This design comes from an exercise in tuning for small area, a short achievable clock period and few clock cycles per item on the open sky130 flow, not from production work. Function was checked by simulation only, so behaviour that the tests miss may differ from the original. Power figures rest on the tool's default switching activity, not on a simulated workload.

Figure 1. Routed clock nets over the placement.
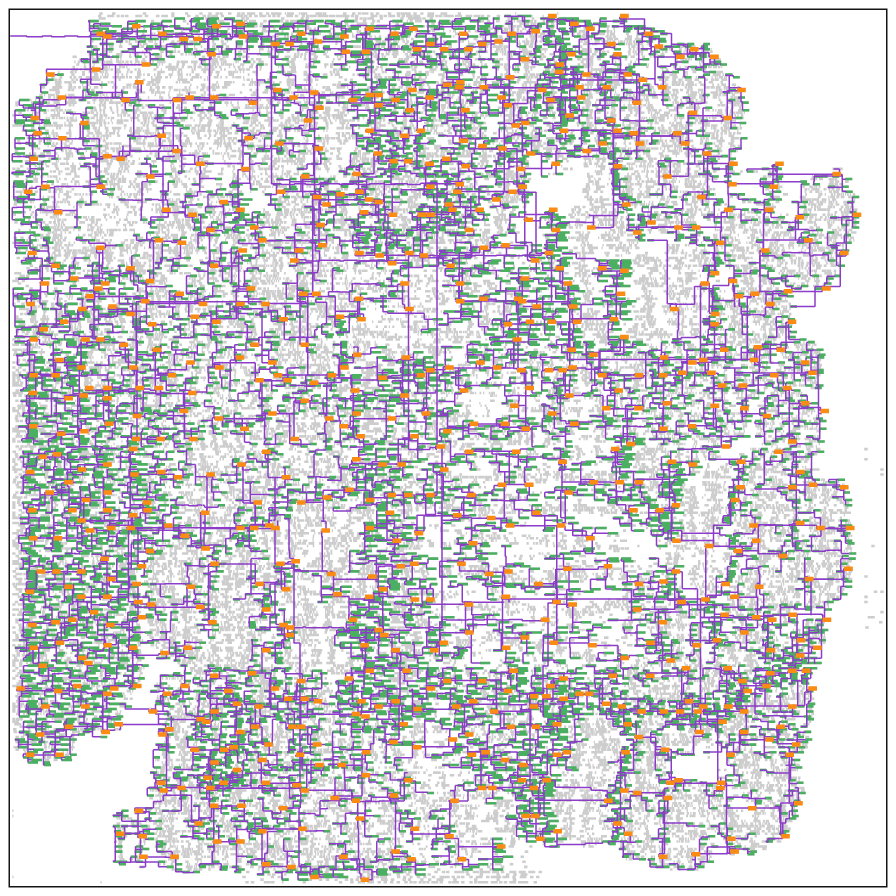
Figure 2. Placed cells, one color a class.
Scale bar: 200 um. Fill, decap, tap and diode cells in gray.
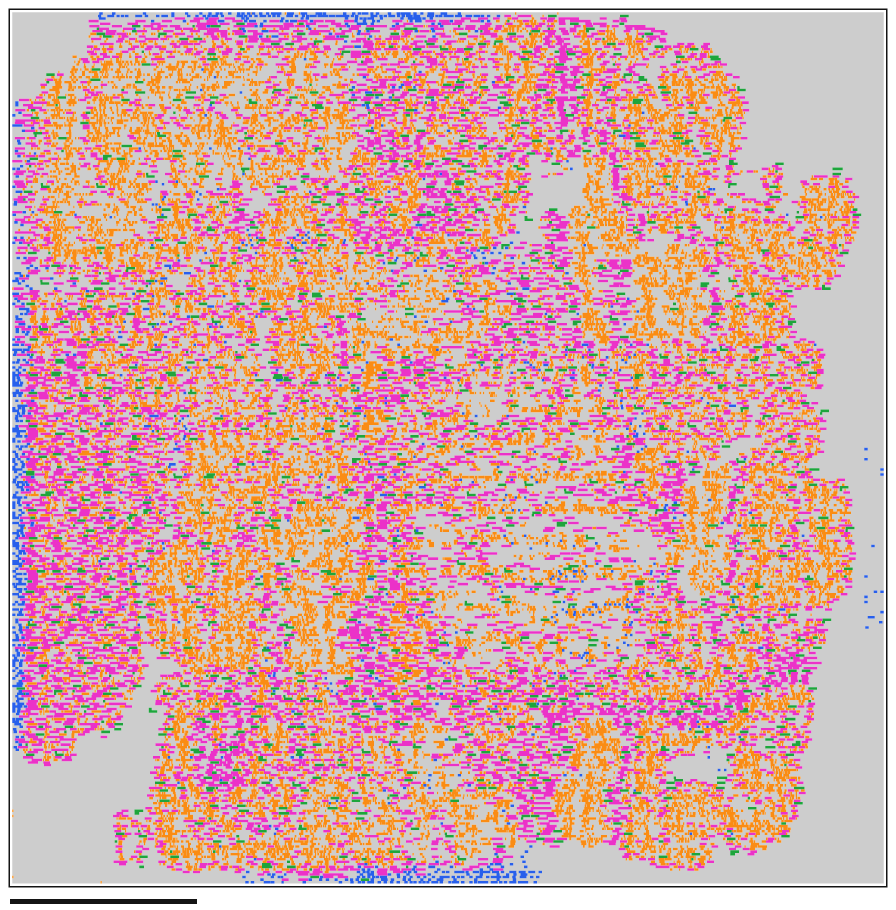
Figure 3. A small window of the routed layout.
Scale bar: 10 um. Region (219, 219) to (249, 249) um. Cells in gray, sequential cells in the stronger gray; small squares are vias.
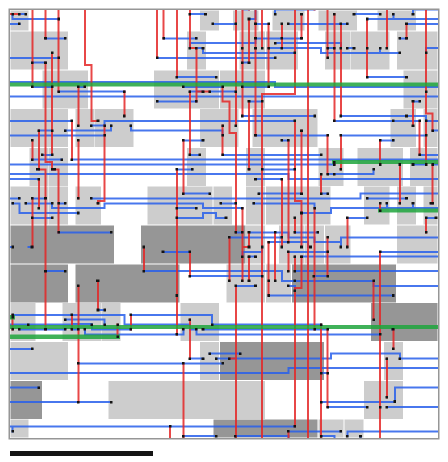
Figure 4. Wire density map.
23 x 23 tiles, from dark blue (low) to red (high), scaled to the fullest tile. Values are wire area over tile area, all layers added.
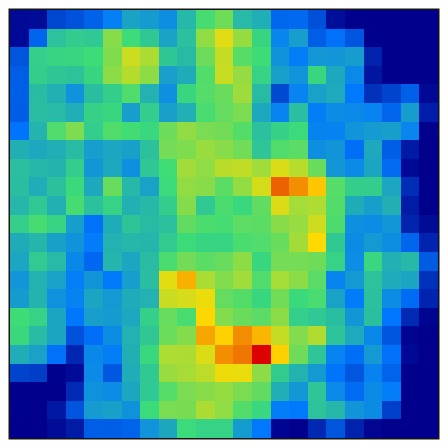
Figure 5. Signal routing as the flow saved it.
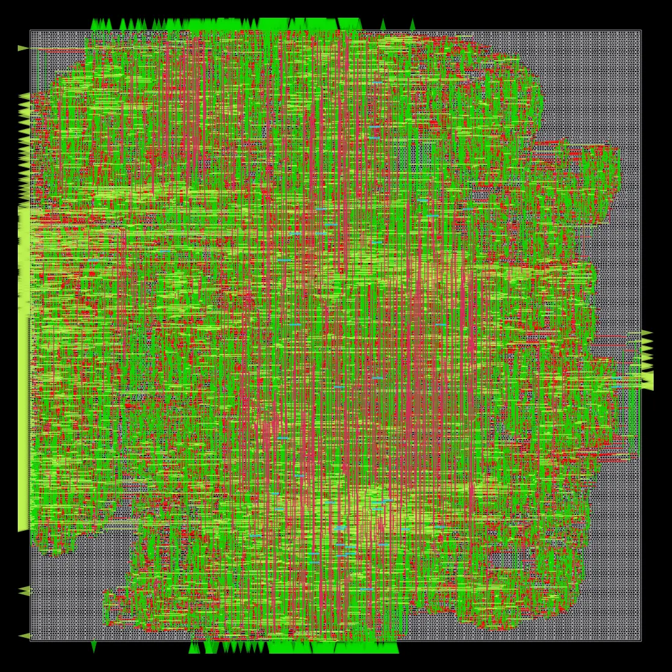
$ cat flow/run.sh
#!/bin/bash
# synth_recipe.tcl (not shown) runs the flow's synth.tcl, then flattens the netlist and writes it again
# the make line also repeats each setting of config.mk as NAME=value (left out here)
make -C /OpenROAD-flow-scripts/flow DESIGN_CONFIG=/design/flow/config.mk WORK_HOME=/design/flow/orfs CLKGATE_MAP_FILE= SYNTH_SCRIPT=/design/flow/synth_recipe.tcl finish
$ cat flow/config.mk
export PLATFORM = sky130hd
export DESIGN_NAME = top_without_mem
export DESIGN_NICKNAME = top_without_mem
export VERILOG_FILES = /design/flow/design.v
export SDC_FILE = /design/flow/constraint.sdc
export NUM_CORES = 8
export LEC_CHECK = 0
export CAP_MARGIN = 20
export CORE_MARGIN = 2
export CORE_UTILIZATION = 40
export SLEW_MARGIN = 20
$ cat flow/constraint.sdc
create_clock -name core_clock -period 13.0 [get_ports {clock}]
set_input_delay 2.6000 -clock core_clock [delete_from_list [all_inputs] [get_ports {clock}]]
set_output_delay 2.6000 -clock core_clock [all_outputs]
set_load 0.01 [all_outputs]
$ cat flow/design.v
module  binary_divider(
input  wire         clk,
input  wire         reset,
input  wire         div_en,
input  wire [63:0]  g_dividend_Q,
input  wire [63:0]  g_divider_Q,
output reg  [31:0]  quotient,
output reg          done
);
parameter
  IDLE      = 2'b00,
  RUN       = 2'b01,
  COMPLETE  = 2'b11;
reg   [1:0]   state;
reg   [1:0]   next_state;
reg   [63:0]  rem;
reg   [63:0]  next_rem;
reg   [127:0] prod;
reg   [127:0] next_prod;
reg   [63:0]  term;
reg   [63:0]  next_term;
reg   [31:0]  next_q;
reg           next_done;
always @(posedge clk) begin
  if(reset) begin
    state     <= IDLE;
	quotient  <= 32'd0;
    rem       <= 64'd0;
	prod      <= 128'd0;
	term      <= 64'd0;
	done      <= 1'b0;
  end
  else begin
    state     <= next_state;
	quotient  <= next_q;
	rem       <= next_rem;
	prod      <= next_prod;
	term      <= next_term;
	done      <= next_done;
  end
end
always @(*) begin
next_state = state;
next_q     = quotient;
next_rem   = rem;
next_prod  = prod;
next_term  = term;
next_done  = 1'b0;
case(state)
   IDLE:begin   
    next_q      = 32'd0;
	next_rem    = g_dividend_Q;
	next_prod   = {64'd0, g_divider_Q} << 63;
	next_term   = 64'h8000000000000000;
	next_done   = 1'b0;
	if(div_en) begin
	  next_state = RUN;
	end
	else begin
	  next_state = IDLE;
	end
   end
   RUN:begin   
    if(~term[0]) begin
	  next_prod  = prod >> 1;
	  next_term  = term >> 1;
	  next_state = RUN;
	  if(g_dividend_Q == 64'd0) begin
		next_q   = 32'd0;
	  end
	  else begin
	    if(prod <= {64'd0, rem}) begin
	      next_q   = quotient + term[31:0];
		  next_rem = rem - prod[63:0];
	    end
	  end
	end
    else begin
      next_state = COMPLETE;
	  if (g_dividend_Q == 64'd0) begin
	    next_q     = 32'd0;
	  end
	  else if(prod <= {64'd0, rem}) begin
	    next_q     = quotient + term[31:0];
	  end
    end	  
   end
   COMPLETE:begin  
    next_done  = 1'b1;
	next_state = IDLE;
   end
   default : next_state   =  state;
endcase
end
endmodule
module divider 
(
input  wire         clk,
input  wire         reset,
input  wire         enable,
input  wire         div_en,
input  wire [31:0]  cdf_min,
input  wire [31:0]  cdf_in,
output wire [31:0]  g_out,
output wire         ready_g_out
);
wire  [63:0] g_dividend_In;
wire  [63:0] g_divider_In;
reg   [63:0] g_dividend_Q;
reg   [63:0] g_divider_Q;
parameter SIZE = 1024;
parameter LPOW = 8;
assign     g_dividend_In[63:0]    =    (({32'd0, (cdf_in - cdf_min)}<<LPOW) - {32'd0, (cdf_in - cdf_min)});
assign     g_divider_In[63:0]     =    {32'd0, (SIZE - cdf_min)};
always @(posedge clk)
begin
 if(reset) begin
  g_dividend_Q <= 64'd0;
  g_divider_Q  <= 64'd0;
 end
 else begin
	if(cdf_in == 32'd0) begin
		g_dividend_Q   <=  64'd0;
	end
	else begin
    g_dividend_Q <= g_dividend_In;
	end
  g_divider_Q  <= g_divider_In;
  end
end
binary_divider div01 (
        .clk            (clk),
		.reset          (reset),
		.div_en         (div_en),
		.g_dividend_Q   (g_dividend_Q),
		.g_divider_Q    (g_divider_Q),
		.quotient       (g_out),
		.done           (ready_g_out)
		);
endmodule
module divider_mem_ctrl(
input  wire         clk,
input  wire         reset,
input  wire         enable,
input  wire         div1_done,
input  wire         div2_done,
input  wire         div3_done,
input  wire         div4_done,
input  wire         div5_done,
input  wire         div6_done,
input  wire         div7_done,
input  wire         div8_done,
output reg [15:0]   sc_mem_rd_addr1,
output reg [15:0]   sc_mem_rd_addr2,
output reg [15:0]   sc_mem_wt_addr,
output reg          sc_mem_rd_data_rdy,
output reg          div_en,
output reg          div_en_D1,
output reg          div_en_D2,
output reg          div_en_D3,
output reg          sc_mem_wt_en,
output reg          sc_mem_rd_done,
output reg          sc_mem_wt_done,
output reg          div_InProgress
);
parameter
  IDLE_RD        = 5'b00000,
  FIRST_RD       = 5'b00001,
  RD_IDLE1       = 5'b00010,
  RD_IDLE2       = 5'b00011,
  RD_RDY         = 5'b00100,
  DIV_EN         = 5'b00101,
  WAITFORDIV_RD  = 5'b00110,
  NEXT_RD        = 5'b00111,
  COMPLETE_RD    = 5'b01000,
  IDLE_WT        = 5'b01001,
  WAITFORDIV_WT  = 5'b01010,
  WRITE1         = 5'b01011,
  WT_IDLE1       = 5'b01100,
  WT_IDLE2       = 5'b01101,
  WRITE2         = 5'b01110,
  WT_IDLE3       = 5'b01111,
  WT_IDLE4       = 5'b10000,
  COMPLETE_WT    = 5'b10001;
reg   [4:0]   rd_state;
reg   [4:0]   wt_state;
reg           wtdiv_done;
reg           next_wtdiv_done;
reg   [4:0]   next_rd_state;
reg   [4:0]   next_wt_state;
reg   [15:0]  next_sc_mem_rd_addr1;
reg   [15:0]  next_sc_mem_rd_addr2;
reg   [15:0]  next_sc_mem_wt_addr;
reg           next_sc_mem_rd_data_rdy;
reg           next_div_en;
reg           next_sc_mem_wt_en;
reg           next_sc_mem_rd_done;
reg           next_sc_mem_wt_done;
reg           next_div_InProgress;
reg   [6:0]   rd_line_count;
reg   [6:0]   wt_line_count;
reg   [6:0]   next_rd_line_count;
reg   [6:0]   next_wt_line_count;
wire          all_div_done;
assign        all_div_done   =  (div1_done & div2_done & div3_done & div4_done & div5_done & div6_done & div7_done & div8_done);
always @(posedge clk) begin
  if(reset) begin
    rd_state            <= IDLE_RD;
	wt_state            <= IDLE_WT;
	sc_mem_rd_addr1     <= 16'd0;
	sc_mem_rd_addr2     <= 16'd0;
	sc_mem_wt_addr      <= 16'd0;
	sc_mem_rd_data_rdy  <= 1'b0;
	div_en              <= 1'b0;
	sc_mem_wt_en        <= 1'b0;
	sc_mem_rd_done      <= 1'b0;
	sc_mem_wt_done      <= 1'b0;
	rd_line_count       <= 7'd0;
	wt_line_count       <= 7'd0;
	wtdiv_done          <= 1'b0;
	div_InProgress      <= 1'b0;
  end
  else begin
    rd_state                 <= next_rd_state;
	wt_state                 <= next_wt_state;
	sc_mem_rd_addr1          <= next_sc_mem_rd_addr1;
	sc_mem_rd_addr2          <= next_sc_mem_rd_addr2;
	sc_mem_wt_addr           <= next_sc_mem_wt_addr;
	sc_mem_rd_data_rdy       <= next_sc_mem_rd_data_rdy;
	div_en                   <= next_div_en;
	sc_mem_wt_en             <= next_sc_mem_wt_en;
	sc_mem_rd_done           <= next_sc_mem_rd_done;
	sc_mem_wt_done           <= next_sc_mem_wt_done;
	rd_line_count            <= next_rd_line_count;
	wt_line_count            <= next_wt_line_count;
	wtdiv_done               <= next_wtdiv_done;
	div_InProgress           <= next_div_InProgress;
  end
end
always @(posedge clk) begin
	div_en_D1   <=   div_en;
	div_en_D2   <=   div_en_D1;
	div_en_D3   <=   div_en_D2;
end
always @(*) begin
next_rd_state           =  rd_state;
next_sc_mem_rd_addr1    =  sc_mem_rd_addr1;
next_sc_mem_rd_addr2    =  sc_mem_rd_addr2;
next_sc_mem_rd_done     =  sc_mem_rd_done;
next_sc_mem_rd_data_rdy =  sc_mem_rd_data_rdy;
next_div_en             =  div_en;
next_rd_line_count      =  rd_line_count;
next_div_InProgress     =  div_InProgress;
case(rd_state)
    IDLE_RD:begin
        next_sc_mem_rd_done       =  1'b0;
		next_sc_mem_rd_data_rdy   =  1'b0;
		next_div_en               =  1'b0;
		next_rd_line_count        =  7'd0;
		next_div_InProgress       =  1'b0;
		if(enable) begin
		   next_rd_state          =   FIRST_RD;
		   next_div_InProgress    =   1'b1;
		end
		else begin
		   next_rd_state  =   IDLE_RD;
		end
	end
	FIRST_RD:begin
		next_sc_mem_rd_addr1 =  16'd64;
		next_sc_mem_rd_addr2 =  16'd65;
		next_rd_line_count   =  7'd1;
		next_rd_state        =  RD_IDLE1;
	end
	RD_IDLE1:begin
		next_rd_state  =  RD_IDLE2;
	end
	RD_IDLE2:begin
		next_rd_state  =  RD_RDY;
	end
	RD_RDY:begin
		next_sc_mem_rd_data_rdy  =  1'b1;
		next_rd_state            =  DIV_EN;
	end
	DIV_EN:begin
		next_div_en    =  1'b1;
		next_rd_state  =  WAITFORDIV_RD;
	end
	WAITFORDIV_RD:begin
		next_div_en              = 1'b0;
		next_sc_mem_rd_data_rdy  = 1'b0;
		if(wtdiv_done && (rd_line_count < 7'd62)) begin
		   next_rd_state  =  NEXT_RD;
		end
		else if(wtdiv_done && (rd_line_count > 7'd62)) begin
		   next_rd_state  =  COMPLETE_RD;
		end
		else begin
		   next_rd_state  =  WAITFORDIV_RD;
		end
	end
	NEXT_RD:begin
	    next_sc_mem_rd_addr1 =  sc_mem_rd_addr1 + 2;
		next_sc_mem_rd_addr2 =  sc_mem_rd_addr2 + 2;
		next_rd_line_count   =  rd_line_count + 2;
		next_rd_state        =  RD_IDLE1;
	end
	COMPLETE_RD:begin
	    next_sc_mem_rd_done  =  1'b1;
		next_rd_state        =  IDLE_RD;
	end
	default : next_rd_state   =  rd_state;
endcase
if(wt_state == COMPLETE_WT)
	next_div_InProgress = 1'b0;
end
always @(*) begin
next_wt_state           =  wt_state;
next_sc_mem_wt_done     =  sc_mem_wt_done;
next_sc_mem_wt_en       =  sc_mem_wt_en;
next_sc_mem_wt_addr     =  sc_mem_wt_addr;
next_wt_line_count      =  wt_line_count;
next_wtdiv_done         =  wtdiv_done;
case(wt_state)
    IDLE_WT:begin
        next_sc_mem_wt_done  =  1'b0;
		next_sc_mem_wt_en    =  1'b0;
		next_sc_mem_wt_addr  =  16'd127;
		next_wt_line_count   =  7'd0;
		next_wtdiv_done      =  1'b0;
		if(enable) begin
		   next_wt_state  =   WAITFORDIV_WT;
		end
		else begin
		   next_wt_state  =   IDLE_WT;
		end
	end
	WAITFORDIV_WT:begin
		next_sc_mem_wt_en    =  1'b0;
		next_wtdiv_done      =  1'b0;
		if(all_div_done && (wt_line_count < 7'd63)) begin
		   next_wt_state  =  WRITE1;
		end
		else if(wt_line_count >= 7'd63) begin
		   next_wt_state  =  COMPLETE_WT;
		end
		else begin
		   next_wt_state  =  WAITFORDIV_WT;
		end
	end
	WRITE1:begin
		next_sc_mem_wt_addr  =  sc_mem_wt_addr + 1;
		next_sc_mem_wt_en    =  1'b1;
		next_wt_line_count   =  wt_line_count + 1;
		next_wt_state        =  WT_IDLE1;
	end
	WT_IDLE1:begin
		next_sc_mem_wt_en    =  1'b0;
		next_wt_state  =  WT_IDLE2;
	end
	WT_IDLE2:begin
		next_wt_state  = WRITE2;
	end
	WRITE2:begin
		next_sc_mem_wt_addr  =  sc_mem_wt_addr + 1;
		next_sc_mem_wt_en    =  1'b1;
		next_wt_line_count   =  wt_line_count + 1;
		next_wt_state        =  WT_IDLE3;
	end
	WT_IDLE3:begin
		next_sc_mem_wt_en    =  1'b0;
		next_wt_state  =  WT_IDLE4;
	end
	WT_IDLE4:begin
		next_wt_state    = WAITFORDIV_WT;
		next_wtdiv_done  = 1'b1;
	end
	COMPLETE_WT:begin
	    next_sc_mem_wt_done       =  1'b1;
		next_wt_state             =  IDLE_WT;
	end
	default : next_wt_state   =  wt_state;  
endcase
end
endmodule
module divider_mem_datapath(
input  wire         clk,
input  wire         reset,
input  wire         enable,
input  wire         sc_mem_rd_data_rdy,
input  wire [127:0] sc_mem_rd_data1,
input  wire [127:0] sc_mem_rd_data2,
input  wire         div1_done,
input  wire         div2_done,
input  wire         div3_done,
input  wire         div4_done,
input  wire         div5_done,
input  wire         div6_done,
input  wire         div7_done,
input  wire         div8_done,
input  wire [31:0]  div1_value,
input  wire [31:0]  div2_value,
input  wire [31:0]  div3_value,
input  wire [31:0]  div4_value,
input  wire [31:0]  div5_value,
input  wire [31:0]  div6_value,
input  wire [31:0]  div7_value,
input  wire [31:0]  div8_value,
output reg  [31:0]  cdfval_todiv1,
output reg  [31:0]  cdfval_todiv2,
output reg  [31:0]  cdfval_todiv3,
output reg  [31:0]  cdfval_todiv4,
output reg  [31:0]  cdfval_todiv5,
output reg  [31:0]  cdfval_todiv6,
output reg  [31:0]  cdfval_todiv7,
output reg  [31:0]  cdfval_todiv8,
output reg  [127:0] sc_mem_wt_data
);
parameter
  IDLE_RD     = 4'b0000,
  CDFLATCH    = 4'b0001,
  IDLE_WT     = 4'b0010,
  WRITE1      = 4'b0011,
  WT_IDLE1    = 4'b0100,
  WT_IDLE2    = 4'b0101,
  WRITE2      = 4'b0110,
  WT_IDLE3    = 4'b0111,
  WT_IDLE4    = 4'b1000;
reg     [3:0]    rd_state;
reg     [3:0]    next_rd_state;
reg     [3:0]    wt_state;
reg     [3:0]    next_wt_state;
reg     [31:0]   next_cdfval_todiv1;
reg     [31:0]   next_cdfval_todiv2;
reg     [31:0]   next_cdfval_todiv3;
reg     [31:0]   next_cdfval_todiv4;
reg     [31:0]   next_cdfval_todiv5;
reg     [31:0]   next_cdfval_todiv6;
reg     [31:0]   next_cdfval_todiv7;
reg     [31:0]   next_cdfval_todiv8;
reg     [127:0]  next_sc_mem_wt_data;
reg     [127:0]  wt_data1;
reg     [127:0]  wt_data2;
reg     [127:0]  wt_data2_D1;
reg     [127:0]  wt_data2_D2;
reg     [127:0]  wt_data2_D3;
wire             all_div_done;
assign   all_div_done     =  (div1_done & div2_done & div3_done & div4_done & div5_done & div6_done & div7_done & div8_done);
always @ (posedge clk) begin
	wt_data1[127:0]   <=   {div4_value, div3_value, div2_value, div1_value};
	wt_data2[127:0]   <=   {div8_value, div7_value, div6_value, div5_value};
end
always @ (posedge clk) begin
	wt_data2_D1     <=   wt_data2;
	wt_data2_D2     <=   wt_data2_D1;
	wt_data2_D3     <=   wt_data2_D2;
end
always @(posedge clk) begin
  if(reset) begin
	rd_state        <=   IDLE_RD;
	wt_state        <=   IDLE_WT;
	sc_mem_wt_data  <=   128'd0;
  end
  else begin
	rd_state        <=   next_rd_state;
	wt_state        <=   next_wt_state;
	sc_mem_wt_data  <=   next_sc_mem_wt_data;
    cdfval_todiv1   <=   next_cdfval_todiv1;
	cdfval_todiv2   <=   next_cdfval_todiv2;
	cdfval_todiv3   <=   next_cdfval_todiv3;
	cdfval_todiv4   <=   next_cdfval_todiv4;
	cdfval_todiv5   <=   next_cdfval_todiv5;
	cdfval_todiv6   <=   next_cdfval_todiv6;
	cdfval_todiv7   <=   next_cdfval_todiv7;
	cdfval_todiv8   <=   next_cdfval_todiv8;
  end
end
always @(*) begin
next_rd_state       =  rd_state;
next_cdfval_todiv1  =  cdfval_todiv1;
next_cdfval_todiv2  =  cdfval_todiv2;
next_cdfval_todiv3  =  cdfval_todiv3;
next_cdfval_todiv4  =  cdfval_todiv4;
next_cdfval_todiv5  =  cdfval_todiv5;
next_cdfval_todiv6  =  cdfval_todiv6;
next_cdfval_todiv7  =  cdfval_todiv7;
next_cdfval_todiv8  =  cdfval_todiv8;
case(rd_state)
    IDLE_RD:begin
		if(sc_mem_rd_data_rdy) begin
		next_rd_state   =   CDFLATCH;
		end
		else begin
		next_rd_state   =   IDLE_RD;
		end
	end
	CDFLATCH:begin
		next_cdfval_todiv1  =  sc_mem_rd_data1[31:0];
		next_cdfval_todiv2  =  sc_mem_rd_data1[63:32];
		next_cdfval_todiv3  =  sc_mem_rd_data1[95:64];
		next_cdfval_todiv4  =  sc_mem_rd_data1[127:96];
		next_cdfval_todiv5  =  sc_mem_rd_data2[31:0];
		next_cdfval_todiv6  =  sc_mem_rd_data2[63:32];
		next_cdfval_todiv7  =  sc_mem_rd_data2[95:64];
		next_cdfval_todiv8  =  sc_mem_rd_data2[127:96];
		next_rd_state       =  IDLE_RD;
	end
	default : next_rd_state  =  rd_state;
endcase
end
always @(*) begin
next_wt_state        =  wt_state;
next_sc_mem_wt_data  =  sc_mem_wt_data;
case(wt_state)
    IDLE_WT:begin
		next_sc_mem_wt_data   =  128'd0;
		if(all_div_done) begin
		next_wt_state  =  WRITE1;
		end
		else begin
		next_wt_state  =  IDLE_WT;
		end
	end
	WRITE1:begin
		next_sc_mem_wt_data  =  wt_data1;
		next_wt_state        =  WT_IDLE1;
	end
	WT_IDLE1:begin
		next_wt_state  =  WT_IDLE2;
	end
	WT_IDLE2:begin
		next_wt_state  =  WRITE2;
	end
	WRITE2:begin
		next_sc_mem_wt_data  =  wt_data2_D3;
		next_wt_state        =  WT_IDLE3;
	end
	WT_IDLE3:begin
		next_wt_state  =  WT_IDLE4;
	end
	WT_IDLE4:begin
		next_wt_state  =  IDLE_WT;
	end	
	default : next_wt_state  = wt_state;
endcase
end
endmodule
module divider_top(
input  wire         clk,
input  wire         reset,
input  wire         enable,
input  wire [31:0]  cdf_min,
input  wire [127:0] div_sc_mem_rd_data1,
input  wire [127:0] div_sc_mem_rd_data2,
output wire [127:0] div_sc_mem_wt_data,
output wire [15:0]  div_sc_mem_rd_addr1,
output wire [15:0]  div_sc_mem_rd_addr2,
output wire [15:0]  div_sc_mem_wt_addr,
output wire         div_sc_mem_wt_en,
output wire         div_sc_mem_rd_done,
output wire         div_sc_mem_wt_done,
output wire         div_InProgress
);
wire                div1_done;
wire                div2_done;
wire                div3_done;
wire                div4_done;
wire                div5_done;
wire                div6_done;
wire                div7_done;
wire                div8_done;
wire                divider_en;
wire                divider_en_D1;
wire                divider_en_D2;
wire                divider_en_D3;
wire                sc_mem_rd_data_rdy;
wire     [31:0]     div1_value;
wire     [31:0]     div2_value;
wire     [31:0]     div3_value;
wire     [31:0]     div4_value;
wire     [31:0]     div5_value;
wire     [31:0]     div6_value;
wire     [31:0]     div7_value;
wire     [31:0]     div8_value;
wire     [31:0]     cdfval_todiv1;
wire     [31:0]     cdfval_todiv2;
wire     [31:0]     cdfval_todiv3;
wire     [31:0]     cdfval_todiv4;
wire     [31:0]     cdfval_todiv5;
wire     [31:0]     cdfval_todiv6;
wire     [31:0]     cdfval_todiv7;
wire     [31:0]     cdfval_todiv8;
divider_mem_ctrl divider_mem_ctrl (
	.clk                       (clk),
	.reset                     (reset),
	.enable                    (enable),
	.div1_done                 (div1_done),
	.div2_done                 (div2_done),
	.div3_done                 (div3_done),
	.div4_done                 (div4_done),
	.div5_done                 (div5_done),
	.div6_done                 (div6_done),
	.div7_done                 (div7_done),
	.div8_done                 (div8_done),
	.sc_mem_rd_addr1           (div_sc_mem_rd_addr1),
	.sc_mem_rd_addr2           (div_sc_mem_rd_addr2),
	.sc_mem_wt_addr            (div_sc_mem_wt_addr),
	.sc_mem_rd_data_rdy        (sc_mem_rd_data_rdy),
	.div_en                    (divider_en),
	.div_en_D1                 (divider_en_D1),
	.div_en_D2                 (divider_en_D2),
	.div_en_D3                 (divider_en_D3),
	.sc_mem_wt_en              (div_sc_mem_wt_en),
	.sc_mem_rd_done            (div_sc_mem_rd_done),
	.sc_mem_wt_done            (div_sc_mem_wt_done),
	.div_InProgress            (div_InProgress)
	);
divider_mem_datapath divider_mem_datapath (
	.clk                       (clk),
	.reset                     (reset),
	.enable                    (enable),
	.sc_mem_rd_data_rdy        (sc_mem_rd_data_rdy),
	.sc_mem_rd_data1           (div_sc_mem_rd_data1),
	.sc_mem_rd_data2           (div_sc_mem_rd_data2),
	.div1_done                 (div1_done),
	.div2_done                 (div2_done),
	.div3_done                 (div3_done),
	.div4_done                 (div4_done),
	.div5_done                 (div5_done),
	.div6_done                 (div6_done),
	.div7_done                 (div7_done),
	.div8_done                 (div8_done),
	.div1_value                (div1_value),
	.div2_value                (div2_value),
	.div3_value                (div3_value),
	.div4_value                (div4_value),
	.div5_value                (div5_value),
	.div6_value                (div6_value),
	.div7_value                (div7_value),
	.div8_value                (div8_value),
	.cdfval_todiv1             (cdfval_todiv1),
	.cdfval_todiv2             (cdfval_todiv2),
	.cdfval_todiv3             (cdfval_todiv3),
	.cdfval_todiv4             (cdfval_todiv4),
	.cdfval_todiv5             (cdfval_todiv5),
	.cdfval_todiv6             (cdfval_todiv6),
	.cdfval_todiv7             (cdfval_todiv7),
	.cdfval_todiv8             (cdfval_todiv8),
	.sc_mem_wt_data            (div_sc_mem_wt_data)
	);
divider  divider1(
	.clk                       (clk),
	.reset                     (reset),
	.enable                    (enable),
	.div_en                    (divider_en_D3),
	.cdf_min                   (cdf_min),
	.cdf_in                    (cdfval_todiv1),
	.g_out                     (div1_value),
	.ready_g_out               (div1_done)
	);
divider  divider2(
	.clk                       (clk),
	.reset                     (reset),
	.enable                    (enable),
	.div_en                    (divider_en_D3),
	.cdf_min                   (cdf_min),
	.cdf_in                    (cdfval_todiv2),
	.g_out                     (div2_value),
	.ready_g_out               (div2_done)
	);
divider  divider3(
	.clk                       (clk),
	.reset                     (reset),
	.enable                    (enable),
	.div_en                    (divider_en_D3),
	.cdf_min                   (cdf_min),
	.cdf_in                    (cdfval_todiv3),
	.g_out                     (div3_value),
	.ready_g_out               (div3_done)
	);
divider  divider4(
	.clk                       (clk),
	.reset                     (reset),
	.enable                    (enable),
	.div_en                    (divider_en_D3),
	.cdf_min                   (cdf_min),
	.cdf_in                    (cdfval_todiv4),
	.g_out                     (div4_value),
	.ready_g_out               (div4_done)
	);
divider  divider5(
	.clk                       (clk),
	.reset                     (reset),
	.enable                    (enable),
	.div_en                    (divider_en_D3),
	.cdf_min                   (cdf_min),
	.cdf_in                    (cdfval_todiv5),
	.g_out                     (div5_value),
	.ready_g_out               (div5_done)
	);
divider  divider6(
	.clk                       (clk),
	.reset                     (reset),
	.enable                    (enable),
	.div_en                    (divider_en_D3),
	.cdf_min                   (cdf_min),
	.cdf_in                    (cdfval_todiv6),
	.g_out                     (div6_value),
	.ready_g_out               (div6_done)
	);
divider  divider7(
	.clk                       (clk),
	.reset                     (reset),
	.enable                    (enable),
	.div_en                    (divider_en_D3),
	.cdf_min                   (cdf_min),
	.cdf_in                    (cdfval_todiv7),
	.g_out                     (div7_value),
	.ready_g_out               (div7_done)
	);
divider  divider8(
	.clk                       (clk),
	.reset                     (reset),
	.enable                    (enable),
	.div_en                    (divider_en_D3),
	.cdf_min                   (cdf_min),
	.cdf_in                    (cdfval_todiv8),
	.g_out                     (div8_value),
	.ready_g_out               (div8_done)
	);
endmodule
module img_map_ctrl(
input  wire          clk,
input  wire          reset,
input  wire          enable,
input  wire          div_sc_mem_wt_done,
input  wire [127:0]  inp_mem_rd_data1,
input  wire [127:0]  inp_mem_rd_data2,
input  wire [127:0]  sc_mem_rd_data1,
input  wire [127:0]  sc_mem_rd_data2,
output reg  [15:0]   inp_mem_rd_addr1,
output reg  [15:0]   inp_mem_rd_addr2,
output reg  [15:0]   map_sc_mem_rd_addr1,
output reg  [15:0]   map_sc_mem_rd_addr2,
output reg  [127:0]  out_mem_wt_data,
output reg  [15:0]   out_mem_wt_addr,
output reg           out_mem_wt_en,
output reg           output_wt_done,
output reg           mapping_InProgress
);
parameter
  IDLE             = 5'b00000,
  FIRST_INP_RD     = 5'b00001,
  IDLE_RD1         = 5'b00010,
  IDLE_RD2         = 5'b00011,
  INP_DATA_ROTATE  = 5'b00100,
  NEXT_INP_RD      = 5'b00101,
  SCMEM_RD         = 5'b00110,
  IDLE_RD3         = 5'b00111,
  IDLE_RD4         = 5'b01000,
  PRE_OP_MAP       = 5'b01001,
  OP_MAP           = 5'b01010,
  WTDATA_1         = 5'b01011,
  IDLE_WT1         = 5'b01100,
  IDLE_WT2         = 5'b01101,
  WTDATA_2         = 5'b01110,
  IDLE_WT3         = 5'b01111,
  IDLE_WT4         = 5'b10000,
  COMPLETE         = 5'b10001;
reg   [4:0]   state;
reg   [6:0]   inp_rd_line_count;
reg   [6:0]   out_wt_line_count;
reg   [4:0]   pixel_map_count;
reg   [7:0]   index_range_select;
reg   [127:0] sc_mem_index_val1;
reg   [127:0] sc_mem_index_val2;
reg   [7:0]   offset_range_select0;
reg   [7:0]   offset_range_select1;
reg   [127:0] pre_map_data1;
reg   [127:0] pre_map_data2;
reg   [127:0] out_wt_data1;
reg   [127:0] out_wt_data2;
reg   [4:0]   next_state;
reg   [6:0]   next_inp_rd_line_count;
reg   [6:0]   next_out_wt_line_count;
reg   [4:0]   next_pixel_map_count;
reg   [15:0]  next_inp_mem_rd_addr1;
reg   [15:0]  next_inp_mem_rd_addr2;
reg   [15:0]  next_map_sc_mem_rd_addr1;
reg   [15:0]  next_map_sc_mem_rd_addr2;
reg   [7:0]   next_index_range_select;
reg   [127:0] next_sc_mem_index_val1;
reg   [127:0] next_sc_mem_index_val2;
reg   [7:0]   next_offset_range_select0;
reg   [7:0]   next_offset_range_select1;
reg   [127:0] next_pre_map_data1;
reg   [127:0] next_pre_map_data2;
reg   [127:0] next_out_wt_data1;
reg   [127:0] next_out_wt_data2;
reg   [15:0]  next_out_mem_wt_addr;
reg           next_out_mem_wt_en;
reg   [127:0] next_out_mem_wt_data;
reg           next_output_wt_done;
reg           next_mapping_InProgress;
always @(posedge clk) begin
  if(reset) begin
	state                  <=  IDLE;
	inp_rd_line_count      <=  7'd0;
	out_wt_line_count      <=  7'd0;
	pixel_map_count        <=  5'd0;
	index_range_select     <=  8'd0;
	sc_mem_index_val1      <=  128'd0;
	sc_mem_index_val2      <=  128'd0;
	offset_range_select0   <=  8'd0;
	offset_range_select1   <=  8'd0;
	pre_map_data1          <=  128'd0;
	pre_map_data2          <=  128'd0;
	out_wt_data1           <=  128'd0;
	out_wt_data2           <=  128'd0;
	inp_mem_rd_addr1       <=  16'd0;
	inp_mem_rd_addr2       <=  16'd0;
	map_sc_mem_rd_addr1    <=  16'd0;
	map_sc_mem_rd_addr2    <=  16'd0;
	out_mem_wt_addr        <=  16'd0;
	out_mem_wt_en          <=  1'b0;
	out_mem_wt_data        <=  128'd0;
	output_wt_done         <=  1'b0;
	mapping_InProgress     <=  1'b0;
  end
  else begin
	state                  <=  next_state;
	inp_rd_line_count      <=  next_inp_rd_line_count;
	out_wt_line_count      <=  next_out_wt_line_count;
	pixel_map_count        <=  next_pixel_map_count;
	inp_mem_rd_addr1       <=  next_inp_mem_rd_addr1;
	inp_mem_rd_addr2       <=  next_inp_mem_rd_addr2;
	map_sc_mem_rd_addr1    <=  next_map_sc_mem_rd_addr1;
	map_sc_mem_rd_addr2    <=  next_map_sc_mem_rd_addr2;
	index_range_select     <=  next_index_range_select;
	sc_mem_index_val1      <=  next_sc_mem_index_val1;
	sc_mem_index_val2      <=  next_sc_mem_index_val2;
	offset_range_select0   <=  next_offset_range_select0;
	offset_range_select1   <=  next_offset_range_select1;
	pre_map_data1          <=  next_pre_map_data1;
	pre_map_data2          <=  next_pre_map_data2;
	out_wt_data1           <=  next_out_wt_data1;
	out_wt_data2           <=  next_out_wt_data2;
	out_mem_wt_addr        <=  next_out_mem_wt_addr;
	out_mem_wt_en          <=  next_out_mem_wt_en;
	out_mem_wt_data        <=  next_out_mem_wt_data;
	output_wt_done         <=  next_output_wt_done;
	mapping_InProgress     <=  next_mapping_InProgress;
  end
end
always @(*) begin
	next_state                     =  state;
	next_inp_rd_line_count         =  inp_rd_line_count;
	next_out_wt_line_count         =  out_wt_line_count;
	next_pixel_map_count           =  pixel_map_count;
	next_inp_mem_rd_addr1          =  inp_mem_rd_addr1;
	next_inp_mem_rd_addr2          =  inp_mem_rd_addr2;
	next_map_sc_mem_rd_addr1       =  map_sc_mem_rd_addr1;
	next_map_sc_mem_rd_addr2       =  map_sc_mem_rd_addr2;
	next_index_range_select        =  index_range_select;
	next_sc_mem_index_val1         =  sc_mem_index_val1;
	next_sc_mem_index_val2         =  sc_mem_index_val2;
	next_offset_range_select0      =  offset_range_select0;
	next_offset_range_select1      =  offset_range_select1;
	next_pre_map_data1             =  pre_map_data1;
	next_pre_map_data2             =  pre_map_data2;
	next_out_wt_data1              =  out_wt_data1;
	next_out_wt_data2              =  out_wt_data2;
	next_out_mem_wt_addr           =  out_mem_wt_addr;
	next_out_mem_wt_en             =  out_mem_wt_en;
	next_out_mem_wt_data           =  out_mem_wt_data;
	next_output_wt_done            =  output_wt_done;
	next_mapping_InProgress        =  mapping_InProgress;
case(state)
    IDLE:begin
		next_inp_rd_line_count    =  7'd0;
		next_out_wt_line_count    =  7'd0;
		next_pixel_map_count      =  5'd0;
		next_index_range_select   =  8'd0;
		next_sc_mem_index_val1    =  128'd0;
		next_sc_mem_index_val2    =  128'd0;
		next_offset_range_select0 =  8'd0;
		next_offset_range_select1 =  8'd0;
		next_pre_map_data1        =  128'd0;
		next_pre_map_data2		  =  128'd0;
		next_out_wt_data1         =  128'd0;
		next_out_wt_data2         =  128'd0;
		next_out_mem_wt_addr      =  16'd0;
		next_out_mem_wt_en        =  1'b0;
		next_out_mem_wt_data      =  128'd0;
		next_output_wt_done       =  1'b0;
		next_mapping_InProgress   =  1'b0;
		if(div_sc_mem_wt_done) begin
			next_state                =   FIRST_INP_RD;
			next_mapping_InProgress   =   1'b1;
		end
		else begin
			next_state    =   IDLE;
		end
	end
	FIRST_INP_RD:begin
		next_inp_mem_rd_addr1   =  16'd0;
		next_inp_mem_rd_addr2   =  16'd1;
		next_inp_rd_line_count  =  7'd2;
		next_state              =  IDLE_RD1;
	end
	IDLE_RD1:begin
		next_state   =  IDLE_RD2;
	end
	IDLE_RD2:begin
		next_state   =  INP_DATA_ROTATE;
	end
	INP_DATA_ROTATE:begin
		next_sc_mem_index_val1  =  (inp_mem_rd_data1 >> index_range_select);
		next_sc_mem_index_val2  =  (inp_mem_rd_data2 >> index_range_select);
	    next_state              =  SCMEM_RD;
	end
	SCMEM_RD:begin
		next_map_sc_mem_rd_addr1  =  ({10'b0000000000, sc_mem_index_val1[7:2]} + 16'd128);
		next_map_sc_mem_rd_addr2  =  ({10'b0000000000, sc_mem_index_val2[7:2]} + 16'd128);
		next_offset_range_select0 =  {6'b000000, sc_mem_index_val1[1:0]};
		next_offset_range_select1 =  {6'b000000, sc_mem_index_val2[1:0]};
		next_pixel_map_count      =  pixel_map_count + 5'd1;
		next_state                =  IDLE_RD3;
	end
	IDLE_RD3:begin
		next_offset_range_select0   =   (8'd96 - (offset_range_select0<<5));
		next_offset_range_select1   =   (8'd96 - (offset_range_select1<<5));
		next_state                  =   IDLE_RD4;
	end
	IDLE_RD4:begin
		next_state    =   PRE_OP_MAP;
	end
	PRE_OP_MAP:begin
		next_pre_map_data1        =     ((sc_mem_rd_data1>>offset_range_select0) & 128'd255);
		next_pre_map_data2        =     ((sc_mem_rd_data2>>offset_range_select1) & 128'd255);
		next_state                =     OP_MAP;
	end
	OP_MAP:begin
		next_out_wt_data1           =  (out_wt_data1 + (pre_map_data1<<index_range_select));
		next_out_wt_data2           =  (out_wt_data2 + (pre_map_data2<<index_range_select));
		next_index_range_select     =  index_range_select + 8'd8;
		if(pixel_map_count >= 5'd16) begin
			next_state    =  WTDATA_1;
		end
		else begin
			next_state    =  INP_DATA_ROTATE;
		end
	end
	WTDATA_1:begin
		next_out_mem_wt_data        =  out_wt_data1;
		next_out_mem_wt_addr        =  {9'b000000000, out_wt_line_count};
		next_out_mem_wt_en          =  1'b1;
		next_out_wt_line_count      =  out_wt_line_count + 7'd1;
		next_pixel_map_count        =  5'd0;
		next_index_range_select     =  8'd0;
		next_state                  =  IDLE_WT1;
	end
	IDLE_WT1:begin
		next_out_mem_wt_en  =  1'b0;
		next_state          =  IDLE_WT2;
	end
	IDLE_WT2:begin
		next_state    =  WTDATA_2;
	end
	WTDATA_2:begin
		next_out_mem_wt_data        =  out_wt_data2;
		next_out_mem_wt_addr        =  {9'b000000000, out_wt_line_count};
		next_out_mem_wt_en          =  1'b1;
		next_out_wt_line_count      =  out_wt_line_count + 7'd1;
		next_state                  =  IDLE_WT3;
	end
	IDLE_WT3:begin
		next_out_mem_wt_en   =  1'b0;
		next_state           =  IDLE_WT4;
	end
	IDLE_WT4:begin
	if(out_wt_line_count == 7'd64) begin
		next_state    =  COMPLETE;
	end
	else begin
		next_state    =  NEXT_INP_RD;
	end
	end
	NEXT_INP_RD:begin
		next_inp_mem_rd_addr1   =   inp_mem_rd_addr1 + 16'd2;
		next_inp_mem_rd_addr2   =   inp_mem_rd_addr2 + 16'd2;
		next_inp_rd_line_count  =   inp_rd_line_count + 7'd2;
		next_out_wt_data1       =   128'd0;
		next_out_wt_data2       =   128'd0;
		next_state              =   IDLE_RD1;
	end
	COMPLETE:begin
		next_output_wt_done       =  1'b1;
		next_state                =  IDLE;
		next_mapping_InProgress   =  1'b0;
	end
	default : next_state  =  state;
endcase
end
endmodule
module dm_top(
input  wire         clk,
input  wire         reset,
input  wire         enable,
input  wire [31:0]  cdf_min,
input  wire [127:0] sc_mem_rd_data1,
input  wire [127:0] sc_mem_rd_data2,
input  wire [127:0] inp_mem_rd_data1,
input  wire [127:0] inp_mem_rd_data2,
output wire [127:0] sc_mem_wt_data,
output wire [15:0]  sc_mem_rd_addr1,
output wire [15:0]  sc_mem_rd_addr2,
output wire [15:0]  sc_mem_wt_addr,
output wire         sc_mem_wt_en,
output wire [15:0]  inp_mem_rd_addr1,
output wire [15:0]  inp_mem_rd_addr2,
output wire [127:0] out_mem_wt_data,
output wire [15:0]  out_mem_wt_addr,
output wire         out_mem_wt_en,
output wire         output_wt_done
);
wire          div_InProgress;
wire          mapping_InProgress;
wire  [15:0]  div_sc_mem_rd_addr1;
wire  [15:0]  div_sc_mem_rd_addr2;
wire  [15:0]  map_sc_mem_rd_addr1;
wire  [15:0]  map_sc_mem_rd_addr2;
wire          div_sc_mem_rd_done;
wire          div_sc_mem_wt_done;
assign   sc_mem_rd_addr1   =  (div_InProgress) ? div_sc_mem_rd_addr1 : map_sc_mem_rd_addr1;
assign   sc_mem_rd_addr2   =  (div_InProgress) ? div_sc_mem_rd_addr2 : map_sc_mem_rd_addr2;
  divider_top  divider_top_1(
	.clk            	  (clk),
	.reset            	  (reset),
	.enable           	  (enable),
	.cdf_min              (cdf_min),
	.div_sc_mem_rd_data1  (sc_mem_rd_data1),
	.div_sc_mem_rd_data2  (sc_mem_rd_data2),
	.div_sc_mem_wt_data   (sc_mem_wt_data),
	.div_sc_mem_rd_addr1  (div_sc_mem_rd_addr1),
	.div_sc_mem_rd_addr2  (div_sc_mem_rd_addr2),
	.div_sc_mem_wt_addr   (sc_mem_wt_addr),
	.div_sc_mem_wt_en     (sc_mem_wt_en),
	.div_sc_mem_rd_done   (div_sc_mem_rd_done),
	.div_sc_mem_wt_done   (div_sc_mem_wt_done),
	.div_InProgress       (div_InProgress)
  );
  img_map_ctrl  mapping_unit_1(
	.clk                   (clk),
	.reset                 (reset),
	.enable                (enable),
	.div_sc_mem_wt_done    (div_sc_mem_wt_done),
	.inp_mem_rd_data1      (inp_mem_rd_data1),
	.inp_mem_rd_data2      (inp_mem_rd_data2),
	.sc_mem_rd_data1       (sc_mem_rd_data1),
	.sc_mem_rd_data2       (sc_mem_rd_data2),
	.inp_mem_rd_addr1      (inp_mem_rd_addr1),
	.inp_mem_rd_addr2      (inp_mem_rd_addr2),
	.map_sc_mem_rd_addr1   (map_sc_mem_rd_addr1),
	.map_sc_mem_rd_addr2   (map_sc_mem_rd_addr2),
	.out_mem_wt_data       (out_mem_wt_data),
	.out_mem_wt_addr       (out_mem_wt_addr),
	.out_mem_wt_en         (out_mem_wt_en),
	.output_wt_done        (output_wt_done),
	.mapping_InProgress    (mapping_InProgress)
  );
  endmodule
module histogram_control
(
input clock, 
input reset,
input start_histogram, 
input input_memory_read_finished, 
input all_pixel_written,
input all_lines_written,
output reg set_read_address_input_mem, 
output reg set_read_address_scratch_mem, 
output reg set_write_address_scratch_mem, 
output reg shift_scratch_memory_rw_address,
output reg read_data_ready_input_mem, 
output reg histogram_computation_done,   
output reg extra_writes_en,   
output reg read_data_ready_scratch_mem  
); 
parameter [3:0]
S0 = 4'b0000, 
S1 = 4'b0001, 
S2 = 4'b0010, 
S3 = 4'b0011, 
S4 = 4'b0100, 
S5 = 4'b0101, 
S6 = 4'b0110, 
S7 = 4'b0111, 
S8 = 4'b1000, 
S9 = 4'b1001, 
S10 = 4'b1010, 
S11 = 4'b1011; 
reg [3:0] current_state; 
reg [3:0] next_state; 
always@(posedge clock)
begin
    if(reset)
    begin
        current_state <= S0; 
    end
    else
    begin
        current_state <= next_state; 
    end
end
always@(*)
begin
    set_read_address_input_mem = 1'b0; 
    set_read_address_scratch_mem = 1'b0; 
    set_write_address_scratch_mem = 1'b0; 
    shift_scratch_memory_rw_address = 1'b0; 
    read_data_ready_input_mem = 1'b0; 
    read_data_ready_scratch_mem = 1'b0; 
    extra_writes_en = 1'b0; 
    histogram_computation_done = 1'b0; 
    case(current_state)
    S0 :
    begin
        if(start_histogram)
            next_state = S1; 
        else
            next_state = S0; 
    end
    S1 :
    begin
        set_read_address_input_mem = 1'b1; 
        next_state = S2; 
    end
    S2 : 
    begin
        next_state = S3; 
    end
    S3 : 
    begin
        next_state = S4; 
    end
    S4 : 
    begin
        read_data_ready_input_mem = 1'b1; 
        if(input_memory_read_finished == 1)
        begin
            next_state = S11;  
        end
        else
        begin
            histogram_computation_done = 0; 
            next_state = S5; 
        end
    end
    S5 : 
    begin
        set_read_address_scratch_mem = 1'b1; 
        next_state = S6; 
    end 
    S6 : 
    begin
        next_state = S7; 
    end
    S7 : 
    begin
        next_state = S8; 
    end
    S8 : 
    begin
        read_data_ready_scratch_mem = 1'b1; 
        next_state = S9; 
    end
    S9 : 
    begin
        set_write_address_scratch_mem = 1'b1; 
        next_state = S10; 
    end  
    S10 : 
    begin
        shift_scratch_memory_rw_address = 1'b1; 
        if(all_pixel_written)
            next_state = S1; 
        else
            next_state = S5;  
    end  
    S11: 
    begin
        if(all_lines_written)
        begin
            histogram_computation_done = 1; 
            next_state = S0; 
        end
        else
        begin
            histogram_computation_done = 0; 
            next_state = S11; 
            extra_writes_en = 1; 
        end
    end
    default : 
    begin
        next_state = S0; 
    end
    endcase
end
endmodule
module histogram_data_path
(
input clock, 
input reset, 
input  [127:0] input_memory_rdata0, 
input  [127:0] input_memory_rdata1, 
input  [127:0] scratch_memory_rdata0, 
output reg [15:0]  input_memory_address_pointer0, 
output reg [15:0]  input_memory_address_pointer1, 
output reg [15:0]  scratch_memory_address_pointer0,  
output reg write_enable, 
output reg [127:0] scratch_memory_wdata, 
output reg [15:0]  write_address, 
output all_lines_written,
input set_read_address_input_mem, 
input set_read_address_scratch_mem, 
input set_write_address_scratch_mem, 
input shift_scratch_memory_rw_address, 
input read_data_ready_input_mem, 
input read_data_ready_scratch_mem,  
input extra_writes_en,
output all_pixel_written  
); 
reg first_time ; 
reg [7:0] offset ; 
reg [5:0] counter ; 
reg [255:0] scratch_memory_rw_address ; 
reg [255:0] offset_reg ; 
reg [127:0] local_scratch_memory_data ; 
reg [127:0] wdata ; 
reg [5:0]   has_nz_data_counter;
reg [63:0] has_nz_data;
wire scratch_memory_read_out_data_is_not_x ; 
always@(posedge clock)
begin
    if(reset)
    begin
        input_memory_address_pointer0 <= 16'b0;
        input_memory_address_pointer1 <= 16'b1;
        first_time <= 1'b1; 
    end
    else
    begin
        if(set_read_address_input_mem)
        begin
            if(!first_time)
            begin
            input_memory_address_pointer0 <= input_memory_address_pointer0 + 16'd2;  
            input_memory_address_pointer1 <= input_memory_address_pointer1 + 16'd2;  
            end
            first_time <= 1'b0; 
        end
    end
end
always@(posedge clock)
begin
    if(reset)
    begin
        scratch_memory_address_pointer0 <= 16'b0;
        offset <= 8'b0;
    end
    else
    begin
        if(set_read_address_scratch_mem)
        begin
            scratch_memory_address_pointer0 <= {8'b0, scratch_memory_rw_address[7:0]};
            offset  <=  offset_reg[7:0]; 
        end
    end
end
assign all_pixel_written = counter[5];  
always@(posedge clock)
begin
    if(reset | set_read_address_input_mem)
    begin
        counter <= 6'b0; 
    end
    else if(set_write_address_scratch_mem)
    begin
            counter <= counter + 1;  
    end
end
always@(posedge clock)
begin
    if(reset)
    begin
        offset_reg  <= 256'b0;  
    end
    else if(read_data_ready_input_mem) 
    begin 
        offset_reg <= {{input_memory_rdata1 & 128'h03030303_03030303_03030303_03030303}, {input_memory_rdata0 & 128'h03030303_03030303_03030303_03030303} }; 
    end
    else if(shift_scratch_memory_rw_address)
    begin
        offset_reg                <= (offset_reg >> 8); 
    end
end
always@(posedge clock) 
begin
    if(reset)
    begin
        scratch_memory_rw_address <= 256'b0;  
    end
    else if(read_data_ready_input_mem) 
    begin 
        scratch_memory_rw_address[255:128] <= {input_memory_rdata1[127:120] >> 2,
                                               input_memory_rdata1[119:112] >> 2, 
                                               input_memory_rdata1[111:104] >> 2, 
                                               input_memory_rdata1[103: 96] >> 2, 
                                               input_memory_rdata1[95 : 88] >> 2, 
                                               input_memory_rdata1[87 : 80] >> 2, 
                                               input_memory_rdata1[79 : 72] >> 2, 
                                               input_memory_rdata1[71 : 64] >> 2, 
                                               input_memory_rdata1[63 : 56] >> 2, 
                                               input_memory_rdata1[55 : 48] >> 2, 
                                               input_memory_rdata1[47 : 40] >> 2, 
                                               input_memory_rdata1[39 : 32] >> 2, 
                                               input_memory_rdata1[31 : 24] >> 2, 
                                               input_memory_rdata1[23 : 16] >> 2, 
                                               input_memory_rdata1[15 :  8] >> 2, 
                                               input_memory_rdata1[ 7 :  0] >> 2  
                                               };
        scratch_memory_rw_address[127:  0] <= {input_memory_rdata0[127:120] >> 2,
                                               input_memory_rdata0[119:112] >> 2, 
                                               input_memory_rdata0[111:104] >> 2, 
                                               input_memory_rdata0[103: 96] >> 2, 
                                               input_memory_rdata0[95 : 88] >> 2, 
                                               input_memory_rdata0[87 : 80] >> 2, 
                                               input_memory_rdata0[79 : 72] >> 2, 
                                               input_memory_rdata0[71 : 64] >> 2, 
                                               input_memory_rdata0[63 : 56] >> 2, 
                                               input_memory_rdata0[55 : 48] >> 2, 
                                               input_memory_rdata0[47 : 40] >> 2, 
                                               input_memory_rdata0[39 : 32] >> 2, 
                                               input_memory_rdata0[31 : 24] >> 2, 
                                               input_memory_rdata0[23 : 16] >> 2, 
                                               input_memory_rdata0[15 :  8] >> 2, 
                                               input_memory_rdata0[ 7 :  0] >> 2  
                                               };
    end    
    else if(shift_scratch_memory_rw_address)
    begin
        scratch_memory_rw_address <= (scratch_memory_rw_address >> 8); 
    end 
end 
assign scratch_memory_read_out_data_is_not_x = (read_data_ready_scratch_mem) ? |(1<< scratch_memory_address_pointer0 & has_nz_data) : 1'b0;  
always@(posedge clock) 
begin
    if(reset)
    begin
        local_scratch_memory_data <= 128'b0;  
    end
    else if(read_data_ready_scratch_mem)
    begin
        if(scratch_memory_read_out_data_is_not_x)
        begin
            local_scratch_memory_data <= scratch_memory_rdata0; 
        end
        else
        begin
            local_scratch_memory_data <= 128'b0; 
        end
    end     
end 
reg [32:0] a,b,c,d; 
always@(*) 
begin
    case({offset,extra_writes_en})
    9'b00000000_0 : wdata = {{local_scratch_memory_data[127:96] + 1'b1} , local_scratch_memory_data[95:0]};
    9'b00000001_0 : wdata = {local_scratch_memory_data[127:96], {local_scratch_memory_data[95:64] + 1'b1}, local_scratch_memory_data[63:0]};  
    9'b00000010_0 : wdata = {local_scratch_memory_data[127:64], {local_scratch_memory_data[63:32] + 1'b1}, local_scratch_memory_data[31:0]}; 
    9'b00000011_0 : wdata = {local_scratch_memory_data[127:32], {local_scratch_memory_data[31: 0] + 1'b1} };  
    default : wdata = 128'b0;  
    endcase
end
always@(posedge clock) 
begin
    if(reset)
    begin
        write_enable            <= 1'b0; 
        scratch_memory_wdata    <= 128'b0;  
        write_address           <= 16'b0;  
    end
    else if(set_read_address_scratch_mem)
    begin
        write_enable <= 1'b0; 
        scratch_memory_wdata    <= 128'b0;  
        write_address           <= 16'b0;  
    end 
    else if(set_write_address_scratch_mem)
    begin
        write_enable            <= 1'b1; 
        scratch_memory_wdata    <= wdata;  
        write_address           <= {8'b0, scratch_memory_rw_address[7:0]};  
    end
    else if (extra_writes_en && !has_nz_data[0])
    begin
        write_enable            <= 1'b1; 
        scratch_memory_wdata    <= 128'b0;  
        write_address           <= has_nz_data_counter; 
    end
end
always@(posedge clock)
begin
    if(reset)
    begin
        has_nz_data <= 64'b0; 
    end
    else if(set_write_address_scratch_mem)
    begin
        has_nz_data <= has_nz_data | (1<<scratch_memory_rw_address[7:0]); 
    end
    else if(extra_writes_en)
    begin
        has_nz_data <= {has_nz_data,has_nz_data} >> 1; 
    end
end
always@(posedge clock)
begin
    if(reset)
    begin
        has_nz_data_counter <= 6'b0; 
    end
    else if(extra_writes_en)
    begin
        has_nz_data_counter <= has_nz_data_counter + 1'b1; 
    end
end
assign all_lines_written = (has_nz_data_counter==6'd63);
endmodule
module cdf_control(clk, reset, cdf_start_in, read_first_value, scratch_mem_read_ready, cdf_computation_done, read_next_value, cdf_done);
parameter WAIT = 0, START = 1, EMPTY1 = 2, READ_READY = 3, COMPUTE = 4, WRITE1 = 5, EMPTY2 = 6, EMPTY3 = 7, WRITE2 = 8, IMAGE_DONE = 9, EMPTY1A = 10, EMPTY1B = 11;
input clk;
input reset;
input cdf_start_in;
output read_first_value;
output scratch_mem_read_ready;
output cdf_computation_done;
output read_next_value;
output cdf_done;
reg cdf_start;
reg cdf_done;
reg cdf_done_out;
reg cdf_computation_done;
reg cdf_computation_done_out;
reg scratch_mem_read_ready;
reg scratch_mem_read_ready_out;
reg read_first_value;
reg read_first_value_out;
reg read_next_value;
reg read_next_value_out;
reg [3:0] state;
reg [3:0] nextState;
reg [7:0] count;
reg [7:0] cdf_count;
reg reset_counter;
reg reset_cdf_counter;
reg incr_cdf_counter;
always @(posedge clk)
begin
	cdf_start <= cdf_start_in;
end
always @(posedge clk)
begin
	if (reset)
		cdf_done <= 1'b0;
	else
		cdf_done <= cdf_done_out;
	read_first_value <= read_first_value_out;
	cdf_computation_done <= cdf_computation_done_out;
	read_next_value <= read_next_value_out;
	scratch_mem_read_ready <= scratch_mem_read_ready_out;
end	
always @(posedge clk) begin
	if(reset) begin
		state <= WAIT;
	    count <= 0;
  	end
  else begin
	  state <= nextState;
	  if (reset_counter == 1'b1)
		  count <= 8'd0;
	  else	
		  count <= count + 1;
  end	
end
always @(posedge clk) begin
	if (reset) begin
		cdf_count <= 0;
	end
	else begin
		if (reset_cdf_counter == 1'b1) begin
			cdf_count <= 8'd0;
		end		
        else if(incr_cdf_counter) begin
			cdf_count <= cdf_count + 2;
		end	
	end	
end
always @(*)
	begin
		read_first_value_out = 1'b0;
		reset_counter = 1'b0;
		reset_cdf_counter = 1'b0;
		cdf_computation_done_out = 1'b0;
        incr_cdf_counter = 1'b0; 
		scratch_mem_read_ready_out = 1'b0;
		read_next_value_out = 1'b0;
		cdf_done_out = 1'b0;
		nextState = state;
		case (state)
			WAIT : 
			begin
				if (cdf_start) begin
					nextState = START;
					reset_counter = 1'b1;
					reset_cdf_counter = 1'b1;
				end	
				else
					nextState = WAIT;
			end
			START :
			begin
		        cdf_done_out = 1'b0;
				reset_cdf_counter = 1'b0;
				reset_counter = 1'b0;
                cdf_computation_done_out = 1'b0; 
				if (cdf_count == 8'd0) begin
					read_first_value_out = 1'b1;
				end
				else begin
					read_next_value_out = 1'b1;
					read_first_value_out = 1'b0;
				end		
				nextState = EMPTY1;
			end
			EMPTY1 :
			begin
				nextState = EMPTY1A;
				reset_counter = 1'b1;
			end
			EMPTY1A :
			begin
				nextState = EMPTY1B;
			end
			EMPTY1B :
			begin
				nextState = READ_READY;
			end
			READ_READY :
			begin
				read_first_value_out = 1'b0;
				scratch_mem_read_ready_out = 1'b1;
				nextState = COMPUTE;
				reset_counter = 1'b0;
			end
			COMPUTE :
			begin
				scratch_mem_read_ready_out = 1'b0;
				nextState = WRITE1;
				reset_counter = 1'b1;
			end
			WRITE1 :
			begin
				cdf_computation_done_out = 1'b1;
				reset_counter = 1'b0;
				nextState = EMPTY2;
			end
			EMPTY2 :
			begin
				cdf_computation_done_out = 1'b0;
				reset_counter = 1'b0;
				nextState = EMPTY3;
			end
			EMPTY3 :
			begin
				cdf_computation_done_out = 1'b0;
				reset_counter = 1'b0;
				nextState = WRITE2;
			end
			WRITE2 :
			begin
				cdf_computation_done_out = 1'b1;
                incr_cdf_counter = 1'b1;
				if (cdf_count == 8'd62) begin
					nextState = IMAGE_DONE;
					reset_cdf_counter = 1'b1;
				end
				else begin
					nextState = START;
					reset_counter = 1'b1;
				end							 			 
			end
			IMAGE_DONE :
			begin
				reset_counter = 1'b1;
				cdf_done_out = 1'b1;
				nextState = WAIT;
			end
			default :
			begin
				nextState = WAIT;
			end
		endcase	
	end										 		 						
endmodule												
module cdf_datapath (clk, reset, scratchmem_input1, scratchmem_input2, read_first_value_in, scratch_mem_read_ready_in, cdf_computation_done_in, read_next_value_in, cdf_done_in,  WE, WriteAddress, WriteBus, ReadAddress1, ReadAddress2, cdf_min);
input clk;
input reset;
output WE;
output [15:0] WriteAddress;
output [127:0] WriteBus;
output [15:0] ReadAddress1;
output [15:0] ReadAddress2;
output [31:0] cdf_min;
input [127:0] scratchmem_input1;
input [127:0] scratchmem_input2;
input read_first_value_in;
input read_next_value_in;
input scratch_mem_read_ready_in;
input cdf_computation_done_in;
input cdf_done_in;
reg WE;
reg [15:0] WriteAddress;
reg [127:0] WriteBus;
reg [15:0] ReadAddress1;
reg [15:0] ReadAddress2;
reg [31:0] cdf_min; 
reg read_first_value;
reg scratch_mem_read_ready;
reg cdf_computation_done;
reg cdf_done;
reg read_next_value;
reg [127:0] scratchmem_data1;
reg [127:0] scratchmem_data2;
wire [31:0] histogram[0:7];
reg [31:0] cdf0;
reg [31:0] cdf1;
reg [31:0] cdf2;
reg [31:0] cdf3;
reg [31:0] cdf4;
reg [31:0] cdf5;
reg [31:0] cdf6;
reg [31:0] cdf7;
reg [31:0] cdf_prev;
always @(posedge clk)
begin
	if (reset) begin
		scratchmem_data1 <= 0;
		scratchmem_data2 <= 0;
		read_first_value <= 0;
		read_next_value <= 0;
		cdf_computation_done <= 0;
		cdf_done <= 0;
	end
	else begin
		scratchmem_data1 <= scratchmem_input1;
		scratchmem_data2 <= scratchmem_input2;
		read_first_value <= read_first_value_in;
		scratch_mem_read_ready <= scratch_mem_read_ready_in;
		read_next_value <= read_next_value_in;
		cdf_computation_done <= cdf_computation_done_in;
		cdf_done <= cdf_done_in;
	end
end
assign histogram[0] = scratchmem_data1[127:96];
assign histogram[1] = scratchmem_data1[95:64];
assign histogram[2] = scratchmem_data1[63:32];
assign histogram[3] = scratchmem_data1[31:0];
assign histogram[4] = scratchmem_data2[127:96];
assign histogram[5] = scratchmem_data2[95:64];
assign histogram[6] = scratchmem_data2[63:32];
assign histogram[7] = scratchmem_data2[31:0];
always @(posedge clk)
begin
    if(reset)
    begin
		ReadAddress1 <= 16'd0;	 
		ReadAddress2 <= 16'd1;
    end
	else if (read_first_value == 1'b1) 
    begin
		ReadAddress1 <= 16'd0;
		ReadAddress2 <= 16'd1;
	end
    else if (read_next_value == 1'b1)
    begin
		ReadAddress1 <= ReadAddress1 + 16'd2;
		ReadAddress2 <= ReadAddress2 + 16'd2;
    end
end
reg cdf_select; 
always @(posedge clk)
begin
    if(reset)
    begin
        cdf_select <= 1'b0;  
    end
    else if(cdf_computation_done)
    begin
        cdf_select <= !cdf_select; 
    end
end
always @(posedge clk)
begin
    if(reset)
    begin
		WE <= 1'b0;
        WriteBus<= 16'b0; 
		WriteAddress <= 128'b0;
    end
    else if (read_first_value)
    begin
		WriteAddress <= 16'd63;
    end
	else if (cdf_computation_done) 
    begin
		WriteAddress <= WriteAddress + 16'd1;
        if(cdf_select == 1'b0)
            WriteBus <= {cdf0,cdf1,cdf2,cdf3};
        else
            WriteBus <= {cdf4,cdf5,cdf6,cdf7};
		WE <= 1'b1;
	end
    else 
    begin
		WE <= 1'b0;
    end
end		
always @(posedge clk)
begin
	if (reset) begin
		cdf_prev <= 32'd0;
	end	
	else if (scratch_mem_read_ready) begin
		cdf0 <= cdf_prev + histogram[0];
		cdf1 <= cdf_prev + histogram[0] + histogram[1];
		cdf2 <= cdf_prev + histogram[0] + histogram[1] + histogram[2];
		cdf3 <= cdf_prev + histogram[0] + histogram[1] + histogram[2] + histogram[3];
		cdf4 <= cdf_prev + histogram[0] + histogram[1] + histogram[2] + histogram[3] + histogram[4];
		cdf5 <= cdf_prev + histogram[0] + histogram[1] + histogram[2] + histogram[3] + histogram[4] + histogram[5];
		cdf6 <= cdf_prev + histogram[0] + histogram[1] + histogram[2] + histogram[3] + histogram[4] + histogram[5] + histogram[6];
		cdf7 <= cdf_prev + histogram[0] + histogram[1] + histogram[2] + histogram[3] + histogram[4] + histogram[5] + histogram[6] + histogram[7];
	end
	else if (cdf_computation_done) begin
		cdf_prev <= cdf7;
	end
end						
always @(posedge clk)
begin
    if(reset)
    begin
        cdf_min <= 32'b0; 
    end
    else if(WE == 1'b1 && cdf_min == 32'b0)
    begin
        if (WriteBus[127:96] != 32'b0)
            cdf_min <= WriteBus[127:96]; 
        else if (WriteBus[95:64] !=32'b0)
            cdf_min <= WriteBus[95:64]; 
        else if (WriteBus[63:32] !=32'b0)
            cdf_min <= WriteBus[63:32]; 
        else if (WriteBus[31:0] !=32'b0)
            cdf_min <= WriteBus[31:0]; 
    end
end
endmodule						
module histogram_equalizer_core
(
input clock, 
input reset, 
input [127:0] histogram_scratch_mem_rdata0,
input [127:0] histogram_scratch_mem_rdata1,
input [127:0] cdf_scratch_mem_rdata0,
input [127:0] cdf_scratch_mem_rdata1,
input [127:0] divider_scratch_mem_rdata0,
input [127:0] divider_scratch_mem_rdata1,
input [127:0] histogram_input_mem_rdata0,
input [127:0] histogram_input_mem_rdata1,
input [127:0] divider_input_mem_rdata0,
input [127:0] divider_input_mem_rdata1,
input start_histogram, 
input start_cdf,
input start_divider,
input input_mem_read_finished, 
output histogram_scratch_mem_WE,
output cdf_scratch_mem_WE,
output divider_scratch_mem_WE,
output [15:0]  histogram_scratch_mem_waddr,
output [15:0]  cdf_scratch_mem_waddr,
output [15:0]  divider_scratch_mem_waddr,
output [127:0] histogram_scratch_mem_wdata, 
output [127:0] cdf_scratch_mem_wdata, 
output [127:0] divider_scratch_mem_wdata, 
output [15:0] histogram_scratch_mem_raddr0,
output [15:0] histogram_scratch_mem_raddr1,
output [15:0] cdf_scratch_mem_raddr0,
output [15:0] cdf_scratch_mem_raddr1,
output [15:0] divider_scratch_mem_raddr0,
output [15:0] divider_scratch_mem_raddr1,
output [15:0] histogram_input_mem_raddr0,
output [15:0] histogram_input_mem_raddr1, 
output [15:0] divider_input_mem_raddr0,
output [15:0] divider_input_mem_raddr1, 
output [127:0] divider_output_mem_wdata, 
output divider_output_mem_WE, 
output [15:0] divider_output_mem_waddr, 
output histogram_computation_done,  
output cdf_done,  
output divider_done
); 
wire all_pixel_written; 
wire all_lines_written; 
wire set_read_address_input_mem; 
wire set_read_address_scratch_mem; 
wire set_write_address_scratch_mem; 
wire shift_scratch_memory_rw_address; 
wire read_data_ready_input_mem; 
wire read_data_ready_scratch_mem; 
wire extra_writes_en; 
wire read_first_value; 
wire read_next_value; 
wire scratch_mem_read_ready; 
wire cdf_computation_done; 
wire cdf_done_in; 
wire [31:0] cdf_min; 
wire output_wt_done;
assign histogram_scratch_mem_raddr1 = 16'd0; 
histogram_data_path histogram_data_path_u0 
(
.clock(clock), 
.reset(reset),
.input_memory_rdata0(histogram_input_mem_rdata0), 
.input_memory_rdata1(histogram_input_mem_rdata1), 
.scratch_memory_rdata0(histogram_scratch_mem_rdata0), 
.input_memory_address_pointer0(histogram_input_mem_raddr0), 
.input_memory_address_pointer1(histogram_input_mem_raddr1), 
.scratch_memory_address_pointer0(histogram_scratch_mem_raddr0), 
.write_enable(histogram_scratch_mem_WE), 
.scratch_memory_wdata(histogram_scratch_mem_wdata), 
.write_address(histogram_scratch_mem_waddr), 
.set_read_address_input_mem(set_read_address_input_mem), 
.set_read_address_scratch_mem(set_read_address_scratch_mem), 
.set_write_address_scratch_mem(set_write_address_scratch_mem), 
.shift_scratch_memory_rw_address(shift_scratch_memory_rw_address), 
.read_data_ready_input_mem(read_data_ready_input_mem), 
.read_data_ready_scratch_mem(read_data_ready_scratch_mem), 
.extra_writes_en(extra_writes_en),
.all_pixel_written(all_pixel_written),  
.all_lines_written(all_lines_written)  
); 
histogram_control histogram_control_u0 
(
.clock(clock), 
.reset(reset), 
.start_histogram(start_histogram), 
.input_memory_read_finished(input_mem_read_finished), 
.all_pixel_written(all_pixel_written), 
.all_lines_written(all_lines_written),  
.set_read_address_input_mem(set_read_address_input_mem), 
.set_read_address_scratch_mem(set_read_address_scratch_mem), 
.set_write_address_scratch_mem(set_write_address_scratch_mem), 
.shift_scratch_memory_rw_address(shift_scratch_memory_rw_address), 
.extra_writes_en(extra_writes_en),
.read_data_ready_input_mem(read_data_ready_input_mem), 
.histogram_computation_done(histogram_computation_done),
.read_data_ready_scratch_mem(read_data_ready_scratch_mem)  
); 
cdf_control cdf_control_u0
(
.clk(clock),
.reset(reset), 
.cdf_start_in(start_cdf), 
.read_first_value(read_first_value),
.scratch_mem_read_ready(scratch_mem_read_ready),
.cdf_computation_done(cdf_computation_done),
.read_next_value(read_next_value),
.cdf_done(cdf_done)
);
cdf_datapath cdf_datapath_u0
(
.clk(clock),
.reset(reset), 
.scratchmem_input1(cdf_scratch_mem_rdata0),
.scratchmem_input2(cdf_scratch_mem_rdata1),
.read_first_value_in(read_first_value),
.scratch_mem_read_ready_in(scratch_mem_read_ready),
.cdf_computation_done_in(cdf_computation_done),
.read_next_value_in(read_next_value),
.cdf_done_in(cdf_done),
.WE(cdf_scratch_mem_WE),
.WriteAddress(cdf_scratch_mem_waddr),
.WriteBus(cdf_scratch_mem_wdata),
.ReadAddress1(cdf_scratch_mem_raddr0),
.ReadAddress2(cdf_scratch_mem_raddr1), 
.cdf_min(cdf_min)
); 
dm_top   dm_top_u0
(
.clk                 (clock),
.reset               (reset),
.enable              (start_divider),
.cdf_min             (cdf_min),
.sc_mem_rd_data1     (divider_scratch_mem_rdata0),
.sc_mem_rd_data2     (divider_scratch_mem_rdata1),
.inp_mem_rd_data1    (divider_input_mem_rdata0),
.inp_mem_rd_data2    (divider_input_mem_rdata1),
.sc_mem_wt_data      (divider_scratch_mem_wdata),
.sc_mem_rd_addr1     (divider_scratch_mem_raddr0),
.sc_mem_rd_addr2     (divider_scratch_mem_raddr1),
.sc_mem_wt_addr      (divider_scratch_mem_waddr),
.sc_mem_wt_en        (divider_scratch_mem_WE),
.inp_mem_rd_addr1    (divider_input_mem_raddr0),
.inp_mem_rd_addr2    (divider_input_mem_raddr1),
.out_mem_wt_data     (divider_output_mem_wdata),
.out_mem_wt_addr     (divider_output_mem_waddr),
.out_mem_wt_en       (divider_output_mem_WE),
.output_wt_done      (divider_done)
);
endmodule
module mem_controller
(
    input clock, 
    input reset, 
    input histogram_en, 
    input cdf_en, 
    input divider_en,
    output reg [127:0] histogram_input_mem_rdata0, 
    output reg [127:0] histogram_input_mem_rdata1, 
    input [15:0] histogram_input_mem_raddr0, 
    input [15:0] histogram_input_mem_raddr1, 
    output reg [127:0] histogram_scratch_mem_rdata0, 
    output reg [127:0] histogram_scratch_mem_rdata1, 
    input [15:0] histogram_scratch_mem_raddr0, 
    input [15:0] histogram_scratch_mem_raddr1, 
    input [15:0] histogram_scratch_mem_waddr, 
    input [127:0] histogram_scratch_mem_wdata, 
    input histogram_scratch_mem_WE, 
    output reg [127:0] cdf_scratch_mem_rdata0, 
    output reg [127:0] cdf_scratch_mem_rdata1, 
    input [15:0] cdf_scratch_mem_raddr0, 
    input [15:0] cdf_scratch_mem_raddr1, 
    input [15:0] cdf_scratch_mem_waddr, 
    input [127:0] cdf_scratch_mem_wdata, 
    input cdf_scratch_mem_WE, 
    output reg [127:0] divider_input_mem_rdata0, 
    output reg [127:0] divider_input_mem_rdata1, 
    input [15:0] divider_input_mem_raddr0, 
    input [15:0] divider_input_mem_raddr1, 
    output reg [127:0] divider_scratch_mem_rdata0, 
    output reg [127:0] divider_scratch_mem_rdata1, 
    input [15:0] divider_scratch_mem_raddr0, 
    input [15:0] divider_scratch_mem_raddr1, 
    input [15:0] divider_scratch_mem_waddr, 
    input [127:0] divider_scratch_mem_wdata, 
    input divider_scratch_mem_WE, 
    input [15:0] divider_output_mem_waddr, 
    input [127:0] divider_output_mem_wdata, 
    input divider_output_mem_WE, 
    input [127:0] final_input_mem_rdata0, 
    input [127:0] final_input_mem_rdata1, 
    output reg [15:0] final_input_mem_raddr0, 
    output reg [15:0] final_input_mem_raddr1, 
    input [127:0] final_scratch_mem_rdata0, 
    input [127:0] final_scratch_mem_rdata1, 
    output reg [15:0] final_scratch_mem_raddr0, 
    output reg [15:0] final_scratch_mem_raddr1,
    output reg [15:0] final_scratch_mem_waddr, 
    output reg [127:0] final_scratch_mem_wdata, 
    output reg final_scratch_mem_WE, 
    output reg [15:0] final_output_mem_waddr, 
    output reg [127:0] final_output_mem_wdata, 
    output reg final_output_mem_WE,  
    output reg input_mem_done
); 
localparam [16:0] input_mem_depth = 17'd63; 
always@(posedge clock)
begin
casex({reset, histogram_en, cdf_en, divider_en}) 
    4'b1xxx : 
    begin
        histogram_input_mem_rdata0 <= 0; 
        histogram_input_mem_rdata1 <= 0; 
        histogram_scratch_mem_rdata0 <= 0; 
        histogram_scratch_mem_rdata1 <= 0; 
        cdf_scratch_mem_rdata0 <= 0; 
        cdf_scratch_mem_rdata1 <= 0; 
        divider_scratch_mem_rdata0 <= 0; 
        divider_scratch_mem_rdata1 <= 0; 
        final_input_mem_raddr0 <= 0; 
        final_input_mem_raddr1 <= 0; 
        final_scratch_mem_raddr0 <= 0; 
        final_scratch_mem_raddr1 <= 0; 
        final_scratch_mem_waddr <= 0; 
        final_scratch_mem_wdata <= 0; 
        final_scratch_mem_WE <= 0; 
        final_output_mem_waddr <= 0; 
        final_output_mem_wdata <= 0; 
        final_output_mem_WE <= 0; 
    end 
    4'b0100 : 
    begin
        histogram_input_mem_rdata0 <= final_input_mem_rdata0; 
        histogram_input_mem_rdata1 <= final_input_mem_rdata1; 
        final_input_mem_raddr0 <= histogram_input_mem_raddr0; 
        final_input_mem_raddr1 <= histogram_input_mem_raddr1; 
        histogram_scratch_mem_rdata0 <= final_scratch_mem_rdata0; 
        histogram_scratch_mem_rdata1 <= final_scratch_mem_rdata1; 
        final_scratch_mem_raddr0 <= histogram_scratch_mem_raddr0; 
        final_scratch_mem_raddr1 <= histogram_scratch_mem_raddr1; 
        final_scratch_mem_waddr <= histogram_scratch_mem_waddr; 
        final_scratch_mem_wdata <= histogram_scratch_mem_wdata; 
        final_scratch_mem_WE <= histogram_scratch_mem_WE;
    end
    4'b0010 : 
    begin
        cdf_scratch_mem_rdata0 <= final_scratch_mem_rdata0; 
        cdf_scratch_mem_rdata1 <= final_scratch_mem_rdata1; 
        final_scratch_mem_raddr0 <= cdf_scratch_mem_raddr0; 
        final_scratch_mem_raddr1 <= cdf_scratch_mem_raddr1; 
        final_scratch_mem_waddr <= cdf_scratch_mem_waddr; 
        final_scratch_mem_wdata <= cdf_scratch_mem_wdata; 
        final_scratch_mem_WE <= cdf_scratch_mem_WE;
    end
    4'b0001 : 
    begin
        divider_input_mem_rdata0 <= final_input_mem_rdata0; 
        divider_input_mem_rdata1 <= final_input_mem_rdata1; 
        final_input_mem_raddr0 <= divider_input_mem_raddr0; 
        final_input_mem_raddr1 <= divider_input_mem_raddr1; 
        divider_scratch_mem_rdata0 <= final_scratch_mem_rdata0; 
        divider_scratch_mem_rdata1 <= final_scratch_mem_rdata1; 
        final_scratch_mem_raddr0 <= divider_scratch_mem_raddr0; 
        final_scratch_mem_raddr1 <= divider_scratch_mem_raddr1; 
        final_scratch_mem_waddr <= divider_scratch_mem_waddr; 
        final_scratch_mem_wdata <= divider_scratch_mem_wdata; 
        final_scratch_mem_WE <= divider_scratch_mem_WE; 
        final_output_mem_waddr <= divider_output_mem_waddr; 
        final_output_mem_wdata <= divider_output_mem_wdata; 
        final_output_mem_WE <= divider_output_mem_WE; 
    end
    default : 
    begin
        final_scratch_mem_WE <= 0; 
        final_output_mem_WE <= 0; 
    end
    endcase
end
always@(posedge clock)
begin
    if(reset)
    begin
        input_mem_done <= 0; 
    end
    else if(histogram_en)
    begin
        if(histogram_input_mem_raddr1 > input_mem_depth)
        input_mem_done <= 1;  
    end
end
endmodule
module top_level_control
(
input clock, 
input reset,
input new_image_pulse, 
input histogram_computation_done, 
input cdf_done, 
input divider_done, 
output reg histogram_start_pulse, 
output reg cdf_start_pulse, 
output reg divider_start_pulse, 
output reg histogram_en,
output reg cdf_en, 
output reg divider_en, 
output reg image_done_pulse, 
output reg image_start, 
output reg input_mem_read_finished   
); 
parameter [2:0]
S0 = 3'b000, 
S1 = 3'b001, 
S2 = 3'b010, 
S3 = 3'b011, 
S4 = 3'b100, 
S5 = 3'b101, 
S6 = 3'b110, 
S7 = 3'b111; 
reg [3:0] current_state; 
reg [3:0] next_state; 
always@(posedge clock)
begin
    if(reset)
    begin
        current_state <= S0; 
    end
    else
    begin
        current_state <= next_state; 
    end
end
always@(*)
begin
    next_state = current_state; 
    histogram_start_pulse = 0; 
    cdf_start_pulse = 0 ; 
    divider_start_pulse = 0; 
    image_done_pulse = 0; 
    image_start = 0; 
    histogram_en = (current_state == S2) | (current_state == S3); 
    cdf_en = (current_state == S4) | (current_state == S5); 
    divider_en = (current_state == S6) | (current_state == S7); 
    input_mem_read_finished = (current_state == S3); 
    case(current_state)
    S0 : 
    begin
        if(new_image_pulse)
        begin
            image_start = 1; 
            next_state = S1;  
        end
    end
    S1 : 
    begin
        histogram_start_pulse = 1;
        next_state = S2;   
    end
    S2 : 
    begin   
        if(histogram_computation_done == 1'b1) 
            next_state = S3; 
    end
    S3 : 
    begin
        cdf_start_pulse = 1; 
        next_state = S4;  
    end
    S4 : 
    begin
        if(cdf_done == 1'b1)
            next_state = S5; 
    end
    S5 :  
    begin
        divider_start_pulse = 1; 
        next_state = S6;  
    end
    S6 :  
    begin
        if(divider_done == 1'b1)
            next_state = S7; 
    end
    S7 : 
    begin
        image_done_pulse = 1; 
        next_state = S0; 
    end
    default : 
    begin
        next_state = S0; 
    end
    endcase
end
endmodule
module top_without_mem
(
input clock, 
input reset,
input new_image_pulse, 
input [127:0] scratch_mem_rdata0,
input [127:0] scratch_mem_rdata1,
input [127:0] input_mem_rdata0,
input [127:0] input_mem_rdata1,
output scratch_mem_WE,
output [15:0] scratch_mem_waddr,
output [127:0] scratch_mem_wdata,
output [15:0] scratch_mem_raddr0,
output [15:0] scratch_mem_raddr1,
output [15:0] input_mem_raddr0,
output [15:0] input_mem_raddr1, 
output output_mem_WE, 
output [15:0] output_mem_waddr,
output [127:0] output_mem_wdata, 
output image_done
); 
wire input_mem_done; 
wire histogram_en; 
wire cdf_en; 
wire divider_en; 
wire image_done_pulse; 
wire image_start; 
wire core_reset = reset | image_start; 
assign image_done = image_done_pulse; 
wire histogram_computation_done;  
wire cdf_done; 
wire divider_done; 
wire histogram_start_pulse; 
wire cdf_start_pulse;
wire divider_start_pulse;
wire input_mem_read_finished; 
wire [127:0] histogram_input_mem_rdata0;
wire [127:0] histogram_input_mem_rdata1;
wire [15:0] histogram_input_mem_raddr0;
wire [15:0] histogram_input_mem_raddr1;
wire [15:0] histogram_scratch_mem_raddr0; 
wire [15:0] histogram_scratch_mem_raddr1; 
wire [127:0] histogram_scratch_mem_rdata0;   
wire [127:0] histogram_scratch_mem_rdata1;  
wire [15:0] histogram_scratch_mem_waddr; 
wire [127:0] histogram_scratch_mem_wdata; 
wire histogram_scratch_mem_WE; 
wire [15:0] cdf_scratch_mem_raddr0;   
wire [15:0] cdf_scratch_mem_raddr1;   
wire [127:0] cdf_scratch_mem_rdata0; 
wire [127:0] cdf_scratch_mem_rdata1; 
wire [15:0] cdf_scratch_mem_waddr; 
wire [127:0] cdf_scratch_mem_wdata; 
wire cdf_scratch_mem_WE; 
wire [15:0] divider_scratch_mem_raddr0;   
wire [15:0] divider_scratch_mem_raddr1;   
wire [127:0] divider_scratch_mem_rdata0; 
wire [127:0] divider_scratch_mem_rdata1; 
wire [127:0] divider_scratch_mem_wdata; 
wire [15:0] divider_scratch_mem_waddr; 
wire [127:0] divider_input_mem_rdata0; 
wire [127:0] divider_input_mem_rdata1; 
wire [15:0] divider_input_mem_raddr0; 
wire [15:0] divider_input_mem_raddr1; 
wire divider_scratch_mem_WE; 
wire [15:0] divider_output_mem_waddr; 
wire [127:0] divider_output_mem_wdata;
wire divider_output_mem_WE;
mem_controller mem_controller_u0
(
    .clock(clock),
    .reset(core_reset),
    .histogram_en(histogram_en), 
    .cdf_en(cdf_en), 
    .divider_en(divider_en), 
    .histogram_input_mem_rdata0(histogram_input_mem_rdata0), 
    .histogram_input_mem_rdata1(histogram_input_mem_rdata1), 
    .histogram_input_mem_raddr0(histogram_input_mem_raddr0), 
    .histogram_input_mem_raddr1(histogram_input_mem_raddr1), 
    .histogram_scratch_mem_raddr0(histogram_scratch_mem_raddr0), 
    .histogram_scratch_mem_raddr1(histogram_scratch_mem_raddr1), 
    .histogram_scratch_mem_rdata0(histogram_scratch_mem_rdata0), 
    .histogram_scratch_mem_rdata1(histogram_scratch_mem_rdata1), 
    .histogram_scratch_mem_waddr(histogram_scratch_mem_waddr), 
    .histogram_scratch_mem_wdata(histogram_scratch_mem_wdata), 
    .histogram_scratch_mem_WE(histogram_scratch_mem_WE), 
    .cdf_scratch_mem_raddr0(cdf_scratch_mem_raddr0), 
    .cdf_scratch_mem_raddr1(cdf_scratch_mem_raddr1), 
    .cdf_scratch_mem_rdata0(cdf_scratch_mem_rdata0), 
    .cdf_scratch_mem_rdata1(cdf_scratch_mem_rdata1), 
    .cdf_scratch_mem_waddr(cdf_scratch_mem_waddr), 
    .cdf_scratch_mem_wdata(cdf_scratch_mem_wdata), 
    .cdf_scratch_mem_WE(cdf_scratch_mem_WE), 
    .divider_input_mem_rdata0(divider_input_mem_rdata0), 
    .divider_input_mem_rdata1(divider_input_mem_rdata1), 
    .divider_input_mem_raddr0(divider_input_mem_raddr0), 
    .divider_input_mem_raddr1(divider_input_mem_raddr1), 
    .divider_scratch_mem_raddr0(divider_scratch_mem_raddr0), 
    .divider_scratch_mem_raddr1(divider_scratch_mem_raddr1), 
    .divider_scratch_mem_rdata0(divider_scratch_mem_rdata0), 
    .divider_scratch_mem_rdata1(divider_scratch_mem_rdata1), 
    .divider_scratch_mem_waddr(divider_scratch_mem_waddr),
    .divider_scratch_mem_WE(divider_scratch_mem_WE),
    .divider_scratch_mem_wdata(divider_scratch_mem_wdata),
    .divider_output_mem_waddr(divider_output_mem_waddr), 
    .divider_output_mem_wdata(divider_output_mem_wdata),
    .divider_output_mem_WE(divider_output_mem_WE),
    .final_input_mem_raddr0(input_mem_raddr0),
    .final_input_mem_raddr1(input_mem_raddr1),
    .final_input_mem_rdata0(input_mem_rdata0), 
    .final_input_mem_rdata1(input_mem_rdata1), 
    .final_scratch_mem_rdata0(scratch_mem_rdata0), 
    .final_scratch_mem_rdata1(scratch_mem_rdata1), 
    .final_scratch_mem_raddr0(scratch_mem_raddr0),
    .final_scratch_mem_raddr1(scratch_mem_raddr1),
    .final_scratch_mem_waddr(scratch_mem_waddr), 
    .final_scratch_mem_wdata(scratch_mem_wdata), 
    .final_scratch_mem_WE(scratch_mem_WE),     
    .final_output_mem_waddr(output_mem_waddr), 
    .final_output_mem_wdata(output_mem_wdata), 
    .final_output_mem_WE(output_mem_WE),    
    .input_mem_done(input_mem_done)
); 
top_level_control top_level_control_u0
(
    .clock(clock),
    .reset(reset),
    .new_image_pulse(new_image_pulse),
    .histogram_computation_done(histogram_computation_done), 
    .cdf_done(cdf_done), 
    .divider_done(divider_done), 
    .histogram_start_pulse(histogram_start_pulse),
    .cdf_start_pulse(cdf_start_pulse),
    .divider_start_pulse(divider_start_pulse),
    .histogram_en(histogram_en),
    .cdf_en(cdf_en), 
    .divider_en(divider_en),
    .image_done_pulse(image_done_pulse),
    .image_start(image_start),
    .input_mem_read_finished(input_mem_read_finished)
);
histogram_equalizer_core histogram_equalizer_core_u0
(
.clock(clock), 
.reset(core_reset),
.histogram_scratch_mem_rdata0(histogram_scratch_mem_rdata0), 
.histogram_scratch_mem_rdata1(histogram_scratch_mem_rdata1), 
.cdf_scratch_mem_rdata0(cdf_scratch_mem_rdata0), 
.cdf_scratch_mem_rdata1(cdf_scratch_mem_rdata1), 
.divider_scratch_mem_rdata0(divider_scratch_mem_rdata0), 
.divider_scratch_mem_rdata1(divider_scratch_mem_rdata1), 
.histogram_input_mem_rdata0(histogram_input_mem_rdata0), 
.histogram_input_mem_rdata1(histogram_input_mem_rdata1), 
.divider_input_mem_rdata0(divider_input_mem_rdata0), 
.divider_input_mem_rdata1(divider_input_mem_rdata1), 
.start_histogram(histogram_start_pulse),
.start_cdf(cdf_start_pulse),
.start_divider(divider_start_pulse),
.input_mem_read_finished(input_mem_done),
.histogram_scratch_mem_WE(histogram_scratch_mem_WE), 
.cdf_scratch_mem_WE(cdf_scratch_mem_WE), 
.divider_scratch_mem_WE(divider_scratch_mem_WE), 
.histogram_scratch_mem_waddr(histogram_scratch_mem_waddr), 
.cdf_scratch_mem_waddr(cdf_scratch_mem_waddr), 
.divider_scratch_mem_waddr(divider_scratch_mem_waddr), 
.histogram_scratch_mem_wdata(histogram_scratch_mem_wdata), 
.cdf_scratch_mem_wdata(cdf_scratch_mem_wdata), 
.divider_scratch_mem_wdata(divider_scratch_mem_wdata), 
.histogram_scratch_mem_raddr0(histogram_scratch_mem_raddr0), 
.histogram_scratch_mem_raddr1(histogram_scratch_mem_raddr1), 
.cdf_scratch_mem_raddr0(cdf_scratch_mem_raddr0), 
.cdf_scratch_mem_raddr1(cdf_scratch_mem_raddr1), 
.divider_scratch_mem_raddr0(divider_scratch_mem_raddr0), 
.divider_scratch_mem_raddr1(divider_scratch_mem_raddr1), 
.histogram_input_mem_raddr0(histogram_input_mem_raddr0), 
.histogram_input_mem_raddr1(histogram_input_mem_raddr1), 
.divider_input_mem_raddr0(divider_input_mem_raddr0), 
.divider_input_mem_raddr1(divider_input_mem_raddr1), 
.divider_output_mem_waddr(divider_output_mem_waddr), 
.divider_output_mem_wdata(divider_output_mem_wdata), 
.divider_output_mem_WE(divider_output_mem_WE), 
.histogram_computation_done(histogram_computation_done) , 
.cdf_done(cdf_done), 
.divider_done(divider_done)
); 
endmodule
==> run notes <==
peak ir drop on the vdd network ~0.11 mV; non-clock buffer count ~1400; Post-Syn Instances 37200; WP data arrival 13.30 ns; Max stage delay on crit path 0.46 ns; Clk pwr share 0.444; Inverters 1799; final HPWL from detailed placement 961 mm; setup ws final 0.637 ns; area of the core 0.866 sq mm; fin crit period 12.36 ns; post-place setup slack 0.521 ns; register area approximately 0.16 sq mm; Mapped Avg Cell Area 9.32 sq um; DRC 0; Commonest cells post-synth 5102 x nor2_1, 4934 x dfxtp_1, 2569 x nand2_1; Nets 40000; most frequent CP cell ha_1; Post-CTS Setup Repair Bufs 0; Synth Area in Simple Gates 0.161; worst-case clock buffer depth 4; signal buffers share of area 0.0321; GR Util met2 0.442; Via density 5.71; HP Class reg -> reg; Final period util 0.951; Fillers 82400; Reg2Reg Depth 57; Top Usage Layer GRT met2; Routability Congestion 0.970; Hold Crit Depth 0; run status timing/DRC/antenna clean; Pins Over Slew Limit 0; worst slew pin tran 1.26 ns; Hold Vio Cnt, Final 0; WP buf/inv 3; pwr/cell area 130 mW/mm^2; Comb pwr share 0.094; Seq area share 0.404; Syn Std Cell Area 0.347 sq mm; M1 WL 533 mm; Worst Setup End Kind flop; Worst setup SP type flop; CTS sink count 6943; dpl cell area 0.367 sq mm; fraction of area in multi-input gates 0.442; net switching power between 10 and 15 mW; total gr overflow 0; EDFF count, synth roughly 2000; first-pass GRT wire length 1860 mm; cell internal pwr approximately 38 mW; CP max-delay cell or4_1; fin cells 49700; Reg clk slew, reported paths approximately 0.060 ns; largest family of logic cells by synthesized area compound AO/OA/AOI/OAI gates; commonest non-fill, non-tap cells in the layout 5073 x nor2_1, 4923 x dfxtp_1, 2544 x nand2_1; number of buffers created by CTS 767; Layout area overhead 13.5%; First DRT Iteration DRCs 29400; worst hold slack 0.306 ns; crit-path max FO 5; final core utilization 0.455; relative slew slack 0.159; Initial Util 0.401; TritonRoute pass-1 iters 10; grt met3 use 0.0516; Post-synth ARST share 0; area of the multi-input gates 0.174 sq mm; top_reg_cell synth dfxtp_1; vias in the first global route 268000; clock buf count 1083; Largest cell class multi-input combinational cells; Synth Area in Compound Gates 0.190; antenna violations before repair about 250; WL met2 574 mm; Seq group 23.6 mW; CTS Hold Bufs 0; register area share after synthesis 0.459; CTS tree yes; CTS H-tree lvls 6; most common cell in the netlist nor2_1; # diodes 262; XOR/XNOR share of the synthesized area 0.0442; switching part of the total 0.257; Synth Area in Adders 0.0829; Tot Pwr 51.1 mW
Testbench counts, summed over its fixed seeds: cycles 607,488, images 48.
-- Figure 1 (at the start) --
clock wires: drawn in purple, length 93.8 mm. clock-net drivers: drawn in orange, count 767. flip-flops: drawn in green, count 6943.
There are 768 routed clock nets.
Power Clock: 22.7 mW
clk latency of the worst-skew pair: 1.20 ns
clk_skew: 0.0711 ns

-- Figure 2 (at the start) --
remaining buffers and delay cells: drawn in blue, cells 1350, share of their area 3.3%. clock drivers and dummy loads: drawn in green, cells 1435, share of their area 6.9%. registers: drawn in magenta, cells 6943, share of their area 42%. remaining logic cells: drawn in orange, cells 28192, share of their area 48%.

-- Figure 3 (at the start) --
M1: drawn in blue. M2: drawn in red. M3: drawn in green.
Sequential cells in the window: 7. 61 logic cells have their middle in the window. Netlist names of flops here include `histogram_equalizer_core_u0.dm_top_u0.divider_top_1.divider1.div01.prod` (4), `histogram_equalizer_core_u0.dm_top_u0.divider_top_1.divider1.div01.rem` (3).

-- Figure 4 (at the start) --
9.3% of the tiles are nearly empty. The fullest tile reaches 0.66. The mean over all tiles is 0.25. The emptiest ninth of the die: north-east. 28% of the tiles are over half the peak.
DR vias: 284000
GRT Total Usage: 0.284
routed len/inst: 26.1 um
Routed WL: 1300 mm

-- Figure 5 (at the start) --
top routing layer used: met5
DR WL met3: 96.7 mm

-- re-timing with driven ports --
In the flow no input, the clock included, has a driving cell. The finished layout below was timed again as built, in two steps. Step 1, drivers: a clkbuf_16 drives clock and a buf_2 each remaining input, both assumed. Step 2 moves the port delays by t, midway between the first and last clock arrival at a register: inputs arrive t later, outputs are due t later. That takes back most of the time a late clock gives input paths. Slacks: no drivers / after step 1 / after step 2; pairs: no drivers / after step 1.
t, ns: 1.341
setup slack, ns: 0.637 / 0.637 / 0.637
worst setup path at the end: register to register
worst data-port slew with drivers (ns): 0.48
After both steps this run still meets setup and hold. The setup slack of this run moves by 0.000 ns with the drivers and by 0.000 ns with both steps.
